Context: an optimization exercise on an open-source flow, tuned for small area, a short achievable clock period and few clock cycles per item. The choices shown serve that exercise and are no tape-out recipe. Where RTL was checked, it was by simulation tests only, not by an equivalence proof against the original. Some runs may be left out. An edit can pass the tests and still lose a function that they never use. The RTL of runs 1 and 2 was laid out without a check of its function.

Figure 1. Track usage over the die (run 1).
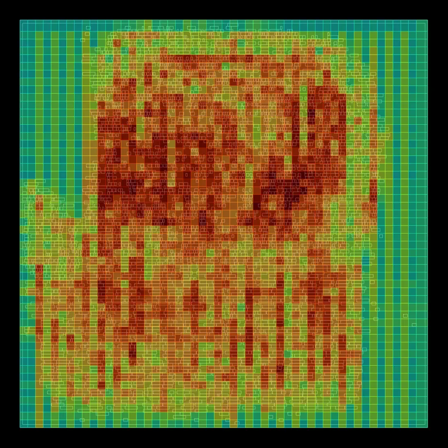
Figure 2. Metal 1 (run 1).
Bar = 100 um.
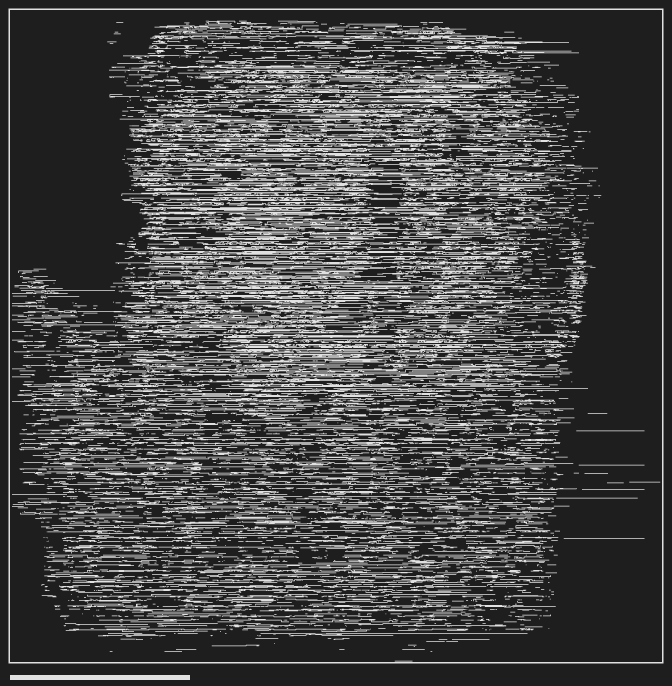
Figure 3. Signal wires on met4 (run 1).
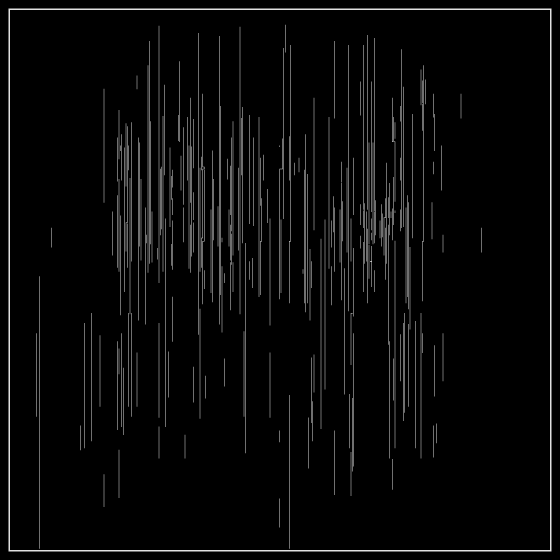
===== flow/design.v =====
module mul_s1 (input logic [31:0] A, input logic [31:0] B, output logic [118:0] P);
    wire one0 = B[0] ^ 1'b0;
    wire two0 = (B[1] & ~B[0] & ~1'b0) | (~B[1] & B[0] & 1'b0);
    wire neg0 = B[1];
    wire pp0_0 = (one0 & A[0]) ^ neg0;
    wire pp0_1 = ((one0 & A[1]) | (two0 & A[0])) ^ neg0;
    wire pp0_2 = ((one0 & A[2]) | (two0 & A[1])) ^ neg0;
    wire pp0_3 = ((one0 & A[3]) | (two0 & A[2])) ^ neg0;
    wire pp0_4 = ((one0 & A[4]) | (two0 & A[3])) ^ neg0;
    wire pp0_5 = ((one0 & A[5]) | (two0 & A[4])) ^ neg0;
    wire pp0_6 = ((one0 & A[6]) | (two0 & A[5])) ^ neg0;
    wire pp0_7 = ((one0 & A[7]) | (two0 & A[6])) ^ neg0;
    wire pp0_8 = ((one0 & A[8]) | (two0 & A[7])) ^ neg0;
    wire pp0_9 = ((one0 & A[9]) | (two0 & A[8])) ^ neg0;
    wire pp0_10 = ((one0 & A[10]) | (two0 & A[9])) ^ neg0;
    wire pp0_11 = ((one0 & A[11]) | (two0 & A[10])) ^ neg0;
    wire pp0_12 = ((one0 & A[12]) | (two0 & A[11])) ^ neg0;
    wire pp0_13 = ((one0 & A[13]) | (two0 & A[12])) ^ neg0;
    wire pp0_14 = ((one0 & A[14]) | (two0 & A[13])) ^ neg0;
    wire pp0_15 = ((one0 & A[15]) | (two0 & A[14])) ^ neg0;
    wire pp0_16 = ((one0 & A[16]) | (two0 & A[15])) ^ neg0;
    wire pp0_17 = ((one0 & A[17]) | (two0 & A[16])) ^ neg0;
    wire pp0_18 = ((one0 & A[18]) | (two0 & A[17])) ^ neg0;
    wire pp0_19 = ((one0 & A[19]) | (two0 & A[18])) ^ neg0;
    wire pp0_20 = ((one0 & A[20]) | (two0 & A[19])) ^ neg0;
    wire pp0_21 = ((one0 & A[21]) | (two0 & A[20])) ^ neg0;
    wire pp0_22 = ((one0 & A[22]) | (two0 & A[21])) ^ neg0;
    wire pp0_23 = ((one0 & A[23]) | (two0 & A[22])) ^ neg0;
    wire pp0_24 = ((one0 & A[24]) | (two0 & A[23])) ^ neg0;
    wire pp0_25 = ((one0 & A[25]) | (two0 & A[24])) ^ neg0;
    wire pp0_26 = ((one0 & A[26]) | (two0 & A[25])) ^ neg0;
    wire pp0_27 = ((one0 & A[27]) | (two0 & A[26])) ^ neg0;
    wire pp0_28 = ((one0 & A[28]) | (two0 & A[27])) ^ neg0;
    wire pp0_29 = ((one0 & A[29]) | (two0 & A[28])) ^ neg0;
    wire pp0_30 = ((one0 & A[30]) | (two0 & A[29])) ^ neg0;
    wire pp0_31 = ((one0 & A[31]) | (two0 & A[30])) ^ neg0;
    wire one1 = B[2] ^ B[1];
    wire two1 = (B[3] & ~B[2] & ~B[1]) | (~B[3] & B[2] & B[1]);
    wire neg1 = B[3];
    wire pp1_0 = (one1 & A[0]) ^ neg1;
    wire pp1_1 = ((one1 & A[1]) | (two1 & A[0])) ^ neg1;
    wire pp1_2 = ((one1 & A[2]) | (two1 & A[1])) ^ neg1;
    wire pp1_3 = ((one1 & A[3]) | (two1 & A[2])) ^ neg1;
    wire pp1_4 = ((one1 & A[4]) | (two1 & A[3])) ^ neg1;
    wire pp1_5 = ((one1 & A[5]) | (two1 & A[4])) ^ neg1;
    wire pp1_6 = ((one1 & A[6]) | (two1 & A[5])) ^ neg1;
    wire pp1_7 = ((one1 & A[7]) | (two1 & A[6])) ^ neg1;
    wire pp1_8 = ((one1 & A[8]) | (two1 & A[7])) ^ neg1;
    wire pp1_9 = ((one1 & A[9]) | (two1 & A[8])) ^ neg1;
    wire pp1_10 = ((one1 & A[10]) | (two1 & A[9])) ^ neg1;
    wire pp1_11 = ((one1 & A[11]) | (two1 & A[10])) ^ neg1;
    wire pp1_12 = ((one1 & A[12]) | (two1 & A[11])) ^ neg1;
    wire pp1_13 = ((one1 & A[13]) | (two1 & A[12])) ^ neg1;
    wire pp1_14 = ((one1 & A[14]) | (two1 & A[13])) ^ neg1;
    wire pp1_15 = ((one1 & A[15]) | (two1 & A[14])) ^ neg1;
    wire pp1_16 = ((one1 & A[16]) | (two1 & A[15])) ^ neg1;
    wire pp1_17 = ((one1 & A[17]) | (two1 & A[16])) ^ neg1;
    wire pp1_18 = ((one1 & A[18]) | (two1 & A[17])) ^ neg1;
    wire pp1_19 = ((one1 & A[19]) | (two1 & A[18])) ^ neg1;
    wire pp1_20 = ((one1 & A[20]) | (two1 & A[19])) ^ neg1;
    wire pp1_21 = ((one1 & A[21]) | (two1 & A[20])) ^ neg1;
    wire pp1_22 = ((one1 & A[22]) | (two1 & A[21])) ^ neg1;
    wire pp1_23 = ((one1 & A[23]) | (two1 & A[22])) ^ neg1;
    wire pp1_24 = ((one1 & A[24]) | (two1 & A[23])) ^ neg1;
    wire pp1_25 = ((one1 & A[25]) | (two1 & A[24])) ^ neg1;
    wire pp1_26 = ((one1 & A[26]) | (two1 & A[25])) ^ neg1;
    wire pp1_27 = ((one1 & A[27]) | (two1 & A[26])) ^ neg1;
    wire pp1_28 = ((one1 & A[28]) | (two1 & A[27])) ^ neg1;
    wire pp1_29 = ((one1 & A[29]) | (two1 & A[28])) ^ neg1;
    wire one2 = B[4] ^ B[3];
    wire two2 = (B[5] & ~B[4] & ~B[3]) | (~B[5] & B[4] & B[3]);
    wire neg2 = B[5];
    wire pp2_0 = (one2 & A[0]) ^ neg2;
    wire pp2_1 = ((one2 & A[1]) | (two2 & A[0])) ^ neg2;
    wire pp2_2 = ((one2 & A[2]) | (two2 & A[1])) ^ neg2;
    wire pp2_3 = ((one2 & A[3]) | (two2 & A[2])) ^ neg2;
    wire pp2_4 = ((one2 & A[4]) | (two2 & A[3])) ^ neg2;
    wire pp2_5 = ((one2 & A[5]) | (two2 & A[4])) ^ neg2;
    wire pp2_6 = ((one2 & A[6]) | (two2 & A[5])) ^ neg2;
    wire pp2_7 = ((one2 & A[7]) | (two2 & A[6])) ^ neg2;
    wire pp2_8 = ((one2 & A[8]) | (two2 & A[7])) ^ neg2;
    wire pp2_9 = ((one2 & A[9]) | (two2 & A[8])) ^ neg2;
    wire pp2_10 = ((one2 & A[10]) | (two2 & A[9])) ^ neg2;
    wire pp2_11 = ((one2 & A[11]) | (two2 & A[10])) ^ neg2;
    wire pp2_12 = ((one2 & A[12]) | (two2 & A[11])) ^ neg2;
    wire pp2_13 = ((one2 & A[13]) | (two2 & A[12])) ^ neg2;
    wire pp2_14 = ((one2 & A[14]) | (two2 & A[13])) ^ neg2;
    wire pp2_15 = ((one2 & A[15]) | (two2 & A[14])) ^ neg2;
    wire pp2_16 = ((one2 & A[16]) | (two2 & A[15])) ^ neg2;
    wire pp2_17 = ((one2 & A[17]) | (two2 & A[16])) ^ neg2;
    wire pp2_18 = ((one2 & A[18]) | (two2 & A[17])) ^ neg2;
    wire pp2_19 = ((one2 & A[19]) | (two2 & A[18])) ^ neg2;
    wire pp2_20 = ((one2 & A[20]) | (two2 & A[19])) ^ neg2;
    wire pp2_21 = ((one2 & A[21]) | (two2 & A[20])) ^ neg2;
    wire pp2_22 = ((one2 & A[22]) | (two2 & A[21])) ^ neg2;
    wire pp2_23 = ((one2 & A[23]) | (two2 & A[22])) ^ neg2;
    wire pp2_24 = ((one2 & A[24]) | (two2 & A[23])) ^ neg2;
    wire pp2_25 = ((one2 & A[25]) | (two2 & A[24])) ^ neg2;
    wire pp2_26 = ((one2 & A[26]) | (two2 & A[25])) ^ neg2;
    wire pp2_27 = ((one2 & A[27]) | (two2 & A[26])) ^ neg2;
    wire one3 = B[6] ^ B[5];
    wire two3 = (B[7] & ~B[6] & ~B[5]) | (~B[7] & B[6] & B[5]);
    wire neg3 = B[7];
    wire pp3_0 = (one3 & A[0]) ^ neg3;
    wire pp3_1 = ((one3 & A[1]) | (two3 & A[0])) ^ neg3;
    wire pp3_2 = ((one3 & A[2]) | (two3 & A[1])) ^ neg3;
    wire pp3_3 = ((one3 & A[3]) | (two3 & A[2])) ^ neg3;
    wire pp3_4 = ((one3 & A[4]) | (two3 & A[3])) ^ neg3;
    wire pp3_5 = ((one3 & A[5]) | (two3 & A[4])) ^ neg3;
    wire pp3_6 = ((one3 & A[6]) | (two3 & A[5])) ^ neg3;
    wire pp3_7 = ((one3 & A[7]) | (two3 & A[6])) ^ neg3;
    wire pp3_8 = ((one3 & A[8]) | (two3 & A[7])) ^ neg3;
    wire pp3_9 = ((one3 & A[9]) | (two3 & A[8])) ^ neg3;
    wire pp3_10 = ((one3 & A[10]) | (two3 & A[9])) ^ neg3;
    wire pp3_11 = ((one3 & A[11]) | (two3 & A[10])) ^ neg3;
    wire pp3_12 = ((one3 & A[12]) | (two3 & A[11])) ^ neg3;
    wire pp3_13 = ((one3 & A[13]) | (two3 & A[12])) ^ neg3;
    wire pp3_14 = ((one3 & A[14]) | (two3 & A[13])) ^ neg3;
    wire pp3_15 = ((one3 & A[15]) | (two3 & A[14])) ^ neg3;
    wire pp3_16 = ((one3 & A[16]) | (two3 & A[15])) ^ neg3;
    wire pp3_17 = ((one3 & A[17]) | (two3 & A[16])) ^ neg3;
    wire pp3_18 = ((one3 & A[18]) | (two3 & A[17])) ^ neg3;
    wire pp3_19 = ((one3 & A[19]) | (two3 & A[18])) ^ neg3;
    wire pp3_20 = ((one3 & A[20]) | (two3 & A[19])) ^ neg3;
    wire pp3_21 = ((one3 & A[21]) | (two3 & A[20])) ^ neg3;
    wire pp3_22 = ((one3 & A[22]) | (two3 & A[21])) ^ neg3;
    wire pp3_23 = ((one3 & A[23]) | (two3 & A[22])) ^ neg3;
    wire pp3_24 = ((one3 & A[24]) | (two3 & A[23])) ^ neg3;
    wire pp3_25 = ((one3 & A[25]) | (two3 & A[24])) ^ neg3;
    wire one4 = B[8] ^ B[7];
    wire two4 = (B[9] & ~B[8] & ~B[7]) | (~B[9] & B[8] & B[7]);
    wire neg4 = B[9];
    wire pp4_0 = (one4 & A[0]) ^ neg4;
    wire pp4_1 = ((one4 & A[1]) | (two4 & A[0])) ^ neg4;
    wire pp4_2 = ((one4 & A[2]) | (two4 & A[1])) ^ neg4;
    wire pp4_3 = ((one4 & A[3]) | (two4 & A[2])) ^ neg4;
    wire pp4_4 = ((one4 & A[4]) | (two4 & A[3])) ^ neg4;
    wire pp4_5 = ((one4 & A[5]) | (two4 & A[4])) ^ neg4;
    wire pp4_6 = ((one4 & A[6]) | (two4 & A[5])) ^ neg4;
    wire pp4_7 = ((one4 & A[7]) | (two4 & A[6])) ^ neg4;
    wire pp4_8 = ((one4 & A[8]) | (two4 & A[7])) ^ neg4;
    wire pp4_9 = ((one4 & A[9]) | (two4 & A[8])) ^ neg4;
    wire pp4_10 = ((one4 & A[10]) | (two4 & A[9])) ^ neg4;
    wire pp4_11 = ((one4 & A[11]) | (two4 & A[10])) ^ neg4;
    wire pp4_12 = ((one4 & A[12]) | (two4 & A[11])) ^ neg4;
    wire pp4_13 = ((one4 & A[13]) | (two4 & A[12])) ^ neg4;
    wire pp4_14 = ((one4 & A[14]) | (two4 & A[13])) ^ neg4;
    wire pp4_15 = ((one4 & A[15]) | (two4 & A[14])) ^ neg4;
    wire pp4_16 = ((one4 & A[16]) | (two4 & A[15])) ^ neg4;
    wire pp4_17 = ((one4 & A[17]) | (two4 & A[16])) ^ neg4;
    wire pp4_18 = ((one4 & A[18]) | (two4 & A[17])) ^ neg4;
    wire pp4_19 = ((one4 & A[19]) | (two4 & A[18])) ^ neg4;
    wire pp4_20 = ((one4 & A[20]) | (two4 & A[19])) ^ neg4;
    wire pp4_21 = ((one4 & A[21]) | (two4 & A[20])) ^ neg4;
    wire pp4_22 = ((one4 & A[22]) | (two4 & A[21])) ^ neg4;
    wire pp4_23 = ((one4 & A[23]) | (two4 & A[22])) ^ neg4;
    wire one5 = B[10] ^ B[9];
    wire two5 = (B[11] & ~B[10] & ~B[9]) | (~B[11] & B[10] & B[9]);
    wire neg5 = B[11];
    wire pp5_0 = (one5 & A[0]) ^ neg5;
    wire pp5_1 = ((one5 & A[1]) | (two5 & A[0])) ^ neg5;
    wire pp5_2 = ((one5 & A[2]) | (two5 & A[1])) ^ neg5;
    wire pp5_3 = ((one5 & A[3]) | (two5 & A[2])) ^ neg5;
    wire pp5_4 = ((one5 & A[4]) | (two5 & A[3])) ^ neg5;
    wire pp5_5 = ((one5 & A[5]) | (two5 & A[4])) ^ neg5;
    wire pp5_6 = ((one5 & A[6]) | (two5 & A[5])) ^ neg5;
    wire pp5_7 = ((one5 & A[7]) | (two5 & A[6])) ^ neg5;
    wire pp5_8 = ((one5 & A[8]) | (two5 & A[7])) ^ neg5;
    wire pp5_9 = ((one5 & A[9]) | (two5 & A[8])) ^ neg5;
    wire pp5_10 = ((one5 & A[10]) | (two5 & A[9])) ^ neg5;
    wire pp5_11 = ((one5 & A[11]) | (two5 & A[10])) ^ neg5;
    wire pp5_12 = ((one5 & A[12]) | (two5 & A[11])) ^ neg5;
    wire pp5_13 = ((one5 & A[13]) | (two5 & A[12])) ^ neg5;
    wire pp5_14 = ((one5 & A[14]) | (two5 & A[13])) ^ neg5;
    wire pp5_15 = ((one5 & A[15]) | (two5 & A[14])) ^ neg5;
    wire pp5_16 = ((one5 & A[16]) | (two5 & A[15])) ^ neg5;
    wire pp5_17 = ((one5 & A[17]) | (two5 & A[16])) ^ neg5;
    wire pp5_18 = ((one5 & A[18]) | (two5 & A[17])) ^ neg5;
    wire pp5_19 = ((one5 & A[19]) | (two5 & A[18])) ^ neg5;
    wire pp5_20 = ((one5 & A[20]) | (two5 & A[19])) ^ neg5;
    wire pp5_21 = ((one5 & A[21]) | (two5 & A[20])) ^ neg5;
    wire one6 = B[12] ^ B[11];
    wire two6 = (B[13] & ~B[12] & ~B[11]) | (~B[13] & B[12] & B[11]);
    wire neg6 = B[13];
    wire pp6_0 = (one6 & A[0]) ^ neg6;
    wire pp6_1 = ((one6 & A[1]) | (two6 & A[0])) ^ neg6;
    wire pp6_2 = ((one6 & A[2]) | (two6 & A[1])) ^ neg6;
    wire pp6_3 = ((one6 & A[3]) | (two6 & A[2])) ^ neg6;
    wire pp6_4 = ((one6 & A[4]) | (two6 & A[3])) ^ neg6;
    wire pp6_5 = ((one6 & A[5]) | (two6 & A[4])) ^ neg6;
    wire pp6_6 = ((one6 & A[6]) | (two6 & A[5])) ^ neg6;
    wire pp6_7 = ((one6 & A[7]) | (two6 & A[6])) ^ neg6;
    wire pp6_8 = ((one6 & A[8]) | (two6 & A[7])) ^ neg6;
    wire pp6_9 = ((one6 & A[9]) | (two6 & A[8])) ^ neg6;
    wire pp6_10 = ((one6 & A[10]) | (two6 & A[9])) ^ neg6;
    wire pp6_11 = ((one6 & A[11]) | (two6 & A[10])) ^ neg6;
    wire pp6_12 = ((one6 & A[12]) | (two6 & A[11])) ^ neg6;
    wire pp6_13 = ((one6 & A[13]) | (two6 & A[12])) ^ neg6;
    wire pp6_14 = ((one6 & A[14]) | (two6 & A[13])) ^ neg6;
    wire pp6_15 = ((one6 & A[15]) | (two6 & A[14])) ^ neg6;
    wire pp6_16 = ((one6 & A[16]) | (two6 & A[15])) ^ neg6;
    wire pp6_17 = ((one6 & A[17]) | (two6 & A[16])) ^ neg6;
    wire pp6_18 = ((one6 & A[18]) | (two6 & A[17])) ^ neg6;
    wire pp6_19 = ((one6 & A[19]) | (two6 & A[18])) ^ neg6;
    wire one7 = B[14] ^ B[13];
    wire two7 = (B[15] & ~B[14] & ~B[13]) | (~B[15] & B[14] & B[13]);
    wire neg7 = B[15];
    wire pp7_0 = (one7 & A[0]) ^ neg7;
    wire pp7_1 = ((one7 & A[1]) | (two7 & A[0])) ^ neg7;
    wire pp7_2 = ((one7 & A[2]) | (two7 & A[1])) ^ neg7;
    wire pp7_3 = ((one7 & A[3]) | (two7 & A[2])) ^ neg7;
    wire pp7_4 = ((one7 & A[4]) | (two7 & A[3])) ^ neg7;
    wire pp7_5 = ((one7 & A[5]) | (two7 & A[4])) ^ neg7;
    wire pp7_6 = ((one7 & A[6]) | (two7 & A[5])) ^ neg7;
    wire pp7_7 = ((one7 & A[7]) | (two7 & A[6])) ^ neg7;
    wire pp7_8 = ((one7 & A[8]) | (two7 & A[7])) ^ neg7;
    wire pp7_9 = ((one7 & A[9]) | (two7 & A[8])) ^ neg7;
    wire pp7_10 = ((one7 & A[10]) | (two7 & A[9])) ^ neg7;
    wire pp7_11 = ((one7 & A[11]) | (two7 & A[10])) ^ neg7;
    wire pp7_12 = ((one7 & A[12]) | (two7 & A[11])) ^ neg7;
    wire pp7_13 = ((one7 & A[13]) | (two7 & A[12])) ^ neg7;
    wire pp7_14 = ((one7 & A[14]) | (two7 & A[13])) ^ neg7;
    wire pp7_15 = ((one7 & A[15]) | (two7 & A[14])) ^ neg7;
    wire pp7_16 = ((one7 & A[16]) | (two7 & A[15])) ^ neg7;
    wire pp7_17 = ((one7 & A[17]) | (two7 & A[16])) ^ neg7;
    wire one8 = B[16] ^ B[15];
    wire two8 = (B[17] & ~B[16] & ~B[15]) | (~B[17] & B[16] & B[15]);
    wire neg8 = B[17];
    wire pp8_0 = (one8 & A[0]) ^ neg8;
    wire pp8_1 = ((one8 & A[1]) | (two8 & A[0])) ^ neg8;
    wire pp8_2 = ((one8 & A[2]) | (two8 & A[1])) ^ neg8;
    wire pp8_3 = ((one8 & A[3]) | (two8 & A[2])) ^ neg8;
    wire pp8_4 = ((one8 & A[4]) | (two8 & A[3])) ^ neg8;
    wire pp8_5 = ((one8 & A[5]) | (two8 & A[4])) ^ neg8;
    wire pp8_6 = ((one8 & A[6]) | (two8 & A[5])) ^ neg8;
    wire pp8_7 = ((one8 & A[7]) | (two8 & A[6])) ^ neg8;
    wire pp8_8 = ((one8 & A[8]) | (two8 & A[7])) ^ neg8;
    wire pp8_9 = ((one8 & A[9]) | (two8 & A[8])) ^ neg8;
    wire pp8_10 = ((one8 & A[10]) | (two8 & A[9])) ^ neg8;
    wire pp8_11 = ((one8 & A[11]) | (two8 & A[10])) ^ neg8;
    wire pp8_12 = ((one8 & A[12]) | (two8 & A[11])) ^ neg8;
    wire pp8_13 = ((one8 & A[13]) | (two8 & A[12])) ^ neg8;
    wire pp8_14 = ((one8 & A[14]) | (two8 & A[13])) ^ neg8;
    wire pp8_15 = ((one8 & A[15]) | (two8 & A[14])) ^ neg8;
    wire one9 = B[18] ^ B[17];
    wire two9 = (B[19] & ~B[18] & ~B[17]) | (~B[19] & B[18] & B[17]);
    wire neg9 = B[19];
    wire pp9_0 = (one9 & A[0]) ^ neg9;
    wire pp9_1 = ((one9 & A[1]) | (two9 & A[0])) ^ neg9;
    wire pp9_2 = ((one9 & A[2]) | (two9 & A[1])) ^ neg9;
    wire pp9_3 = ((one9 & A[3]) | (two9 & A[2])) ^ neg9;
    wire pp9_4 = ((one9 & A[4]) | (two9 & A[3])) ^ neg9;
    wire pp9_5 = ((one9 & A[5]) | (two9 & A[4])) ^ neg9;
    wire pp9_6 = ((one9 & A[6]) | (two9 & A[5])) ^ neg9;
    wire pp9_7 = ((one9 & A[7]) | (two9 & A[6])) ^ neg9;
    wire pp9_8 = ((one9 & A[8]) | (two9 & A[7])) ^ neg9;
    wire pp9_9 = ((one9 & A[9]) | (two9 & A[8])) ^ neg9;
    wire pp9_10 = ((one9 & A[10]) | (two9 & A[9])) ^ neg9;
    wire pp9_11 = ((one9 & A[11]) | (two9 & A[10])) ^ neg9;
    wire pp9_12 = ((one9 & A[12]) | (two9 & A[11])) ^ neg9;
    wire pp9_13 = ((one9 & A[13]) | (two9 & A[12])) ^ neg9;
    wire one10 = B[20] ^ B[19];
    wire two10 = (B[21] & ~B[20] & ~B[19]) | (~B[21] & B[20] & B[19]);
    wire neg10 = B[21];
    wire pp10_0 = (one10 & A[0]) ^ neg10;
    wire pp10_1 = ((one10 & A[1]) | (two10 & A[0])) ^ neg10;
    wire pp10_2 = ((one10 & A[2]) | (two10 & A[1])) ^ neg10;
    wire pp10_3 = ((one10 & A[3]) | (two10 & A[2])) ^ neg10;
    wire pp10_4 = ((one10 & A[4]) | (two10 & A[3])) ^ neg10;
    wire pp10_5 = ((one10 & A[5]) | (two10 & A[4])) ^ neg10;
    wire pp10_6 = ((one10 & A[6]) | (two10 & A[5])) ^ neg10;
    wire pp10_7 = ((one10 & A[7]) | (two10 & A[6])) ^ neg10;
    wire pp10_8 = ((one10 & A[8]) | (two10 & A[7])) ^ neg10;
    wire pp10_9 = ((one10 & A[9]) | (two10 & A[8])) ^ neg10;
    wire pp10_10 = ((one10 & A[10]) | (two10 & A[9])) ^ neg10;
    wire pp10_11 = ((one10 & A[11]) | (two10 & A[10])) ^ neg10;
    wire one11 = B[22] ^ B[21];
    wire two11 = (B[23] & ~B[22] & ~B[21]) | (~B[23] & B[22] & B[21]);
    wire neg11 = B[23];
    wire pp11_0 = (one11 & A[0]) ^ neg11;
    wire pp11_1 = ((one11 & A[1]) | (two11 & A[0])) ^ neg11;
    wire pp11_2 = ((one11 & A[2]) | (two11 & A[1])) ^ neg11;
    wire pp11_3 = ((one11 & A[3]) | (two11 & A[2])) ^ neg11;
    wire pp11_4 = ((one11 & A[4]) | (two11 & A[3])) ^ neg11;
    wire pp11_5 = ((one11 & A[5]) | (two11 & A[4])) ^ neg11;
    wire pp11_6 = ((one11 & A[6]) | (two11 & A[5])) ^ neg11;
    wire pp11_7 = ((one11 & A[7]) | (two11 & A[6])) ^ neg11;
    wire pp11_8 = ((one11 & A[8]) | (two11 & A[7])) ^ neg11;
    wire pp11_9 = ((one11 & A[9]) | (two11 & A[8])) ^ neg11;
    wire one12 = B[24] ^ B[23];
    wire two12 = (B[25] & ~B[24] & ~B[23]) | (~B[25] & B[24] & B[23]);
    wire neg12 = B[25];
    wire pp12_0 = (one12 & A[0]) ^ neg12;
    wire pp12_1 = ((one12 & A[1]) | (two12 & A[0])) ^ neg12;
    wire pp12_2 = ((one12 & A[2]) | (two12 & A[1])) ^ neg12;
    wire pp12_3 = ((one12 & A[3]) | (two12 & A[2])) ^ neg12;
    wire pp12_4 = ((one12 & A[4]) | (two12 & A[3])) ^ neg12;
    wire pp12_5 = ((one12 & A[5]) | (two12 & A[4])) ^ neg12;
    wire pp12_6 = ((one12 & A[6]) | (two12 & A[5])) ^ neg12;
    wire pp12_7 = ((one12 & A[7]) | (two12 & A[6])) ^ neg12;
    wire one13 = B[26] ^ B[25];
    wire two13 = (B[27] & ~B[26] & ~B[25]) | (~B[27] & B[26] & B[25]);
    wire neg13 = B[27];
    wire pp13_0 = (one13 & A[0]) ^ neg13;
    wire pp13_1 = ((one13 & A[1]) | (two13 & A[0])) ^ neg13;
    wire pp13_2 = ((one13 & A[2]) | (two13 & A[1])) ^ neg13;
    wire pp13_3 = ((one13 & A[3]) | (two13 & A[2])) ^ neg13;
    wire pp13_4 = ((one13 & A[4]) | (two13 & A[3])) ^ neg13;
    wire pp13_5 = ((one13 & A[5]) | (two13 & A[4])) ^ neg13;
    wire one14 = B[28] ^ B[27];
    wire two14 = (B[29] & ~B[28] & ~B[27]) | (~B[29] & B[28] & B[27]);
    wire neg14 = B[29];
    wire pp14_0 = (one14 & A[0]) ^ neg14;
    wire pp14_1 = ((one14 & A[1]) | (two14 & A[0])) ^ neg14;
    wire pp14_2 = ((one14 & A[2]) | (two14 & A[1])) ^ neg14;
    wire pp14_3 = ((one14 & A[3]) | (two14 & A[2])) ^ neg14;
    wire one15 = B[30] ^ B[29];
    wire two15 = (B[31] & ~B[30] & ~B[29]) | (~B[31] & B[30] & B[29]);
    wire neg15 = B[31];
    wire pp15_0 = (one15 & A[0]) ^ neg15;
    wire pp15_1 = ((one15 & A[1]) | (two15 & A[0])) ^ neg15;
    wire s1 = pp0_24 ^ pp1_22;
    wire c2 = pp0_24 & pp1_22;
    wire s3 = pp0_25 ^ pp1_23;
    wire c4 = pp0_25 & pp1_23;
    wire s5 = pp0_26 ^ pp1_24 ^ pp2_22;
    wire c6 = (pp0_26 & pp1_24) | (pp0_26 & pp2_22) | (pp1_24 & pp2_22);
    wire s7 = pp3_20 ^ pp4_18;
    wire c8 = pp3_20 & pp4_18;
    wire s9 = pp0_27 ^ pp1_25 ^ pp2_23;
    wire c10 = (pp0_27 & pp1_25) | (pp0_27 & pp2_23) | (pp1_25 & pp2_23);
    wire s11 = pp3_21 ^ pp4_19;
    wire c12 = pp3_21 & pp4_19;
    wire s13 = pp0_28 ^ pp1_26 ^ pp2_24;
    wire c14 = (pp0_28 & pp1_26) | (pp0_28 & pp2_24) | (pp1_26 & pp2_24);
    wire s15 = pp3_22 ^ pp4_20 ^ pp5_18;
    wire c16 = (pp3_22 & pp4_20) | (pp3_22 & pp5_18) | (pp4_20 & pp5_18);
    wire s17 = pp6_16 ^ pp7_14;
    wire c18 = pp6_16 & pp7_14;
    wire s19 = pp0_29 ^ pp1_27 ^ pp2_25;
    wire c20 = (pp0_29 & pp1_27) | (pp0_29 & pp2_25) | (pp1_27 & pp2_25);
    wire s21 = pp3_23 ^ pp4_21 ^ pp5_19;
    wire c22 = (pp3_23 & pp4_21) | (pp3_23 & pp5_19) | (pp4_21 & pp5_19);
    wire s23 = pp6_17 ^ pp7_15;
    wire c24 = pp6_17 & pp7_15;
    wire s25 = pp0_30 ^ pp1_28 ^ pp2_26;
    wire c26 = (pp0_30 & pp1_28) | (pp0_30 & pp2_26) | (pp1_28 & pp2_26);
    wire s27 = pp3_24 ^ pp4_22 ^ pp5_20;
    wire c28 = (pp3_24 & pp4_22) | (pp3_24 & pp5_20) | (pp4_22 & pp5_20);
    wire s29 = pp6_18 ^ pp7_16 ^ pp8_14;
    wire c30 = (pp6_18 & pp7_16) | (pp6_18 & pp8_14) | (pp7_16 & pp8_14);
    wire s31 = pp9_12 ^ pp10_10;
    wire c32 = pp9_12 & pp10_10;
    wire s33 = pp0_31 ^ pp1_29 ^ pp2_27;
    wire s35 = pp3_25 ^ pp4_23 ^ pp5_21;
    wire s37 = pp6_19 ^ pp7_17 ^ pp8_15;
    wire s39 = pp9_13 ^ pp10_11;
    wire s41 = pp0_16 ^ pp1_14;
    wire c42 = pp0_16 & pp1_14;
    wire s43 = pp0_17 ^ pp1_15;
    wire c44 = pp0_17 & pp1_15;
    wire s45 = pp0_18 ^ pp1_16 ^ pp2_14;
    wire c46 = (pp0_18 & pp1_16) | (pp0_18 & pp2_14) | (pp1_16 & pp2_14);
    wire s47 = pp3_12 ^ pp4_10;
    wire c48 = pp3_12 & pp4_10;
    wire s49 = pp0_19 ^ pp1_17 ^ pp2_15;
    wire c50 = (pp0_19 & pp1_17) | (pp0_19 & pp2_15) | (pp1_17 & pp2_15);
    wire s51 = pp3_13 ^ pp4_11;
    wire c52 = pp3_13 & pp4_11;
    wire s53 = pp0_20 ^ pp1_18 ^ pp2_16;
    wire c54 = (pp0_20 & pp1_18) | (pp0_20 & pp2_16) | (pp1_18 & pp2_16);
    wire s55 = pp3_14 ^ pp4_12 ^ pp5_10;
    wire c56 = (pp3_14 & pp4_12) | (pp3_14 & pp5_10) | (pp4_12 & pp5_10);
    wire s57 = pp6_8 ^ pp7_6;
    wire c58 = pp6_8 & pp7_6;
    wire s59 = pp0_21 ^ pp1_19 ^ pp2_17;
    wire c60 = (pp0_21 & pp1_19) | (pp0_21 & pp2_17) | (pp1_19 & pp2_17);
    wire s61 = pp3_15 ^ pp4_13 ^ pp5_11;
    wire c62 = (pp3_15 & pp4_13) | (pp3_15 & pp5_11) | (pp4_13 & pp5_11);
    wire s63 = pp6_9 ^ pp7_7;
    wire c64 = pp6_9 & pp7_7;
    wire s65 = pp0_22 ^ pp1_20 ^ pp2_18;
    wire c66 = (pp0_22 & pp1_20) | (pp0_22 & pp2_18) | (pp1_20 & pp2_18);
    wire s67 = pp3_16 ^ pp4_14 ^ pp5_12;
    wire c68 = (pp3_16 & pp4_14) | (pp3_16 & pp5_12) | (pp4_14 & pp5_12);
    wire s69 = pp6_10 ^ pp7_8 ^ pp8_6;
    wire c70 = (pp6_10 & pp7_8) | (pp6_10 & pp8_6) | (pp7_8 & pp8_6);
    wire s71 = pp9_4 ^ pp10_2;
    wire c72 = pp9_4 & pp10_2;
    wire s73 = pp0_23 ^ pp1_21 ^ pp2_19;
    wire c74 = (pp0_23 & pp1_21) | (pp0_23 & pp2_19) | (pp1_21 & pp2_19);
    wire s75 = pp3_17 ^ pp4_15 ^ pp5_13;
    wire c76 = (pp3_17 & pp4_15) | (pp3_17 & pp5_13) | (pp4_15 & pp5_13);
    wire s77 = pp6_11 ^ pp7_9 ^ pp8_7;
    wire c78 = (pp6_11 & pp7_9) | (pp6_11 & pp8_7) | (pp7_9 & pp8_7);
    wire s79 = pp9_5 ^ pp10_3;
    wire c80 = pp9_5 & pp10_3;
    wire s81 = pp2_20 ^ pp3_18 ^ pp4_16;
    wire c82 = (pp2_20 & pp3_18) | (pp2_20 & pp4_16) | (pp3_18 & pp4_16);
    wire s83 = pp5_14 ^ pp6_12 ^ pp7_10;
    wire c84 = (pp5_14 & pp6_12) | (pp5_14 & pp7_10) | (pp6_12 & pp7_10);
    wire s85 = pp8_8 ^ pp9_6 ^ pp10_4;
    wire c86 = (pp8_8 & pp9_6) | (pp8_8 & pp10_4) | (pp9_6 & pp10_4);
    wire s87 = pp11_2 ^ pp12_0 ^ neg12;
    wire c88 = (pp11_2 & pp12_0) | (pp11_2 & neg12) | (pp12_0 & neg12);
    wire s89 = pp2_21 ^ pp3_19 ^ pp4_17;
    wire c90 = (pp2_21 & pp3_19) | (pp2_21 & pp4_17) | (pp3_19 & pp4_17);
    wire s91 = pp5_15 ^ pp6_13 ^ pp7_11;
    wire c92 = (pp5_15 & pp6_13) | (pp5_15 & pp7_11) | (pp6_13 & pp7_11);
    wire s93 = pp8_9 ^ pp9_7 ^ pp10_5;
    wire c94 = (pp8_9 & pp9_7) | (pp8_9 & pp10_5) | (pp9_7 & pp10_5);
    wire s95 = pp11_3 ^ pp12_1 ^ c2;
    wire c96 = (pp11_3 & pp12_1) | (pp11_3 & c2) | (pp12_1 & c2);
    wire s97 = pp5_16 ^ pp6_14 ^ pp7_12;
    wire c98 = (pp5_16 & pp6_14) | (pp5_16 & pp7_12) | (pp6_14 & pp7_12);
    wire s99 = pp8_10 ^ pp9_8 ^ pp10_6;
    wire c100 = (pp8_10 & pp9_8) | (pp8_10 & pp10_6) | (pp9_8 & pp10_6);
    wire s101 = pp11_4 ^ pp12_2 ^ pp13_0;
    wire c102 = (pp11_4 & pp12_2) | (pp11_4 & pp13_0) | (pp12_2 & pp13_0);
    wire s103 = neg13 ^ c4 ^ s5;
    wire c104 = (neg13 & c4) | (neg13 & s5) | (c4 & s5);
    wire s105 = pp5_17 ^ pp6_15 ^ pp7_13;
    wire c106 = (pp5_17 & pp6_15) | (pp5_17 & pp7_13) | (pp6_15 & pp7_13);
    wire s107 = pp8_11 ^ pp9_9 ^ pp10_7;
    wire c108 = (pp8_11 & pp9_9) | (pp8_11 & pp10_7) | (pp9_9 & pp10_7);
    wire s109 = pp11_5 ^ pp12_3 ^ pp13_1;
    wire c110 = (pp11_5 & pp12_3) | (pp11_5 & pp13_1) | (pp12_3 & pp13_1);
    wire s111 = c6 ^ c8 ^ s9;
    wire c112 = (c6 & c8) | (c6 & s9) | (c8 & s9);
    wire s113 = pp8_12 ^ pp9_10 ^ pp10_8;
    wire c114 = (pp8_12 & pp9_10) | (pp8_12 & pp10_8) | (pp9_10 & pp10_8);
    wire s115 = pp11_6 ^ pp12_4 ^ pp13_2;
    wire c116 = (pp11_6 & pp12_4) | (pp11_6 & pp13_2) | (pp12_4 & pp13_2);
    wire s117 = pp14_0 ^ neg14 ^ c10;
    wire c118 = (pp14_0 & neg14) | (pp14_0 & c10) | (neg14 & c10);
    wire s119 = c12 ^ s13 ^ s15;
    wire c120 = (c12 & s13) | (c12 & s15) | (s13 & s15);
    wire s121 = pp8_13 ^ pp9_11 ^ pp10_9;
    wire c122 = (pp8_13 & pp9_11) | (pp8_13 & pp10_9) | (pp9_11 & pp10_9);
    wire s123 = pp11_7 ^ pp12_5 ^ pp13_3;
    wire c124 = (pp11_7 & pp12_5) | (pp11_7 & pp13_3) | (pp12_5 & pp13_3);
    wire s125 = pp14_1 ^ c14 ^ c16;
    wire c126 = (pp14_1 & c14) | (pp14_1 & c16) | (c14 & c16);
    wire s127 = c18 ^ s19 ^ s21;
    wire c128 = (c18 & s19) | (c18 & s21) | (s19 & s21);
    wire s129 = pp11_8 ^ pp12_6 ^ pp13_4;
    wire c130 = (pp11_8 & pp12_6) | (pp11_8 & pp13_4) | (pp12_6 & pp13_4);
    wire s131 = pp14_2 ^ pp15_0 ^ neg15;
    wire c132 = (pp14_2 & pp15_0) | (pp14_2 & neg15) | (pp15_0 & neg15);
    wire s133 = c20 ^ c22 ^ c24;
    wire c134 = (c20 & c22) | (c20 & c24) | (c22 & c24);
    wire s135 = s25 ^ s27 ^ s29;
    wire c136 = (s25 & s27) | (s25 & s29) | (s27 & s29);
    wire s137 = pp11_9 ^ pp12_7 ^ pp13_5;
    wire s139 = pp14_3 ^ pp15_1 ^ c26;
    wire s141 = c28 ^ c30 ^ c32;
    wire s143 = s33 ^ s35 ^ s37;
    wire s145 = pp0_10 ^ pp1_8;
    wire c146 = pp0_10 & pp1_8;
    wire s147 = pp0_11 ^ pp1_9;
    wire c148 = pp0_11 & pp1_9;
    wire s149 = pp0_12 ^ pp1_10 ^ pp2_8;
    wire c150 = (pp0_12 & pp1_10) | (pp0_12 & pp2_8) | (pp1_10 & pp2_8);
    wire s151 = pp3_6 ^ pp4_4;
    wire c152 = pp3_6 & pp4_4;
    wire s153 = pp0_13 ^ pp1_11 ^ pp2_9;
    wire c154 = (pp0_13 & pp1_11) | (pp0_13 & pp2_9) | (pp1_11 & pp2_9);
    wire s155 = pp3_7 ^ pp4_5;
    wire c156 = pp3_7 & pp4_5;
    wire s157 = pp0_14 ^ pp1_12 ^ pp2_10;
    wire c158 = (pp0_14 & pp1_12) | (pp0_14 & pp2_10) | (pp1_12 & pp2_10);
    wire s159 = pp3_8 ^ pp4_6 ^ pp5_4;
    wire c160 = (pp3_8 & pp4_6) | (pp3_8 & pp5_4) | (pp4_6 & pp5_4);
    wire s161 = pp6_2 ^ pp7_0;
    wire c162 = pp6_2 & pp7_0;
    wire s163 = pp0_15 ^ pp1_13 ^ pp2_11;
    wire c164 = (pp0_15 & pp1_13) | (pp0_15 & pp2_11) | (pp1_13 & pp2_11);
    wire s165 = pp3_9 ^ pp4_7 ^ pp5_5;
    wire c166 = (pp3_9 & pp4_7) | (pp3_9 & pp5_5) | (pp4_7 & pp5_5);
    wire s167 = pp6_3 ^ pp7_1;
    wire c168 = pp6_3 & pp7_1;
    wire s169 = pp2_12 ^ pp3_10 ^ pp4_8;
    wire c170 = (pp2_12 & pp3_10) | (pp2_12 & pp4_8) | (pp3_10 & pp4_8);
    wire s171 = pp5_6 ^ pp6_4 ^ pp7_2;
    wire c172 = (pp5_6 & pp6_4) | (pp5_6 & pp7_2) | (pp6_4 & pp7_2);
    wire s173 = pp8_0 ^ neg8 ^ s41;
    wire c174 = (pp8_0 & neg8) | (pp8_0 & s41) | (neg8 & s41);
    wire s175 = pp2_13 ^ pp3_11 ^ pp4_9;
    wire c176 = (pp2_13 & pp3_11) | (pp2_13 & pp4_9) | (pp3_11 & pp4_9);
    wire s177 = pp5_7 ^ pp6_5 ^ pp7_3;
    wire c178 = (pp5_7 & pp6_5) | (pp5_7 & pp7_3) | (pp6_5 & pp7_3);
    wire s179 = pp8_1 ^ c42 ^ s43;
    wire c180 = (pp8_1 & c42) | (pp8_1 & s43) | (c42 & s43);
    wire s181 = pp5_8 ^ pp6_6 ^ pp7_4;
    wire c182 = (pp5_8 & pp6_6) | (pp5_8 & pp7_4) | (pp6_6 & pp7_4);
    wire s183 = pp8_2 ^ pp9_0 ^ neg9;
    wire c184 = (pp8_2 & pp9_0) | (pp8_2 & neg9) | (pp9_0 & neg9);
    wire s185 = c44 ^ s45 ^ s47;
    wire c186 = (c44 & s45) | (c44 & s47) | (s45 & s47);
    wire s187 = pp5_9 ^ pp6_7 ^ pp7_5;
    wire c188 = (pp5_9 & pp6_7) | (pp5_9 & pp7_5) | (pp6_7 & pp7_5);
    wire s189 = pp8_3 ^ pp9_1 ^ c46;
    wire c190 = (pp8_3 & pp9_1) | (pp8_3 & c46) | (pp9_1 & c46);
    wire s191 = c48 ^ s49 ^ s51;
    wire c192 = (c48 & s49) | (c48 & s51) | (s49 & s51);
    wire s193 = pp8_4 ^ pp9_2 ^ pp10_0;
    wire c194 = (pp8_4 & pp9_2) | (pp8_4 & pp10_0) | (pp9_2 & pp10_0);
    wire s195 = neg10 ^ c50 ^ c52;
    wire c196 = (neg10 & c50) | (neg10 & c52) | (c50 & c52);
    wire s197 = s53 ^ s55 ^ s57;
    wire c198 = (s53 & s55) | (s53 & s57) | (s55 & s57);
    wire s199 = pp8_5 ^ pp9_3 ^ pp10_1;
    wire c200 = (pp8_5 & pp9_3) | (pp8_5 & pp10_1) | (pp9_3 & pp10_1);
    wire s201 = c54 ^ c56 ^ c58;
    wire c202 = (c54 & c56) | (c54 & c58) | (c56 & c58);
    wire s203 = s59 ^ s61 ^ s63;
    wire c204 = (s59 & s61) | (s59 & s63) | (s61 & s63);
    wire s205 = pp11_0 ^ neg11 ^ c60;
    wire c206 = (pp11_0 & neg11) | (pp11_0 & c60) | (neg11 & c60);
    wire s207 = c62 ^ c64 ^ s65;
    wire c208 = (c62 & c64) | (c62 & s65) | (c64 & s65);
    wire s209 = s67 ^ s69 ^ s71;
    wire c210 = (s67 & s69) | (s67 & s71) | (s69 & s71);
    wire s211 = pp11_1 ^ c66 ^ c68;
    wire c212 = (pp11_1 & c66) | (pp11_1 & c68) | (c66 & c68);
    wire s213 = c70 ^ c72 ^ s73;
    wire c214 = (c70 & c72) | (c70 & s73) | (c72 & s73);
    wire s215 = s75 ^ s77 ^ s79;
    wire c216 = (s75 & s77) | (s75 & s79) | (s77 & s79);
    wire s217 = s1 ^ c74 ^ c76;
    wire c218 = (s1 & c74) | (s1 & c76) | (c74 & c76);
    wire s219 = c78 ^ c80 ^ s81;
    wire c220 = (c78 & c80) | (c78 & s81) | (c80 & s81);
    wire s221 = s83 ^ s85 ^ s87;
    wire c222 = (s83 & s85) | (s83 & s87) | (s85 & s87);
    wire s223 = s3 ^ c82 ^ c84;
    wire c224 = (s3 & c82) | (s3 & c84) | (c82 & c84);
    wire s225 = c86 ^ c88 ^ s89;
    wire c226 = (c86 & c88) | (c86 & s89) | (c88 & s89);
    wire s227 = s91 ^ s93 ^ s95;
    wire c228 = (s91 & s93) | (s91 & s95) | (s93 & s95);
    wire s229 = s7 ^ c90 ^ c92;
    wire c230 = (s7 & c90) | (s7 & c92) | (c90 & c92);
    wire s231 = c94 ^ c96 ^ s97;
    wire c232 = (c94 & c96) | (c94 & s97) | (c96 & s97);
    wire s233 = s99 ^ s101 ^ s103;
    wire c234 = (s99 & s101) | (s99 & s103) | (s101 & s103);
    wire s235 = s11 ^ c98 ^ c100;
    wire c236 = (s11 & c98) | (s11 & c100) | (c98 & c100);
    wire s237 = c102 ^ c104 ^ s105;
    wire c238 = (c102 & c104) | (c102 & s105) | (c104 & s105);
    wire s239 = s107 ^ s109 ^ s111;
    wire c240 = (s107 & s109) | (s107 & s111) | (s109 & s111);
    wire s241 = s17 ^ c106 ^ c108;
    wire c242 = (s17 & c106) | (s17 & c108) | (c106 & c108);
    wire s243 = c110 ^ c112 ^ s113;
    wire c244 = (c110 & c112) | (c110 & s113) | (c112 & s113);
    wire s245 = s115 ^ s117 ^ s119;
    wire c246 = (s115 & s117) | (s115 & s119) | (s117 & s119);
    wire s247 = s23 ^ c114 ^ c116;
    wire c248 = (s23 & c114) | (s23 & c116) | (c114 & c116);
    wire s249 = c118 ^ c120 ^ s121;
    wire c250 = (c118 & c120) | (c118 & s121) | (c120 & s121);
    wire s251 = s123 ^ s125 ^ s127;
    wire c252 = (s123 & s125) | (s123 & s127) | (s125 & s127);
    wire s253 = s31 ^ c122 ^ c124;
    wire c254 = (s31 & c122) | (s31 & c124) | (c122 & c124);
    wire s255 = c126 ^ c128 ^ s129;
    wire c256 = (c126 & c128) | (c126 & s129) | (c128 & s129);
    wire s257 = s131 ^ s133 ^ s135;
    wire c258 = (s131 & s133) | (s131 & s135) | (s133 & s135);
    wire s259 = s39 ^ c130 ^ c132;
    wire s261 = c134 ^ c136 ^ s137;
    wire s263 = s139 ^ s141 ^ s143;
    wire s265 = pp0_6 ^ pp1_4;
    wire c266 = pp0_6 & pp1_4;
    wire s267 = pp0_7 ^ pp1_5;
    wire c268 = pp0_7 & pp1_5;
    wire s269 = pp0_8 ^ pp1_6 ^ pp2_4;
    wire c270 = (pp0_8 & pp1_6) | (pp0_8 & pp2_4) | (pp1_6 & pp2_4);
    wire s271 = pp3_2 ^ pp4_0;
    wire c272 = pp3_2 & pp4_0;
    wire s273 = pp0_9 ^ pp1_7 ^ pp2_5;
    wire c274 = (pp0_9 & pp1_7) | (pp0_9 & pp2_5) | (pp1_7 & pp2_5);
    wire s275 = pp3_3 ^ pp4_1;
    wire c276 = pp3_3 & pp4_1;
    wire s277 = pp2_6 ^ pp3_4 ^ pp4_2;
    wire c278 = (pp2_6 & pp3_4) | (pp2_6 & pp4_2) | (pp3_4 & pp4_2);
    wire s279 = pp5_0 ^ neg5 ^ s145;
    wire c280 = (pp5_0 & neg5) | (pp5_0 & s145) | (neg5 & s145);
    wire s281 = pp2_7 ^ pp3_5 ^ pp4_3;
    wire c282 = (pp2_7 & pp3_5) | (pp2_7 & pp4_3) | (pp3_5 & pp4_3);
    wire s283 = pp5_1 ^ c146 ^ s147;
    wire c284 = (pp5_1 & c146) | (pp5_1 & s147) | (c146 & s147);
    wire s285 = pp5_2 ^ pp6_0 ^ neg6;
    wire c286 = (pp5_2 & pp6_0) | (pp5_2 & neg6) | (pp6_0 & neg6);
    wire s287 = c148 ^ s149 ^ s151;
    wire c288 = (c148 & s149) | (c148 & s151) | (s149 & s151);
    wire s289 = pp5_3 ^ pp6_1 ^ c150;
    wire c290 = (pp5_3 & pp6_1) | (pp5_3 & c150) | (pp6_1 & c150);
    wire s291 = c152 ^ s153 ^ s155;
    wire c292 = (c152 & s153) | (c152 & s155) | (s153 & s155);
    wire s293 = neg7 ^ c154 ^ c156;
    wire c294 = (neg7 & c154) | (neg7 & c156) | (c154 & c156);
    wire s295 = s157 ^ s159 ^ s161;
    wire c296 = (s157 & s159) | (s157 & s161) | (s159 & s161);
    wire s297 = c158 ^ c160 ^ c162;
    wire c298 = (c158 & c160) | (c158 & c162) | (c160 & c162);
    wire s299 = s163 ^ s165 ^ s167;
    wire c300 = (s163 & s165) | (s163 & s167) | (s165 & s167);
    wire s301 = c164 ^ c166 ^ c168;
    wire c302 = (c164 & c166) | (c164 & c168) | (c166 & c168);
    wire s303 = s169 ^ s171 ^ s173;
    wire c304 = (s169 & s171) | (s169 & s173) | (s171 & s173);
    wire s305 = c170 ^ c172 ^ c174;
    wire c306 = (c170 & c172) | (c170 & c174) | (c172 & c174);
    wire s307 = s175 ^ s177 ^ s179;
    wire c308 = (s175 & s177) | (s175 & s179) | (s177 & s179);
    wire s309 = c176 ^ c178 ^ c180;
    wire c310 = (c176 & c178) | (c176 & c180) | (c178 & c180);
    wire s311 = s181 ^ s183 ^ s185;
    wire c312 = (s181 & s183) | (s181 & s185) | (s183 & s185);
    wire s313 = c182 ^ c184 ^ c186;
    wire c314 = (c182 & c184) | (c182 & c186) | (c184 & c186);
    wire s315 = s187 ^ s189 ^ s191;
    wire c316 = (s187 & s189) | (s187 & s191) | (s189 & s191);
    wire s317 = c188 ^ c190 ^ c192;
    wire c318 = (c188 & c190) | (c188 & c192) | (c190 & c192);
    wire s319 = s193 ^ s195 ^ s197;
    wire c320 = (s193 & s195) | (s193 & s197) | (s195 & s197);
    wire s321 = c194 ^ c196 ^ c198;
    wire c322 = (c194 & c196) | (c194 & c198) | (c196 & c198);
    wire s323 = s199 ^ s201 ^ s203;
    wire c324 = (s199 & s201) | (s199 & s203) | (s201 & s203);
    wire s325 = c200 ^ c202 ^ c204;
    wire c326 = (c200 & c202) | (c200 & c204) | (c202 & c204);
    wire s327 = s205 ^ s207 ^ s209;
    wire c328 = (s205 & s207) | (s205 & s209) | (s207 & s209);
    wire s329 = c206 ^ c208 ^ c210;
    wire c330 = (c206 & c208) | (c206 & c210) | (c208 & c210);
    wire s331 = s211 ^ s213 ^ s215;
    wire c332 = (s211 & s213) | (s211 & s215) | (s213 & s215);
    wire s333 = c212 ^ c214 ^ c216;
    wire c334 = (c212 & c214) | (c212 & c216) | (c214 & c216);
    wire s335 = s217 ^ s219 ^ s221;
    wire c336 = (s217 & s219) | (s217 & s221) | (s219 & s221);
    wire s337 = c218 ^ c220 ^ c222;
    wire c338 = (c218 & c220) | (c218 & c222) | (c220 & c222);
    wire s339 = s223 ^ s225 ^ s227;
    wire c340 = (s223 & s225) | (s223 & s227) | (s225 & s227);
    wire s341 = c224 ^ c226 ^ c228;
    wire c342 = (c224 & c226) | (c224 & c228) | (c226 & c228);
    wire s343 = s229 ^ s231 ^ s233;
    wire c344 = (s229 & s231) | (s229 & s233) | (s231 & s233);
    wire s345 = c230 ^ c232 ^ c234;
    wire c346 = (c230 & c232) | (c230 & c234) | (c232 & c234);
    wire s347 = s235 ^ s237 ^ s239;
    wire c348 = (s235 & s237) | (s235 & s239) | (s237 & s239);
    wire s349 = c236 ^ c238 ^ c240;
    wire c350 = (c236 & c238) | (c236 & c240) | (c238 & c240);
    wire s351 = s241 ^ s243 ^ s245;
    wire c352 = (s241 & s243) | (s241 & s245) | (s243 & s245);
    wire s353 = c242 ^ c244 ^ c246;
    wire c354 = (c242 & c244) | (c242 & c246) | (c244 & c246);
    wire s355 = s247 ^ s249 ^ s251;
    wire c356 = (s247 & s249) | (s247 & s251) | (s249 & s251);
    wire s357 = c248 ^ c250 ^ c252;
    wire c358 = (c248 & c250) | (c248 & c252) | (c250 & c252);
    wire s359 = s253 ^ s255 ^ s257;
    wire c360 = (s253 & s255) | (s253 & s257) | (s255 & s257);
    wire s361 = c254 ^ c256 ^ c258;
    wire s363 = s259 ^ s261 ^ s263;
    assign P[0] = pp0_0;
    assign P[1] = neg0;
    assign P[2] = pp0_1;
    assign P[3] = pp0_2;
    assign P[4] = pp1_0;
    assign P[5] = neg1;
    assign P[6] = pp0_3;
    assign P[7] = pp1_1;
    assign P[8] = pp0_4;
    assign P[9] = pp1_2;
    assign P[10] = pp2_0;
    assign P[11] = neg2;
    assign P[12] = pp0_5;
    assign P[13] = pp1_3;
    assign P[14] = pp2_1;
    assign P[15] = pp2_2;
    assign P[16] = pp3_0;
    assign P[17] = neg3;
    assign P[18] = s265;
    assign P[19] = pp2_3;
    assign P[20] = pp3_1;
    assign P[21] = c266;
    assign P[22] = s267;
    assign P[23] = neg4;
    assign P[24] = c268;
    assign P[25] = s269;
    assign P[26] = s271;
    assign P[27] = c270;
    assign P[28] = c272;
    assign P[29] = s273;
    assign P[30] = s275;
    assign P[31] = c274;
    assign P[32] = c276;
    assign P[33] = s277;
    assign P[34] = s279;
    assign P[35] = c278;
    assign P[36] = c280;
    assign P[37] = s281;
    assign P[38] = s283;
    assign P[39] = c282;
    assign P[40] = c284;
    assign P[41] = s285;
    assign P[42] = s287;
    assign P[43] = c286;
    assign P[44] = c288;
    assign P[45] = s289;
    assign P[46] = s291;
    assign P[47] = c290;
    assign P[48] = c292;
    assign P[49] = s293;
    assign P[50] = s295;
    assign P[51] = c294;
    assign P[52] = c296;
    assign P[53] = s297;
    assign P[54] = s299;
    assign P[55] = c298;
    assign P[56] = c300;
    assign P[57] = s301;
    assign P[58] = s303;
    assign P[59] = c302;
    assign P[60] = c304;
    assign P[61] = s305;
    assign P[62] = s307;
    assign P[63] = c306;
    assign P[64] = c308;
    assign P[65] = s309;
    assign P[66] = s311;
    assign P[67] = c310;
    assign P[68] = c312;
    assign P[69] = s313;
    assign P[70] = s315;
    assign P[71] = c314;
    assign P[72] = c316;
    assign P[73] = s317;
    assign P[74] = s319;
    assign P[75] = c318;
    assign P[76] = c320;
    assign P[77] = s321;
    assign P[78] = s323;
    assign P[79] = c322;
    assign P[80] = c324;
    assign P[81] = s325;
    assign P[82] = s327;
    assign P[83] = c326;
    assign P[84] = c328;
    assign P[85] = s329;
    assign P[86] = s331;
    assign P[87] = c330;
    assign P[88] = c332;
    assign P[89] = s333;
    assign P[90] = s335;
    assign P[91] = c334;
    assign P[92] = c336;
    assign P[93] = s337;
    assign P[94] = s339;
    assign P[95] = c338;
    assign P[96] = c340;
    assign P[97] = s341;
    assign P[98] = s343;
    assign P[99] = c342;
    assign P[100] = c344;
    assign P[101] = s345;
    assign P[102] = s347;
    assign P[103] = c346;
    assign P[104] = c348;
    assign P[105] = s349;
    assign P[106] = s351;
    assign P[107] = c350;
    assign P[108] = c352;
    assign P[109] = s353;
    assign P[110] = s355;
    assign P[111] = c354;
    assign P[112] = c356;
    assign P[113] = s357;
    assign P[114] = s359;
    assign P[115] = c358;
    assign P[116] = c360;
    assign P[117] = s361;
    assign P[118] = s363;
endmodule
module mul_s2 (input logic [118:0] P, output logic [31:0] Y);
    wire s365 = P[8] ^ P[9];
    wire c366 = P[8] & P[9];
    wire s367 = P[12] ^ P[13];
    wire c368 = P[12] & P[13];
    wire s369 = P[15] ^ P[16] ^ P[17];
    wire c370 = (P[15] & P[16]) | (P[15] & P[17]) | (P[16] & P[17]);
    wire s371 = P[19] ^ P[20] ^ P[21];
    wire c372 = (P[19] & P[20]) | (P[19] & P[21]) | (P[20] & P[21]);
    wire s373 = P[23] ^ P[24] ^ P[25];
    wire c374 = (P[23] & P[24]) | (P[23] & P[25]) | (P[24] & P[25]);
    wire s375 = P[27] ^ P[28] ^ P[29];
    wire c376 = (P[27] & P[28]) | (P[27] & P[29]) | (P[28] & P[29]);
    wire s377 = P[31] ^ P[32] ^ P[33];
    wire c378 = (P[31] & P[32]) | (P[31] & P[33]) | (P[32] & P[33]);
    wire s379 = P[35] ^ P[36] ^ P[37];
    wire c380 = (P[35] & P[36]) | (P[35] & P[37]) | (P[36] & P[37]);
    wire s381 = P[39] ^ P[40] ^ P[41];
    wire c382 = (P[39] & P[40]) | (P[39] & P[41]) | (P[40] & P[41]);
    wire s383 = P[43] ^ P[44] ^ P[45];
    wire c384 = (P[43] & P[44]) | (P[43] & P[45]) | (P[44] & P[45]);
    wire s385 = P[47] ^ P[48] ^ P[49];
    wire c386 = (P[47] & P[48]) | (P[47] & P[49]) | (P[48] & P[49]);
    wire s387 = P[51] ^ P[52] ^ P[53];
    wire c388 = (P[51] & P[52]) | (P[51] & P[53]) | (P[52] & P[53]);
    wire s389 = P[55] ^ P[56] ^ P[57];
    wire c390 = (P[55] & P[56]) | (P[55] & P[57]) | (P[56] & P[57]);
    wire s391 = P[59] ^ P[60] ^ P[61];
    wire c392 = (P[59] & P[60]) | (P[59] & P[61]) | (P[60] & P[61]);
    wire s393 = P[63] ^ P[64] ^ P[65];
    wire c394 = (P[63] & P[64]) | (P[63] & P[65]) | (P[64] & P[65]);
    wire s395 = P[67] ^ P[68] ^ P[69];
    wire c396 = (P[67] & P[68]) | (P[67] & P[69]) | (P[68] & P[69]);
    wire s397 = P[71] ^ P[72] ^ P[73];
    wire c398 = (P[71] & P[72]) | (P[71] & P[73]) | (P[72] & P[73]);
    wire s399 = P[75] ^ P[76] ^ P[77];
    wire c400 = (P[75] & P[76]) | (P[75] & P[77]) | (P[76] & P[77]);
    wire s401 = P[79] ^ P[80] ^ P[81];
    wire c402 = (P[79] & P[80]) | (P[79] & P[81]) | (P[80] & P[81]);
    wire s403 = P[83] ^ P[84] ^ P[85];
    wire c404 = (P[83] & P[84]) | (P[83] & P[85]) | (P[84] & P[85]);
    wire s405 = P[87] ^ P[88] ^ P[89];
    wire c406 = (P[87] & P[88]) | (P[87] & P[89]) | (P[88] & P[89]);
    wire s407 = P[91] ^ P[92] ^ P[93];
    wire c408 = (P[91] & P[92]) | (P[91] & P[93]) | (P[92] & P[93]);
    wire s409 = P[95] ^ P[96] ^ P[97];
    wire c410 = (P[95] & P[96]) | (P[95] & P[97]) | (P[96] & P[97]);
    wire s411 = P[99] ^ P[100] ^ P[101];
    wire c412 = (P[99] & P[100]) | (P[99] & P[101]) | (P[100] & P[101]);
    wire s413 = P[103] ^ P[104] ^ P[105];
    wire c414 = (P[103] & P[104]) | (P[103] & P[105]) | (P[104] & P[105]);
    wire s415 = P[107] ^ P[108] ^ P[109];
    wire c416 = (P[107] & P[108]) | (P[107] & P[109]) | (P[108] & P[109]);
    wire s417 = P[111] ^ P[112] ^ P[113];
    wire c418 = (P[111] & P[112]) | (P[111] & P[113]) | (P[112] & P[113]);
    wire s419 = P[115] ^ P[116] ^ P[117];
    wire s421 = P[3] ^ P[4];
    wire c422 = P[3] & P[4];
    wire s423 = P[6] ^ P[7];
    wire c424 = P[6] & P[7];
    wire s425 = P[10] ^ P[11] ^ s365;
    wire c426 = (P[10] & P[11]) | (P[10] & s365) | (P[11] & s365);
    wire s427 = P[14] ^ c366 ^ s367;
    wire c428 = (P[14] & c366) | (P[14] & s367) | (c366 & s367);
    wire s429 = P[18] ^ c368 ^ s369;
    wire c430 = (P[18] & c368) | (P[18] & s369) | (c368 & s369);
    wire s431 = P[22] ^ c370 ^ s371;
    wire c432 = (P[22] & c370) | (P[22] & s371) | (c370 & s371);
    wire s433 = P[26] ^ c372 ^ s373;
    wire c434 = (P[26] & c372) | (P[26] & s373) | (c372 & s373);
    wire s435 = P[30] ^ c374 ^ s375;
    wire c436 = (P[30] & c374) | (P[30] & s375) | (c374 & s375);
    wire s437 = P[34] ^ c376 ^ s377;
    wire c438 = (P[34] & c376) | (P[34] & s377) | (c376 & s377);
    wire s439 = P[38] ^ c378 ^ s379;
    wire c440 = (P[38] & c378) | (P[38] & s379) | (c378 & s379);
    wire s441 = P[42] ^ c380 ^ s381;
    wire c442 = (P[42] & c380) | (P[42] & s381) | (c380 & s381);
    wire s443 = P[46] ^ c382 ^ s383;
    wire c444 = (P[46] & c382) | (P[46] & s383) | (c382 & s383);
    wire s445 = P[50] ^ c384 ^ s385;
    wire c446 = (P[50] & c384) | (P[50] & s385) | (c384 & s385);
    wire s447 = P[54] ^ c386 ^ s387;
    wire c448 = (P[54] & c386) | (P[54] & s387) | (c386 & s387);
    wire s449 = P[58] ^ c388 ^ s389;
    wire c450 = (P[58] & c388) | (P[58] & s389) | (c388 & s389);
    wire s451 = P[62] ^ c390 ^ s391;
    wire c452 = (P[62] & c390) | (P[62] & s391) | (c390 & s391);
    wire s453 = P[66] ^ c392 ^ s393;
    wire c454 = (P[66] & c392) | (P[66] & s393) | (c392 & s393);
    wire s455 = P[70] ^ c394 ^ s395;
    wire c456 = (P[70] & c394) | (P[70] & s395) | (c394 & s395);
    wire s457 = P[74] ^ c396 ^ s397;
    wire c458 = (P[74] & c396) | (P[74] & s397) | (c396 & s397);
    wire s459 = P[78] ^ c398 ^ s399;
    wire c460 = (P[78] & c398) | (P[78] & s399) | (c398 & s399);
    wire s461 = P[82] ^ c400 ^ s401;
    wire c462 = (P[82] & c400) | (P[82] & s401) | (c400 & s401);
    wire s463 = P[86] ^ c402 ^ s403;
    wire c464 = (P[86] & c402) | (P[86] & s403) | (c402 & s403);
    wire s465 = P[90] ^ c404 ^ s405;
    wire c466 = (P[90] & c404) | (P[90] & s405) | (c404 & s405);
    wire s467 = P[94] ^ c406 ^ s407;
    wire c468 = (P[94] & c406) | (P[94] & s407) | (c406 & s407);
    wire s469 = P[98] ^ c408 ^ s409;
    wire c470 = (P[98] & c408) | (P[98] & s409) | (c408 & s409);
    wire s471 = P[102] ^ c410 ^ s411;
    wire c472 = (P[102] & c410) | (P[102] & s411) | (c410 & s411);
    wire s473 = P[106] ^ c412 ^ s413;
    wire c474 = (P[106] & c412) | (P[106] & s413) | (c412 & s413);
    wire s475 = P[110] ^ c414 ^ s415;
    wire c476 = (P[110] & c414) | (P[110] & s415) | (c414 & s415);
    wire s477 = P[114] ^ c416 ^ s417;
    wire c478 = (P[114] & c416) | (P[114] & s417) | (c416 & s417);
    wire s479 = P[118] ^ c418 ^ s419;
    wire [31:0] row0 = {c478, c476, c474, c472, c470, c468, c466, c464, c462, c460, c458, c456, c454, c452, c450, c448, c446, c444, c442, c440, c438, c436, c434, c432, c430, c428, c426, c424, c422, P[5], P[2], P[0]};
    wire [31:0] row1 = {s479, s477, s475, s473, s471, s469, s467, s465, s463, s461, s459, s457, s455, s453, s451, s449, s447, s445, s443, s441, s439, s437, s435, s433, s431, s429, s427, s425, s423, s421, 1'b0, P[1]};
    assign Y = row0 + row1;
endmodule
module processor (
    input  logic        clock,
    input  logic        reset,
    output logic [7:0]  memAddr,
    input  logic [15:0] memDataIn,
    output logic        wbEn,
    output logic [3:0]  wbAddr,
    output logic [31:0] wbData
);
    localparam MULB = 119;
    logic stall;
    logic [7:0]  pc;
    logic [15:0] ir;
    logic        irValid;
    assign memAddr = pc;
    always_ff @(posedge clock or negedge reset) begin
        if (!reset) begin
            pc      <= 8'd0;
            irValid <= 1'b0;
        end else if (!stall) begin
            pc      <= pc + 8'd1;
            irValid <= 1'b1;
        end
    end
    always_ff @(posedge clock) if (!stall) ir <= memDataIn;
    logic [31:0] rf [0:15];
    always_ff @(posedge clock) begin
        if (wbEn) rf[wbAddr] <= wbData;
    end
    logic [3:0] ra, rb, rd;
    logic       imm;
    assign ra  = ir[7:4];
    assign rb  = ir[3:0];
    assign rd  = ir[11:8];
    assign imm = ir[12];
    logic [31:0] rdA, rdB;
    assign rdA = (wbEn && wbAddr == ra) ? wbData : rf[ra];
    assign rdB = imm ? {{24{ir[7]}}, ir[7:0]} :
                 (wbEn && wbAddr == rb) ? wbData : rf[rb];
    logic [31:0] exA, exB;
    logic [2:0]  exOp;
    logic [3:0]  exRd;
    logic        exValid;
    logic        exF1A, exF1B, exF2A, exF2B;
    logic [31:0] m2Res;
    logic [MULB-1:0] m2P;
    logic        m2Mul;
    logic [3:0]  m2Rd;
    logic        m2Valid;
    logic exMul;
    assign exMul = (exOp == 3'd3);
    logic depA1, depB1, depA2, depB2;
    assign depA1 = exValid && (exRd == ra);
    assign depB1 = exValid && (exRd == rb) && !imm;
    assign depA2 = m2Valid && (m2Rd == ra);
    assign depB2 = m2Valid && (m2Rd == rb) && !imm;
    assign stall = irValid && exMul && (depA1 || depB1);
    always_ff @(posedge clock) begin
        exA  <= rdA;
        exB  <= rdB;
        exOp <= ir[15:13];
        exRd <= rd;
    end
    always_ff @(posedge clock or negedge reset) begin
        if (!reset) begin
            exValid <= 1'b0;
            exF1A   <= 1'b0;
            exF1B   <= 1'b0;
            exF2A   <= 1'b0;
            exF2B   <= 1'b0;
        end else begin
            exValid <= irValid && !stall;
            exF1A   <= depA1;
            exF1B   <= depB1;
            exF2A   <= depA2;
            exF2B   <= depB2;
        end
    end
    logic [31:0] a, b, res;
    assign a = exF1A ? m2Res : exF2A ? wbData : exA;
    assign b = exF1B ? m2Res : exF2B ? wbData : exB;
    always_comb begin
        case (exOp)
            3'd0: res = a + b;
            3'd1: res = a & b;
            3'd2: res = a | b;
            3'd4: res = a << b[4:0];
            3'd5: res = a >> b[4:0];
            default: res = a;
        endcase
    end
    logic [MULB-1:0] mulP;
    mul_s1 mulStage1 (.A(a), .B(b), .P(mulP));
    always_ff @(posedge clock) begin
        m2Res <= res;
        m2P   <= mulP;
        m2Mul <= exMul;
        m2Rd  <= exRd;
    end
    always_ff @(posedge clock or negedge reset) begin
        if (!reset) m2Valid <= 1'b0;
        else        m2Valid <= exValid;
    end
    logic [31:0] mulY;
    mul_s2 mulStage2 (.P(m2P), .Y(mulY));
    always_ff @(posedge clock or negedge reset) begin
        if (!reset) wbEn <= 1'b0;
        else        wbEn <= m2Valid;
    end
    always_ff @(posedge clock) begin
        wbAddr <= m2Rd;
        wbData <= m2Mul ? mulY : m2Res;
    end
endmodule

===== flow/constraint.sdc =====
create_clock -name core_clock -period 10.0 [get_ports {clock}]
set_input_delay 2.0000 -clock core_clock [delete_from_list [all_inputs] [get_ports {clock}]]
set_output_delay 2.0000 -clock core_clock [all_outputs]
set_load 0.01 [all_outputs]

===== flow/run.sh =====
#!/bin/bash
# synth_recipe.tcl (not shown) runs the flow's synth.tcl, then flattens the netlist and writes it again
# the make line also repeats each setting of config.mk as NAME=value (left out here)
make -C /OpenROAD-flow-scripts/flow DESIGN_CONFIG=/design/flow/config.mk WORK_HOME=/design/flow/orfs CLKGATE_MAP_FILE= SYNTH_SCRIPT=/design/flow/synth_recipe.tcl finish

===== flow/config.mk =====
export PLATFORM = sky130hd
export DESIGN_NAME = processor
export DESIGN_NICKNAME = processor
export VERILOG_FILES = /design/flow/design.v
export SDC_FILE = /design/flow/constraint.sdc
export NUM_CORES = 4
export LEC_CHECK = 0
export CAP_MARGIN = 20
export CORE_MARGIN = 2
export CORE_UTILIZATION = 40
export PLACE_DENSITY = 0.6
export SETUP_SLACK_MARGIN = 5
export SLEW_MARGIN = 20

==> run_results.csv, run 1 <==
group,metric,value,unit
floorplanning,die-area,0.131,sq mm
yosys,ys_ff_latch,783,
yosys,synth_adder_area_share,10.5,%
sta,slew_viol_final,0,
yosys,synthXorXnorAreaFrac,5.15,%
yosys,synth_top_family_by_area,"multiplexers",
worst_setup_path,crit_end,"m2Res[17]",
worst_setup_path,rr_endpoint,"m2Res[17]",
sta,clock_skew,0.0473,ns
clock_tree,cts_hold_buf,0,
layout,fin_area,0.0587,sq mm
place,port_buffers,62,
yosys,ys_seq_area_share,41.1,%
floorplanning,core_area,0.127,sq mm
layout,area_growth,14.4,%
worst_setup_path,crit_family,"compound AO/OA/AOI/OAI gates",
worst_setup_path,worstSetupStartpointType,"flop",
clock_tree,clk_latency,0.70,ns
yosys,synth-async-reset-ratio,2.04,%
route,routedWlPerCell,31.2,um
global_routing,grt_overflow,0,
worst_setup_path,slowest_delay,0.59,ns
sta,min_period_over_period,50.6,%
clock_tree,htree_levels,3,
global_routing,grt_max_degree,105,
sta,holdWs,0.339,ns
worst_setup_path,cp.required,10.50,ns
yosys,yosysWarnings,1,
route,drt_iter0_markers,5860,
yosys,synth_compound_area_share,14.7,%
yosys,synth_edf_count,528,
worst_setup_path,cp_common_cell,"buf_4",
clock_tree,cts_tree,"done",
min_path,whs_endpoint,"exRd[0]",
layout,drive_above_1_share,19.6,%
yosys,ys_top_cells_by_area,"edfxtp_1 31%, mux4_2 13%, dfxtp_1 9.3%, fa_1 7.4%, xnor2_1 4.4%",
min_path,min-delay-path-class,"reg2reg",
floorplanning,die_w,362,um
layout,layout_common_cells,"528 x edfxtp_1, 292 x mux4_2, 279 x nand2_1, 253 x xnor2_1, 249 x inv_1",
place,gp_congestion,1.03,
worst_setup_path,arrival,5.56,ns
global_routing,grt_pass1_wl,272000,um
clock_tree,path_clk_slew,0.06,ns
worst_setup_path,cp_max_fo,29,
yosys,ys_top_cells_by_count,"528 x edfxtp_1, 292 x mux4_2, 284 x nand2_1, 259 x xnor2_1, 258 x inv_1",
worst_setup_path,path_class,"reg2reg",
yosys,yosysMostFrequentCell,"edfxtp_1",
worst_setup_path,cpMaxStageDelayCell,"a32oi_1",
sta,finalHoldViolCount,0,
layout,fill_cells,11400,
run,maxCapViolCount,0,
floorplanning,rows,131,
sta,min_period,5.06,ns
layout,instances_no_fill,6183,
run_status,outcome,"finished clean",
sta,setup_viol,0,
floorplanning,start_util,40.2,%
layout,mostFrequentLayoutCell,"edfxtp_1",
yosys,synth_top_area_cell,"edfxtp_1",
floorplanning,io_pins,63,
yosys,syn-cell-area,0.0513,sq mm
place,place_ws,3.61,ns
min_path,hold_path_depth,0,
place,place_inst,5934,
clock_tree,cts-buffers-inserted,84,
worst_setup_path,crit_cells,17,
worst_setup_path,path_cells,"buf_12 -> buf_4 -> clkbuf_16 -> buf_4 -> mux4_2 -> mux2i_1 -> o211a_2 -> buf_6 -> ha_1 -> inv_1 -> o21bai_1 -> a2111oi_4 -> o21bai_2 -> nor2_1 -> xnor2_1 -> a21oi_1 -> a32oi_1",
sta,grt_setup_unrepaired,"yes",
layout,finish.utilization,46.1,%
worst_setup_path,rrSetupSlack,4.94,ns
yosys,yosys.area_share.simple,6.25,%
global_routing,grt_pass1_vias,38800,
sta,tns,0,ns
sta,slew_headroom,27.6,%
yosys,synth_mux_area_share,17.3,%
worst_setup_path,cp_num_buf_inv,6,
global_routing,antenna_found_initial,6,
worst_setup_path,reg2regPathDepth,17,
yosys,avgSynthCellArea,11.5,sq um
clock_tree,cts_buffer_depth,3,
yosys,syn_nets,4778,
sta,timing.fmax,0.198,GHz
sta,worst_slack,4.94,ns
yosys,synthCells,4445,
route,postRouteAntennaNets,0,
clock_tree,cts-root-buf,"clkbuf_16",
place,place_hpwl,122000,um
sta,tightest_slew,1.08,ns
route,vias_per_cell,6.48,
place,postPlaceCellArea,0.0538,sq mm
route,drtPass1Iterations,6,
worst_setup_path,end_kind,"flop",
min_path,min_from,"ir[8]",
yosys,synth_top_area_share,30.9,%
yosys,ys.flop_type,"edfxtp_1",
yosys,synth.distinct_cells,91,
layout,final_nets,4788,
floorplanning,die_y,362,um
route,drc,0,
clock_tree,cts.sinks,783,
-- Figure 1 (at the start) --
Total Routing Usage GR: 28.5%
busiest grt layer: met2

-- Figure 2 (at the start) --
main direction	horizontal
wire length on this layer	74.9 mm
via count: 40,100
Total Wirelength: 193,000 um
met1 Use GR: 38.3%

-- Figure 3 (at the start) --
main direction	vertical
longest straight run	202 um
wire length on this layer	12,300 um
share of all routed wire	6.4%

-- run 1: routing by layer --
layer / track usage [%] / wire length (um)
met5: 0 / 25
met4: 15.9 / 12300
met3: 5.79 / 20700
met2: 43.0 / 85000
met1: 38.3 / 74900
-- run 1: state kept, by name (all words and copies together) (netlist names), 3 cells and up, named ones only --
signal / flops
pc: 8
wbData: 32
exRd: 4
ir: 16
exB: 32
wbAddr: 4
rf: 512
m2Rd: 4
exOp: 3
m2P: 119
m2Res: 32
-- run 1: area by class of cell --
class,instances,area (sq um),share of cell area (%)
Sequential cell,783,21100,35.9
Clock inverter,39,520,0.887
Timing Repair Buffer,292,3160,5.39
Inverter,272,1080,1.84
Clock buffer,112,2340,3.99
Antenna cell,1,2.50,0.00427
Tap cell,1662,2080,3.55
Multi-Input combinational cell,3022,28400,48.4
-- run 1: timing repair --
action	4_1_cts	5_1_grt
buffers inserted	28	48
gates cloned	10	11
pin swaps	8	21
setup endpoints to repair	103	48
gates resized for setup	113	105
Figure 4. Metal 3 (run 1).
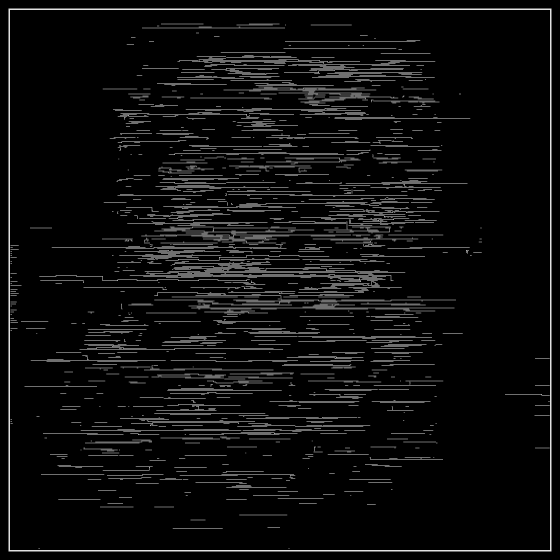

## Run 2: what changed since run 1
--- a/flow/config.mk
+++ b/flow/config.mk
@@ -10,4 +10,3 @@
 export CORE_UTILIZATION = 40
 export PLACE_DENSITY = 0.6
-export SETUP_SLACK_MARGIN = 5
 export SLEW_MARGIN = 20
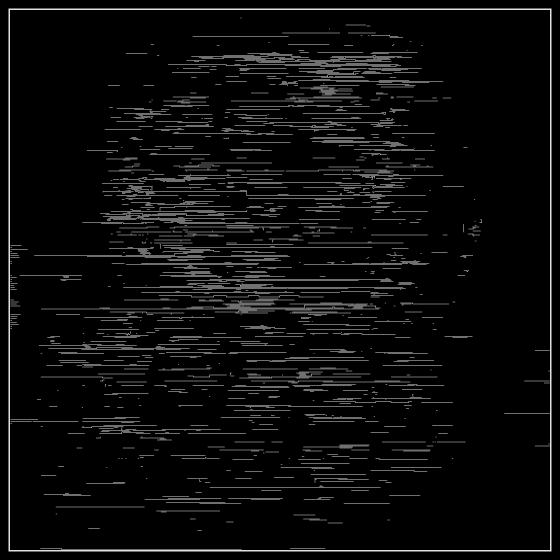
Figure 5: run 2, metal 3.
wire length on this layer	17,700 um
nets with wire on the layer	581

==> run_results.csv, run 2 <==
group,metric,value,unit
run_status,outcome,"finished clean",
clock_tree,post_cts_buffers,0,
sta,slew_headroom,19.3,%
worst_setup_path,cp_num_buf_inv,4,
route,routedWlPerCell,30.5,um
yosys,synthCells,4445,
yosys,yosys.area_share.simple,6.25,%
worst_setup_path,rrSetupSlack,3.34,ns
layout,mostFrequentLayoutCell,"edfxtp_1",
clock_tree,cts-root-buf,"clkbuf_16",
yosys,synth_compound_area_share,14.7,%
floorplanning,die_w,362,um
sta,setup_viol,0,
layout,finish.utilization,44.6,%
floorplanning,die-area,0.131,sq mm
worst_setup_path,crit_end,"m2P[118]",
floorplanning,start_util,40.2,%
place,port_buffers,62,
worst_setup_path,cp_common_cell,"xnor2_1",
yosys,synth_adder_area_share,10.5,%
route,postRouteAntennaNets,0,
yosys,yosysWarnings,1,
place,place_ws,3.52,ns
run,maxCapViolCount,0,
sta,tightest_slew,1.18,ns
global_routing,grt_pass1_wl,268000,um
sta,min_period,6.66,ns
sta,tns,0,ns
yosys,ys_ff_latch,783,
sta,worst_slack,3.34,ns
yosys,ys_top_cells_by_area,"edfxtp_1 31%, mux4_2 13%, dfxtp_1 9.3%, fa_1 7.4%, xnor2_1 4.4%",
route,drc,0,
worst_setup_path,cp_max_fo,79,
sta,finalHoldViolCount,0,
sta,grt_setup_unrepaired,"no",
worst_setup_path,cpMaxStageDelayCell,"buf_4",
yosys,synth_edf_count,528,
yosys,synthXorXnorAreaFrac,5.15,%
yosys,avgSynthCellArea,11.5,sq um
worst_setup_path,slowest_delay,0.72,ns
place,postPlaceCellArea,0.0537,sq mm
worst_setup_path,arrival,7.23,ns
floorplanning,io_pins,63,
clock_tree,path_clk_slew,0.07,ns
yosys,ys_seq_area_share,41.1,%
yosys,synth_top_area_share,30.9,%
yosys,syn_nets,4778,
worst_setup_path,setup.worst_path.start,"exF1B",
place,gp_congestion,1.03,
sta,timing.fmax,0.150,GHz
yosys,ys.flop_type,"edfxtp_1",
layout,regMostFlops,"rf",
layout,fin_area,0.0568,sq mm
route,vias_per_cell,6.42,
clock_tree,cts-buffers-inserted,84,
place,place_inst,5932,
yosys,synth.distinct_cells,91,
global_routing,grt_util_all_layers,28.0,%
worst_setup_path,worstSetupStartpointType,"flop",
sta,slew_viol_final,0,
layout,largest_register_ffs,512,
clock_tree,cts_buffer_depth,3,
layout,drive_above_1_share,16.3,%
clock_tree,cts_resized,0,
layout,instances_no_fill,6091,
floorplanning,rows,131,
clock_tree,htree_levels,3,
min_path,whs_endpoint,"exRd[0]",
global_routing,grt_pass1_vias,38200,
yosys,yosysMostFrequentCell,"edfxtp_1",
min_path,min_from,"ir[8]",
clock_tree,cts.sinks,783,
global_routing,grt_max_degree,80,
worst_setup_path,end_kind,"flop",
layout,reg.largest.list,"rf (512), m2P (119)",
worst_setup_path,regToRegStartpoint,"exF1B",
place,place_hpwl,126000,um
yosys,synth-async-reset-ratio,2.04,%
worst_setup_path,path_class,"reg2reg",
min_path,hold_path_depth,0,
floorplanning,core_area,0.127,sq mm
global_routing,antenna_found_initial,6,
route,drtPass1Iterations,6,
yosys,synth_mux_area_share,17.3,%
sta,holdWs,0.339,ns
yosys,synth_top_family_by_area,"multiplexers",
clock_tree,cts_hold_buf,0,
clock_tree,cts_tree,"done",
layout,final_nets,4689,
layout,layout_common_cells,"528 x edfxtp_1, 292 x mux4_2, 284 x nand2_1, 256 x xnor2_1, 254 x inv_1",
yosys,ys_top_cells_by_count,"528 x edfxtp_1, 292 x mux4_2, 284 x nand2_1, 259 x xnor2_1, 258 x inv_1",
layout,area_growth,10.9,%
floorplanning,die_y,362,um
worst_setup_path,reg2regPathDepth,19,
route,drt_iter0_markers,4896,
sta,clock_skew,0.0425,ns
yosys,synth_top_area_cell,"edfxtp_1",
worst_setup_path,cp.required,10.56,ns
clock_tree,clk_latency,0.71,ns
min_path,min-delay-path-class,"reg2reg",
global_routing,grt_overflow,0,
worst_setup_path,path_cells,"buf_4 -> inv_1 -> a21oi_4 -> buf_4 -> buf_4 -> nand2_1 -> nand2_1 -> nand2_1 -> o221ai_1 -> fa_1 -> fa_1 -> xor2_1 -> xnor2_1 -> xnor2_1 -> xnor2_1 -> xnor2_1 -> xnor2_1 -> xnor2_1 -> xnor3_1",
worst_setup_path,crit_cells,19,
worst_setup_path,rr_endpoint,"m2P[118]",
yosys,syn-cell-area,0.0513,sq mm
sta,min_period_over_period,66.6,%
worst_setup_path,crit_family,"buffers and inverters",
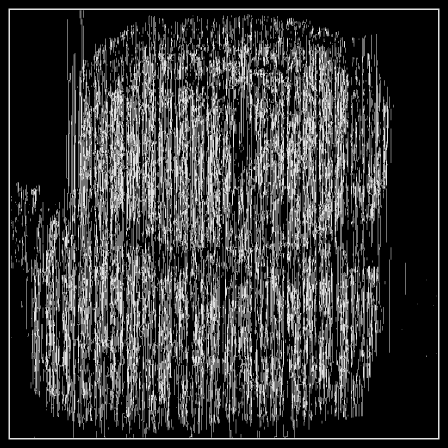
Figure 6: run 2, met2 routing.
main direction	vertical
wire length on this layer	83.0 mm
nets with wire on the layer	3,922
met2 capacity usage during global routing: 43.2%
via count: 39,100
Total Wirelength: 186,000 um

-- run 2: area by class of cell --
cell class                      instances  area (sq um)
Timing Repair Buffer                  197          1660
Antenna cell                            1          2.50
Sequential cell                       783         21100
Tap cell                             1662          2080
Clock buffer                          114          2360
Inverter                              272          1030
Fill cell                           11500         70500
Multi-Input combinational cell       3018         27900
Clock inverter                         44           714
-- run 2: per-layer routing --
metal	share of wire, %	routed length, um	GRT usage [%]	vias to the layer above
li1	-	-	-	16500
met3	9.5	17700	5.05	453
met4	5.7	10600	14.2	2
met1	40	74800	38.0	19800
met5	0.0059	11	0	-
met2	45	83000	43.2	2390
-- run 2: cell families (layout without fill, tap and decap cells) --
| kind of cell | count (synthesis) | after routing |
|---|---|---|
| compound gates | 1162 | 1162 |
| flops | 783 | 783 |
| other cells | 1 | 2 |
| fa+ha+maj | 318 | 318 |
| simple gates | 727 | 727 |
| mux | 512 | 512 |
| buf+inv | 644 | 627 |
| xor+xnor | 298 | 298 |
Figure 7. Track usage over the die (run 2).
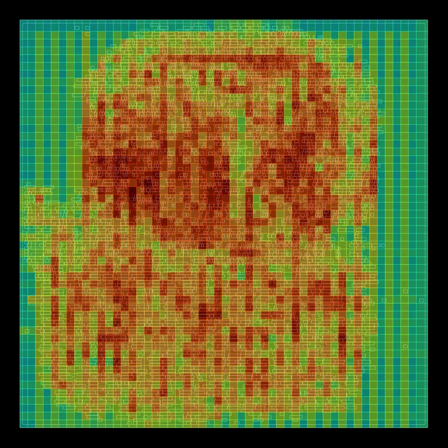

## Run 3: what changed since run 2
--- a/flow/design.v
+++ b/flow/design.v
@@ -940,18 +940,15 @@
     end
     logic [3:0] ra, rb, rd;
-    logic       imm;
-    assign ra  = ir[7:4];
-    assign rb  = ir[3:0];
-    assign rd  = ir[11:8];
-    assign imm = ir[12];
-    logic [31:0] rdA, rdB;
-    assign rdA = (wbEn && wbAddr == ra) ? wbData : rf[ra];
-    assign rdB = imm ? {{24{ir[7]}}, ir[7:0]} :
-                 (wbEn && wbAddr == rb) ? wbData : rf[rb];
+    logic       imm, irMul;
+    assign ra    = ir[7:4];
+    assign rb    = ir[3:0];
+    assign rd    = ir[11:8];
+    assign imm   = ir[12];
+    assign irMul = (ir[15:13] == 3'd3) || (ir[15:13] == 3'd4);
     logic [31:0] exA, exB;
     logic [2:0]  exOp;
     logic [3:0]  exRd;
-    logic        exValid;
-    logic        exF1A, exF1B, exF2A, exF2B;
+    logic        exValid, exMul;
+    logic        exFA, exFB, exGA, exGB;
     logic [31:0] m2Res;
     logic [MULB-1:0] m2P;
@@ -959,12 +956,38 @@
     logic [3:0]  m2Rd;
     logic        m2Valid;
-    logic exMul;
-    assign exMul = (exOp == 3'd3);
-    logic depA1, depB1, depA2, depB2;
+    logic depA1, depB1, depA2, depB2, depA3, depB3;
     assign depA1 = exValid && (exRd == ra);
     assign depB1 = exValid && (exRd == rb) && !imm;
     assign depA2 = m2Valid && (m2Rd == ra);
     assign depB2 = m2Valid && (m2Rd == rb) && !imm;
-    assign stall = irValid && exMul && (depA1 || depB1);
+    assign depA3 = wbEn && (wbAddr == ra);
+    assign depB3 = wbEn && (wbAddr == rb);
+    assign stall = irValid && (((depA1 || depB1) && exMul) ||
+                               (depB1 && irMul) ||
+                               (depB2 && irMul && m2Mul));
+    logic [15:0] selA, selB;
+    logic        bypB2, bypA3, bypB3;
+    assign bypB2 = m2Valid && (m2Rd == rb);
+    assign bypA3 = wbEn && (wbAddr == ra);
+    assign bypB3 = wbEn && (wbAddr == rb);
+    always_comb begin
+        for (int i = 0; i < 16; i++) begin
+            selA[i] = (ra == i[3:0]);
+            selB[i] = (rb == i[3:0]);
+        end
+    end
+    logic [31:0] rfA, rfB, rdA, rdB;
+    always_comb begin
+        rfA = '0;
+        rfB = '0;
+        for (int i = 0; i < 16; i++) begin
+            rfA = rfA | ({32{selA[i]}} & rf[i]);
+            rfB = rfB | ({32{selB[i]}} & rf[i]);
+        end
+    end
+    assign rdA = bypA3 ? wbData : rfA;
+    logic [31:0] opB;
+    assign opB = imm ? {{24{ir[7]}}, ir[7:0]} : bypB2 ? m2Res : bypB3 ? wbData : rfB;
+    assign rdB = (ir[15:13] == 3'd4) ? (32'd1 << opB[4:0]) : opB;
     always_ff @(posedge clock) begin
         exA  <= rdA;
@@ -976,25 +999,27 @@
         if (!reset) begin
             exValid <= 1'b0;
-            exF1A   <= 1'b0;
-            exF1B   <= 1'b0;
-            exF2A   <= 1'b0;
-            exF2B   <= 1'b0;
+            exMul   <= 1'b0;
+            exFA    <= 1'b0;
+            exFB    <= 1'b0;
+            exGA    <= 1'b0;
+            exGB    <= 1'b0;
         end else begin
             exValid <= irValid && !stall;
-            exF1A   <= depA1;
-            exF1B   <= depB1;
-            exF2A   <= depA2;
-            exF2B   <= depB2;
+            exMul   <= irValid && !stall && irMul;
+            exFA    <= depA1;
+            exFB    <= depB1;
+            exGA    <= depA2 && !depA1;
+            exGB    <= depB2 && !depB1;
         end
     end
-    logic [31:0] a, b, res;
-    assign a = exF1A ? m2Res : exF2A ? wbData : exA;
-    assign b = exF1B ? m2Res : exF2B ? wbData : exB;
+    logic [31:0] a, b, sum, res;
+    assign a = exFA ? m2Res : exGA ? wbData : exA;
+    assign b = exFB ? m2Res : exGB ? wbData : exB;
+    assign sum = a + b;
     always_comb begin
         case (exOp)
-            3'd0: res = a + b;
+            3'd0: res = sum;
             3'd1: res = a & b;
             3'd2: res = a | b;
-            3'd4: res = a << b[4:0];
             3'd5: res = a >> b[4:0];
             default: res = a;
@@ -1002,14 +1027,18 @@
     end
     logic [MULB-1:0] mulP;
-    mul_s1 mulStage1 (.A(a), .B(b), .P(mulP));
+    mul_s1 mulStage1 (.A(a), .B(exB), .P(mulP));
     always_ff @(posedge clock) begin
         m2Res <= res;
         m2P   <= mulP;
-        m2Mul <= exMul;
         m2Rd  <= exRd;
     end
     always_ff @(posedge clock or negedge reset) begin
-        if (!reset) m2Valid <= 1'b0;
-        else        m2Valid <= exValid;
+        if (!reset) begin
+            m2Valid <= 1'b0;
+            m2Mul   <= 1'b0;
+        end else begin
+            m2Valid <= exValid;
+            m2Mul   <= exMul;
+        end
     end
     logic [31:0] mulY;
==> flow/flow/run.sh (new file) <==
#!/bin/bash
set -euo pipefail
W=$(pwd)
F=$W/flow
sed 's#log_cmd abc {\*}\$abc_args#log_cmd abc {*}[lreplace $abc_args 1 1 '"$F"'/abc_delay.script]#' \
    "$FLOW_HOME/scripts/synth.tcl" > "$W/synth_core.tcl"
grep -q abc_delay.script "$W/synth_core.tcl"
sed "s#source \$::env(SCRIPTS_DIR)/synth.tcl#source $W/synth_core.tcl#" synth_recipe.tcl > "$W/synth_top.tcl"
grep -q synth_core.tcl "$W/synth_top.tcl"
sed "s#SYNTH_SCRIPT=[^ ]*#SYNTH_SCRIPT=$W/synth_top.tcl#" standard.sh > "$W/standard_mod.sh"
grep -q synth_top.tcl "$W/standard_mod.sh"
export ADDER_MAP_FILE=
export SETUP_SLACK_MARGIN=6.5
export BUFFER_PORTS_ARGS="-buffer_cell sky130_fd_sc_hd__buf_4"
export POST_GLOBAL_ROUTE_TCL="$F/post_grt.tcl"
bash "$W/standard_mod.sh" > "$W/standard.log" 2>&1
==> flow/flow/abc_delay.script (new file) <==
&get -n
&st
&dch
&nf -D 2000
&put
buffer -c
topo
stime -c
upsize -c
dnsize -c
==> flow/flow/post_grt.tcl (new file) <==
# Run after ORFS's global route step (POST_GLOBAL_ROUTE_TCL): a second round
# of setup repair on global-route parasitics, done as global_route.tcl does
# its own, then the route guides are written again.
log_cmd estimate_parasitics -global_routing
repair_timing_helper
log_cmd global_route -start_incremental
log_cmd detailed_placement
log_cmd global_route -end_incremental
log_cmd estimate_parasitics -global_routing
report_worst_slack -max
write_guides $::env(RESULTS_DIR)/route.guide
==> flow/standard.sh (new file) <==
#!/bin/bash
# synth_recipe.tcl (not shown) runs the flow's synth.tcl, then flattens the netlist and writes it again
# the make line also repeats each setting of config.mk as NAME=value (left out here)
make -C /OpenROAD-flow-scripts/flow DESIGN_CONFIG=/design/flow/config.mk WORK_HOME=/design/flow/orfs CLKGATE_MAP_FILE= SYNTH_SCRIPT=/design/flow/synth_recipe.tcl "${@:-finish}"
removed: flow/run.sh
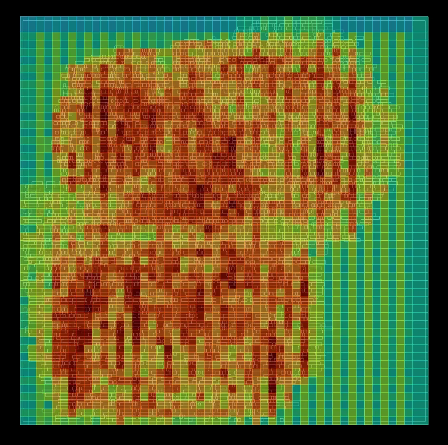
Figure 8: run 3, track usage over the die.
met1 Use GR: 39.1%
met2 capacity usage during global routing: 44.6%
global routing usage on met3: 7.09%
Total Routing Usage GR: 29.6%
Core Util, Final: 47.1%

==> run_results.csv, run 3 <==
group,metric,value,unit
run_status,outcome,"finished clean",
clock_tree,path_clk_slew,0.06,ns
route,drt_iter0_markers,7416,
sta,tightest_slew,1.07,ns
worst_setup_path,reg2regPathDepth,11,
clock_tree,cts-root-buf,"clkbuf_16",
clock_tree,cts_buffer_depth,3,
route,vias_per_cell,6.55,
floorplanning,io_pins,63,
layout,final_nets,4626,
layout,num_antenna_cells,0,
global_routing,grt_max_degree,66,
worst_setup_path,cp_num_buf_inv,2,
yosys,synth_compound_area_share,19.3,%
layout,instances_no_fill,6288,
global_routing,grt_pass1_wl,268000,um
sta,finalHoldViolCount,0,
global_routing,grt_overflow,0,
worst_setup_path,end_kind,"output port",
worst_setup_path,rrSetupSlack,6.51,ns
layout,mostFrequentLayoutCell,"edfxtp_1",
sta,slew_viol_final,0,
sta,holdWs,0.343,ns
route,drtPass1Iterations,10,
clock_tree,cts_resized,155,
place,place_ws,5.82,ns
yosys,syn_nets,4575,
layout,largest_register_ffs,512,
place,gp_congestion,0.994,
clock_tree,cts_tree,"done",
layout,fin_area,0.0564,sq mm
floorplanning,die-area,0.124,sq mm
sta,worst_slack,6.51,ns
yosys,ys_seq_area_share,44.6,%
yosys,syn-cell-area,0.0483,sq mm
route,wl_met2,81100,um
worst_setup_path,rr_endpoint,"m2Res[6]",
route,drc,0,
min_path,hold_path_depth,0,
floorplanning,core_area,0.120,sq mm
worst_setup_path,cp.required,8.00,ns
min_path,min_from,"ir[11]",
yosys,synth_top_family_by_area,"compound AO/OA/AOI/OAI gates",
clock_tree,htree_levels,3,
layout,area_growth,16.7,%
worst_setup_path,path_cells,"buf_8 -> buf_4",
yosys,synth.distinct_cells,89,
layout,layout_common_cells,"528 x edfxtp_1, 509 x xnor2_1, 395 x nand2_1, 360 x a22oi_1, 230 x dfxtp_1",
clock_tree,cts_hold_buf,0,
clock_tree,post_cts_buffers,27,
worst_setup_path,path_class,"reg2out",
layout,drive_above_1_share,16.8,%
worst_setup_path,regToRegStartpoint,"exGB",
place,place_hpwl,118000,um
place,postPlaceCellArea,0.0508,sq mm
run,maxCapViolCount,0,
layout,reg.largest.list,"rf (512), m2P (119)",
yosys,ys_top_cells_by_count,"535 x xnor2_1, 528 x edfxtp_1, 400 x nand2_1, 367 x a22oi_1, 263 x nor2_1",
route,routed.top_layer,"met5",
sta,setup_viol,0,
yosys,ys_top_cells_by_area,"edfxtp_1 33%, dfxtp_1 11%, xnor2_1 9.7%, a22oi_1 5.7%, a222oi_1 4.5%",
worst_setup_path,slowest_delay,0.42,ns
yosys,synth_edf_count,528,
floorplanning,die_y,352,um
min_path,min-delay-path-class,"reg2reg",
worst_setup_path,crit_family,"flip-flops",
route,drt-met1-wl,72000,um
place,place_inst,6034,
yosys,avgSynthCellArea,10.6,sq um
yosys,synth_adder_area_share,3.00,%
worst_setup_path,cpMaxStageDelayCell,"dfxtp_1",
worst_setup_path,arrival,1.49,ns
yosys,synthXorXnorAreaFrac,16.1,%
global_routing,grt_pass1_vias,39300,
sta,min_period,3.49,ns
clock_tree,cts-buffers-inserted,88,
yosys,yosysWarnings,1,
yosys,yosys.area_share.simple,10.1,%
yosys,ys.flop_type,"edfxtp_1",
global_routing,antenna_found_initial,3,
worst_setup_path,cp_max_fo,20,
min_path,whs_endpoint,"exRd[3]",
route,postRouteAntennaNets,0,
sta,tns,0,ns
floorplanning,start_util,40.3,%
yosys,ys_ff_latch,808,
yosys,synthCells,4557,
floorplanning,rows,127,
yosys,synth_top_area_share,32.8,%
route,routedWlPerCell,30.2,um
worst_setup_path,worstSetupStartpointType,"flop",
layout,regMostFlops,"rf",
layout,fill_cells,11000,
Testbench counts for the RTL of run 3, summed over its fixed seeds: cycles 2,150, instrs 2,048.
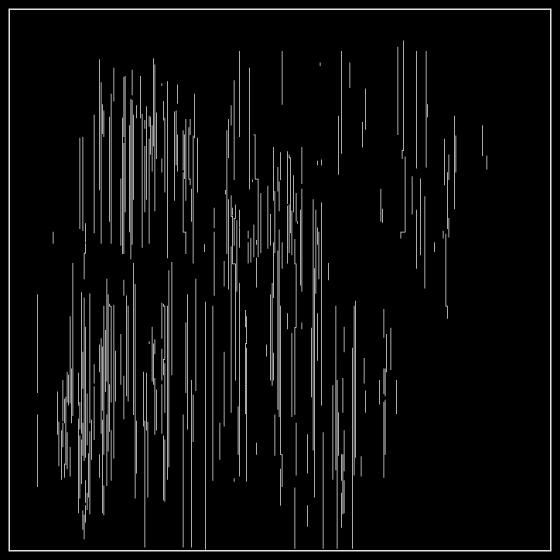
Figure 9: run 3, signal wires on met4.
wire length on this layer	12,500 um
share of all routed wire	6.6%
main direction	vertical
via count: 41,200
Total Wirelength: 190,000 um

## run 3: cell types whose count changed after synthesis, moves of 86 or more
cell,delta
mux4_2,-292
xor2_1,+137
nand4_1,+108
xnor2_1,+276
o22ai_1,-154
a21oi_1,-86
a222oi_1,+214
nand2_1,+116
inv_1,-232
a22oi_1,+310
ha_1,-126
maj3_1,+124
fa_1,-189
## run 3: worst max path at each step
| stage | cells after the start | endpoint | start | slack (ns) |
|---|---|---|---|---|
| after floorplan | 3 | rf[12][0] | wbEn | 6.59 |
| after global placement | 12 | m2P[114] | exB[3] | 5.71 |
| after detailed placement | 8 | m2P[114] | exB[19] | 5.82 |
| after CTS | 10 | m2Res[31] | exB[25] | 6.32 |
| final | 2 | wbData[28] | wbData[28] | 6.51 |
## run 3: layout make-up
| cell class | count | area (sq um) | share of cell area (%) |
|---|---|---|---|
| tap | 1612 | 2020 | 3.58 |
| clock buffer | 105 | 2320 | 4.12 |
| inverter | 26 | 97.6 | 0.173 |
| clock inverter | 53 | 602 | 1.07 |
| multi-input combinational | 3388 | 26800 | 47.6 |
| timing repair buffer | 296 | 2860 | 5.07 |
| sequential | 808 | 21600 | 38.4 |
Figure 10. Metal 1 (run 3).
Bar = 100 um.
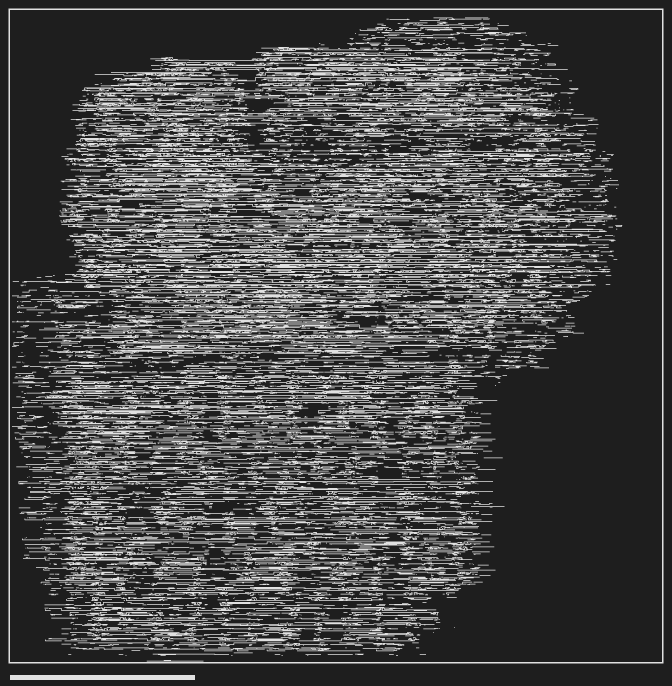

## Run 4: what changed since run 3
--- a/flow/design.v
+++ b/flow/design.v
@@ -963,7 +963,9 @@
     assign depA3 = wbEn && (wbAddr == ra);
     assign depB3 = wbEn && (wbAddr == rb);
+    logic irBrr;
+    assign irBrr = irMul || (ir[15:13] == 3'd5);
     assign stall = irValid && (((depA1 || depB1) && exMul) ||
-                               (depB1 && irMul) ||
-                               (depB2 && irMul && m2Mul));
+                               (depB1 && irBrr) ||
+                               (depB2 && irBrr && m2Mul));
     logic [15:0] selA, selB;
     logic        bypB2, bypA3, bypB3;
@@ -1022,5 +1024,5 @@
             3'd1: res = a & b;
             3'd2: res = a | b;
-            3'd5: res = a >> b[4:0];
+            3'd5: res = a >> exB[4:0];
             default: res = a;
         endcase
--- a/flow/flow/run.sh
+++ b/flow/flow/run.sh
@@ -1,3 +1,13 @@
 #!/bin/bash
+# The standard layout (standard.sh) with these changes to how it is made:
+#  - synthesis is the standard flow's own script (synth_recipe.tcl, ORFS synth.tcl) except
+#    that ABC maps with flow/abc_delay.script, a delay-driven mapping;
+#  - no full-adder cell extraction (ADDER_MAP_FILE empty), so ABC maps the
+#    adders and the multiplier tree itself;
+#  - ports are buffered with buf_4 cells (BUFFER_PORTS_ARGS) rather than the
+#    default choice of buffer cell;
+#  - after global routing, flow/post_grt.tcl runs a second round of setup
+#    repair on global-route parasitics.
+# The registers are exactly those of the standard synthesis.
 set -euo pipefail
 W=$(pwd)
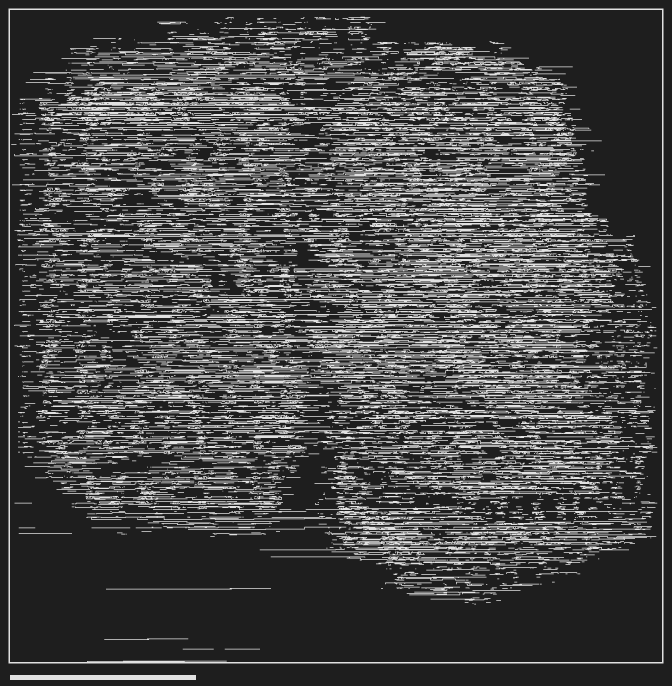
Figure 11: run 4, metal 1.
Bar = 100 um.
nets with wire on the layer	4,412
main direction	horizontal
share of all routed wire	37%
longest straight run	90.2 um
via count: 41,200
Total Wirelength: 194,000 um
met1 Use GR: 37.4%

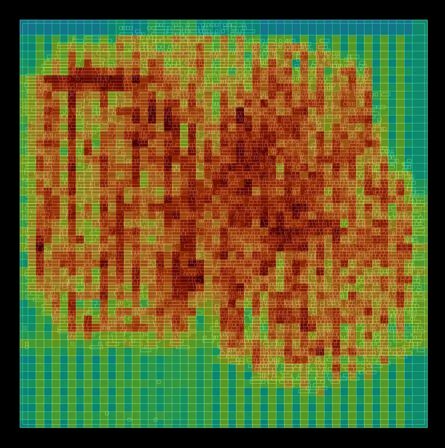
Figure 12: run 4, track usage over the die.
Total Routing Usage GR: 30.1%
Core Util, Final: 47.2%

==> run_results.csv, run 4 <==
group,metric,value,unit
run_status,outcome,"finished clean",
place,place_hpwl,122000,um
route,wl_met2,86700,um
floorplanning,start_util,40.3,%
worst_setup_path,arrival,4.08,ns
worst_setup_path,rrSetupSlack,6.48,ns
route,postRouteAntennaNets,0,
global_routing,grt_pass1_wl,271000,um
floorplanning,io_pins,63,
worst_setup_path,cpMaxStageDelayCell,"or4_4",
yosys,synth_top_area_share,32.9,%
yosys,ys_top_cells_by_area,"edfxtp_1 33%, dfxtp_1 11%, xnor2_1 10%, a22oi_1 5.6%, a222oi_1 4.2%",
min_path,hold_path_depth,0,
layout,largest_register_ffs,512,
clock_tree,path_clk_slew,0.06,ns
yosys,synthCells,4563,
worst_setup_path,cp_num_buf_inv,0,
worst_setup_path,reg2regPathDepth,10,
route,routedWlPerCell,30.9,um
layout,final_nets,4633,
place,gp_congestion,0.978,
floorplanning,die-area,0.123,sq mm
worst_setup_path,path_class,"reg2reg",
worst_setup_path,crit_cells,10,
run,maxCapViolCount,0,
yosys,syn_nets,4581,
layout,mostFrequentLayoutCell,"edfxtp_1",
route,vias_per_cell,6.53,
clock_tree,cts_buffer_depth,3,
layout,multi_input_area,0.0270,sq mm
worst_setup_path,setup.worst_path.start,"m2P[57]",
sta,finalHoldViolCount,0,
yosys,ys_seq_area_share,44.7,%
clock_tree,cts_resized,166,
worst_setup_path,worstSetupStartpointType,"flop",
global_routing,use_met3,7.84,%
sta,min_period,3.52,ns
floorplanning,die_y,351,um
route,drc,0,
global_routing,grt_max_degree,66,
sta,setup_viol,0,
layout,reg.largest.list,"rf (512), m2P (119)",
global_routing,grt_overflow,0,
clock_tree,cts_tree,"done",
clock_tree,post_cts_buffers,27,
global_routing,grt_use_met2,47.4,%
layout,seq_area,0.0216,sq mm
worst_setup_path,path_cells,"xor3_2 -> maj3_2 -> xor2_4 -> or4_4 -> or2_4 -> or4b_4 -> o211ai_4 -> a31oi_4 -> xnor2_2 -> a21oi_2",
place,postPlaceCellArea,0.0508,sq mm
yosys,syn-cell-area,0.0482,sq mm
sta,tns,0,ns
yosys,avgSynthCellArea,10.6,sq um
clock_tree,htree_levels,3,
route,drt_iter0_markers,6746,
route,drtPass1Iterations,13,
layout,drive_above_1_share,18.5,%
layout,fin_area,0.0565,sq mm
layout,instances_no_fill,6303,
floorplanning,core_area,0.120,sq mm
worst_setup_path,cp.required,10.55,ns
Testbench counts for the RTL of run 4, summed over its fixed seeds: cycles 2,155, instrs 2,048.
==> run 4: per-stage QoR <==
| step | hold slack (ns) | setup WS [ns] |
|---|---|---|
| floorplan | 0.323 | 6.59 |
| global placement | 0.328 | 5.33 |
| detailed placement | 0.330 | 5.53 |
| CTS | 0.345 | 6.40 |
| finish | 0.343 | 6.48 |
==> run 4: final cells by class <==
cell class	count	area share, %
flip-flops and latches	808	38.3
multi-input cells	3394	47.7
well taps	1612	3.57
clock buffers	108	4.20
inverters	27	0.184
repair buffers	296	4.97
clock inverters	55	1.01
diodes	3	0.0133
==> run 4: kinds of logic (layout without fill, tap and decap cells) <==
logic type	Yosys count	after routing	synth area share [%]
xor+xnor	765	765	15.6
other cells	1	4	0.00778
flops	808	808	44.7
fa+ha+maj	148	148	3.12
simple gates	1035	1036	10.1
buf+inv	363	486	3.18
mux	153	154	3.48
compound gates	1290	1290	19.8

==> layout pictures side by side <==
Met2 routing.
panel A
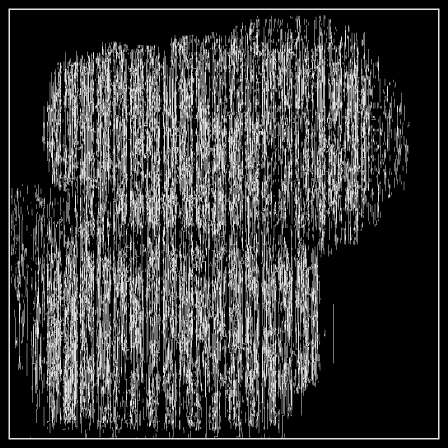
panel B
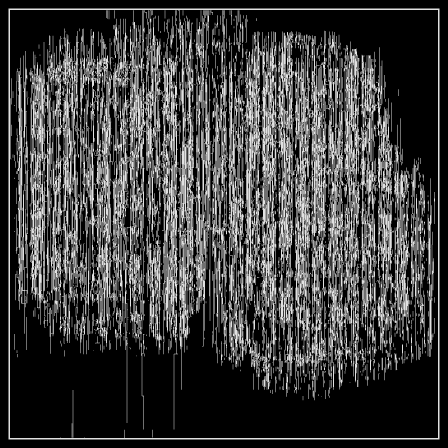
Panel B comes from run 4.
Panel A comes from run 3.

Key to panel A:
wire length on this layer	81.1 mm
nets with wire on the layer	3,972
main direction	vertical
longest straight run	108 um

-- what the ideal ports hide --
Ports are ideal in the flow. The routed layouts listed here were re-timed in OpenROAD. Step 1 assumes that a clkbuf_16 drives the clock port and a buf_2 every other input. Step 2 times the ports against the registers' clock, not the clock port: input delays grow and output delays shrink by t, the midpoint of the rising clock arrivals with the driver on. Slacks: ideal / step 1 / step 2; pairs: ideal / step 1.
run | t, ns | setup WS [ns] | hold WS [ns] | latest minus earliest clock arrival (ns)
run 1 | 0.760 | 4.941 / 4.941 / 4.941 | 0.339 / 0.339 / 0.339 | 0.048 / 0.048
run 2 | 0.760 | 3.337 / 3.337 / 3.337 | 0.339 / 0.339 / 0.339 | 0.043 / 0.043
run 3 | 0.756 | 6.508 / 6.435 / 6.511 | 0.343 / 0.343 / 0.343 | 0.063 / 0.063
run 4 | 0.764 | 6.476 / 6.459 / 6.476 | 0.343 / 0.343 / 0.343 | 0.057 / 0.057
After both steps setup and hold are still met in every run listed.
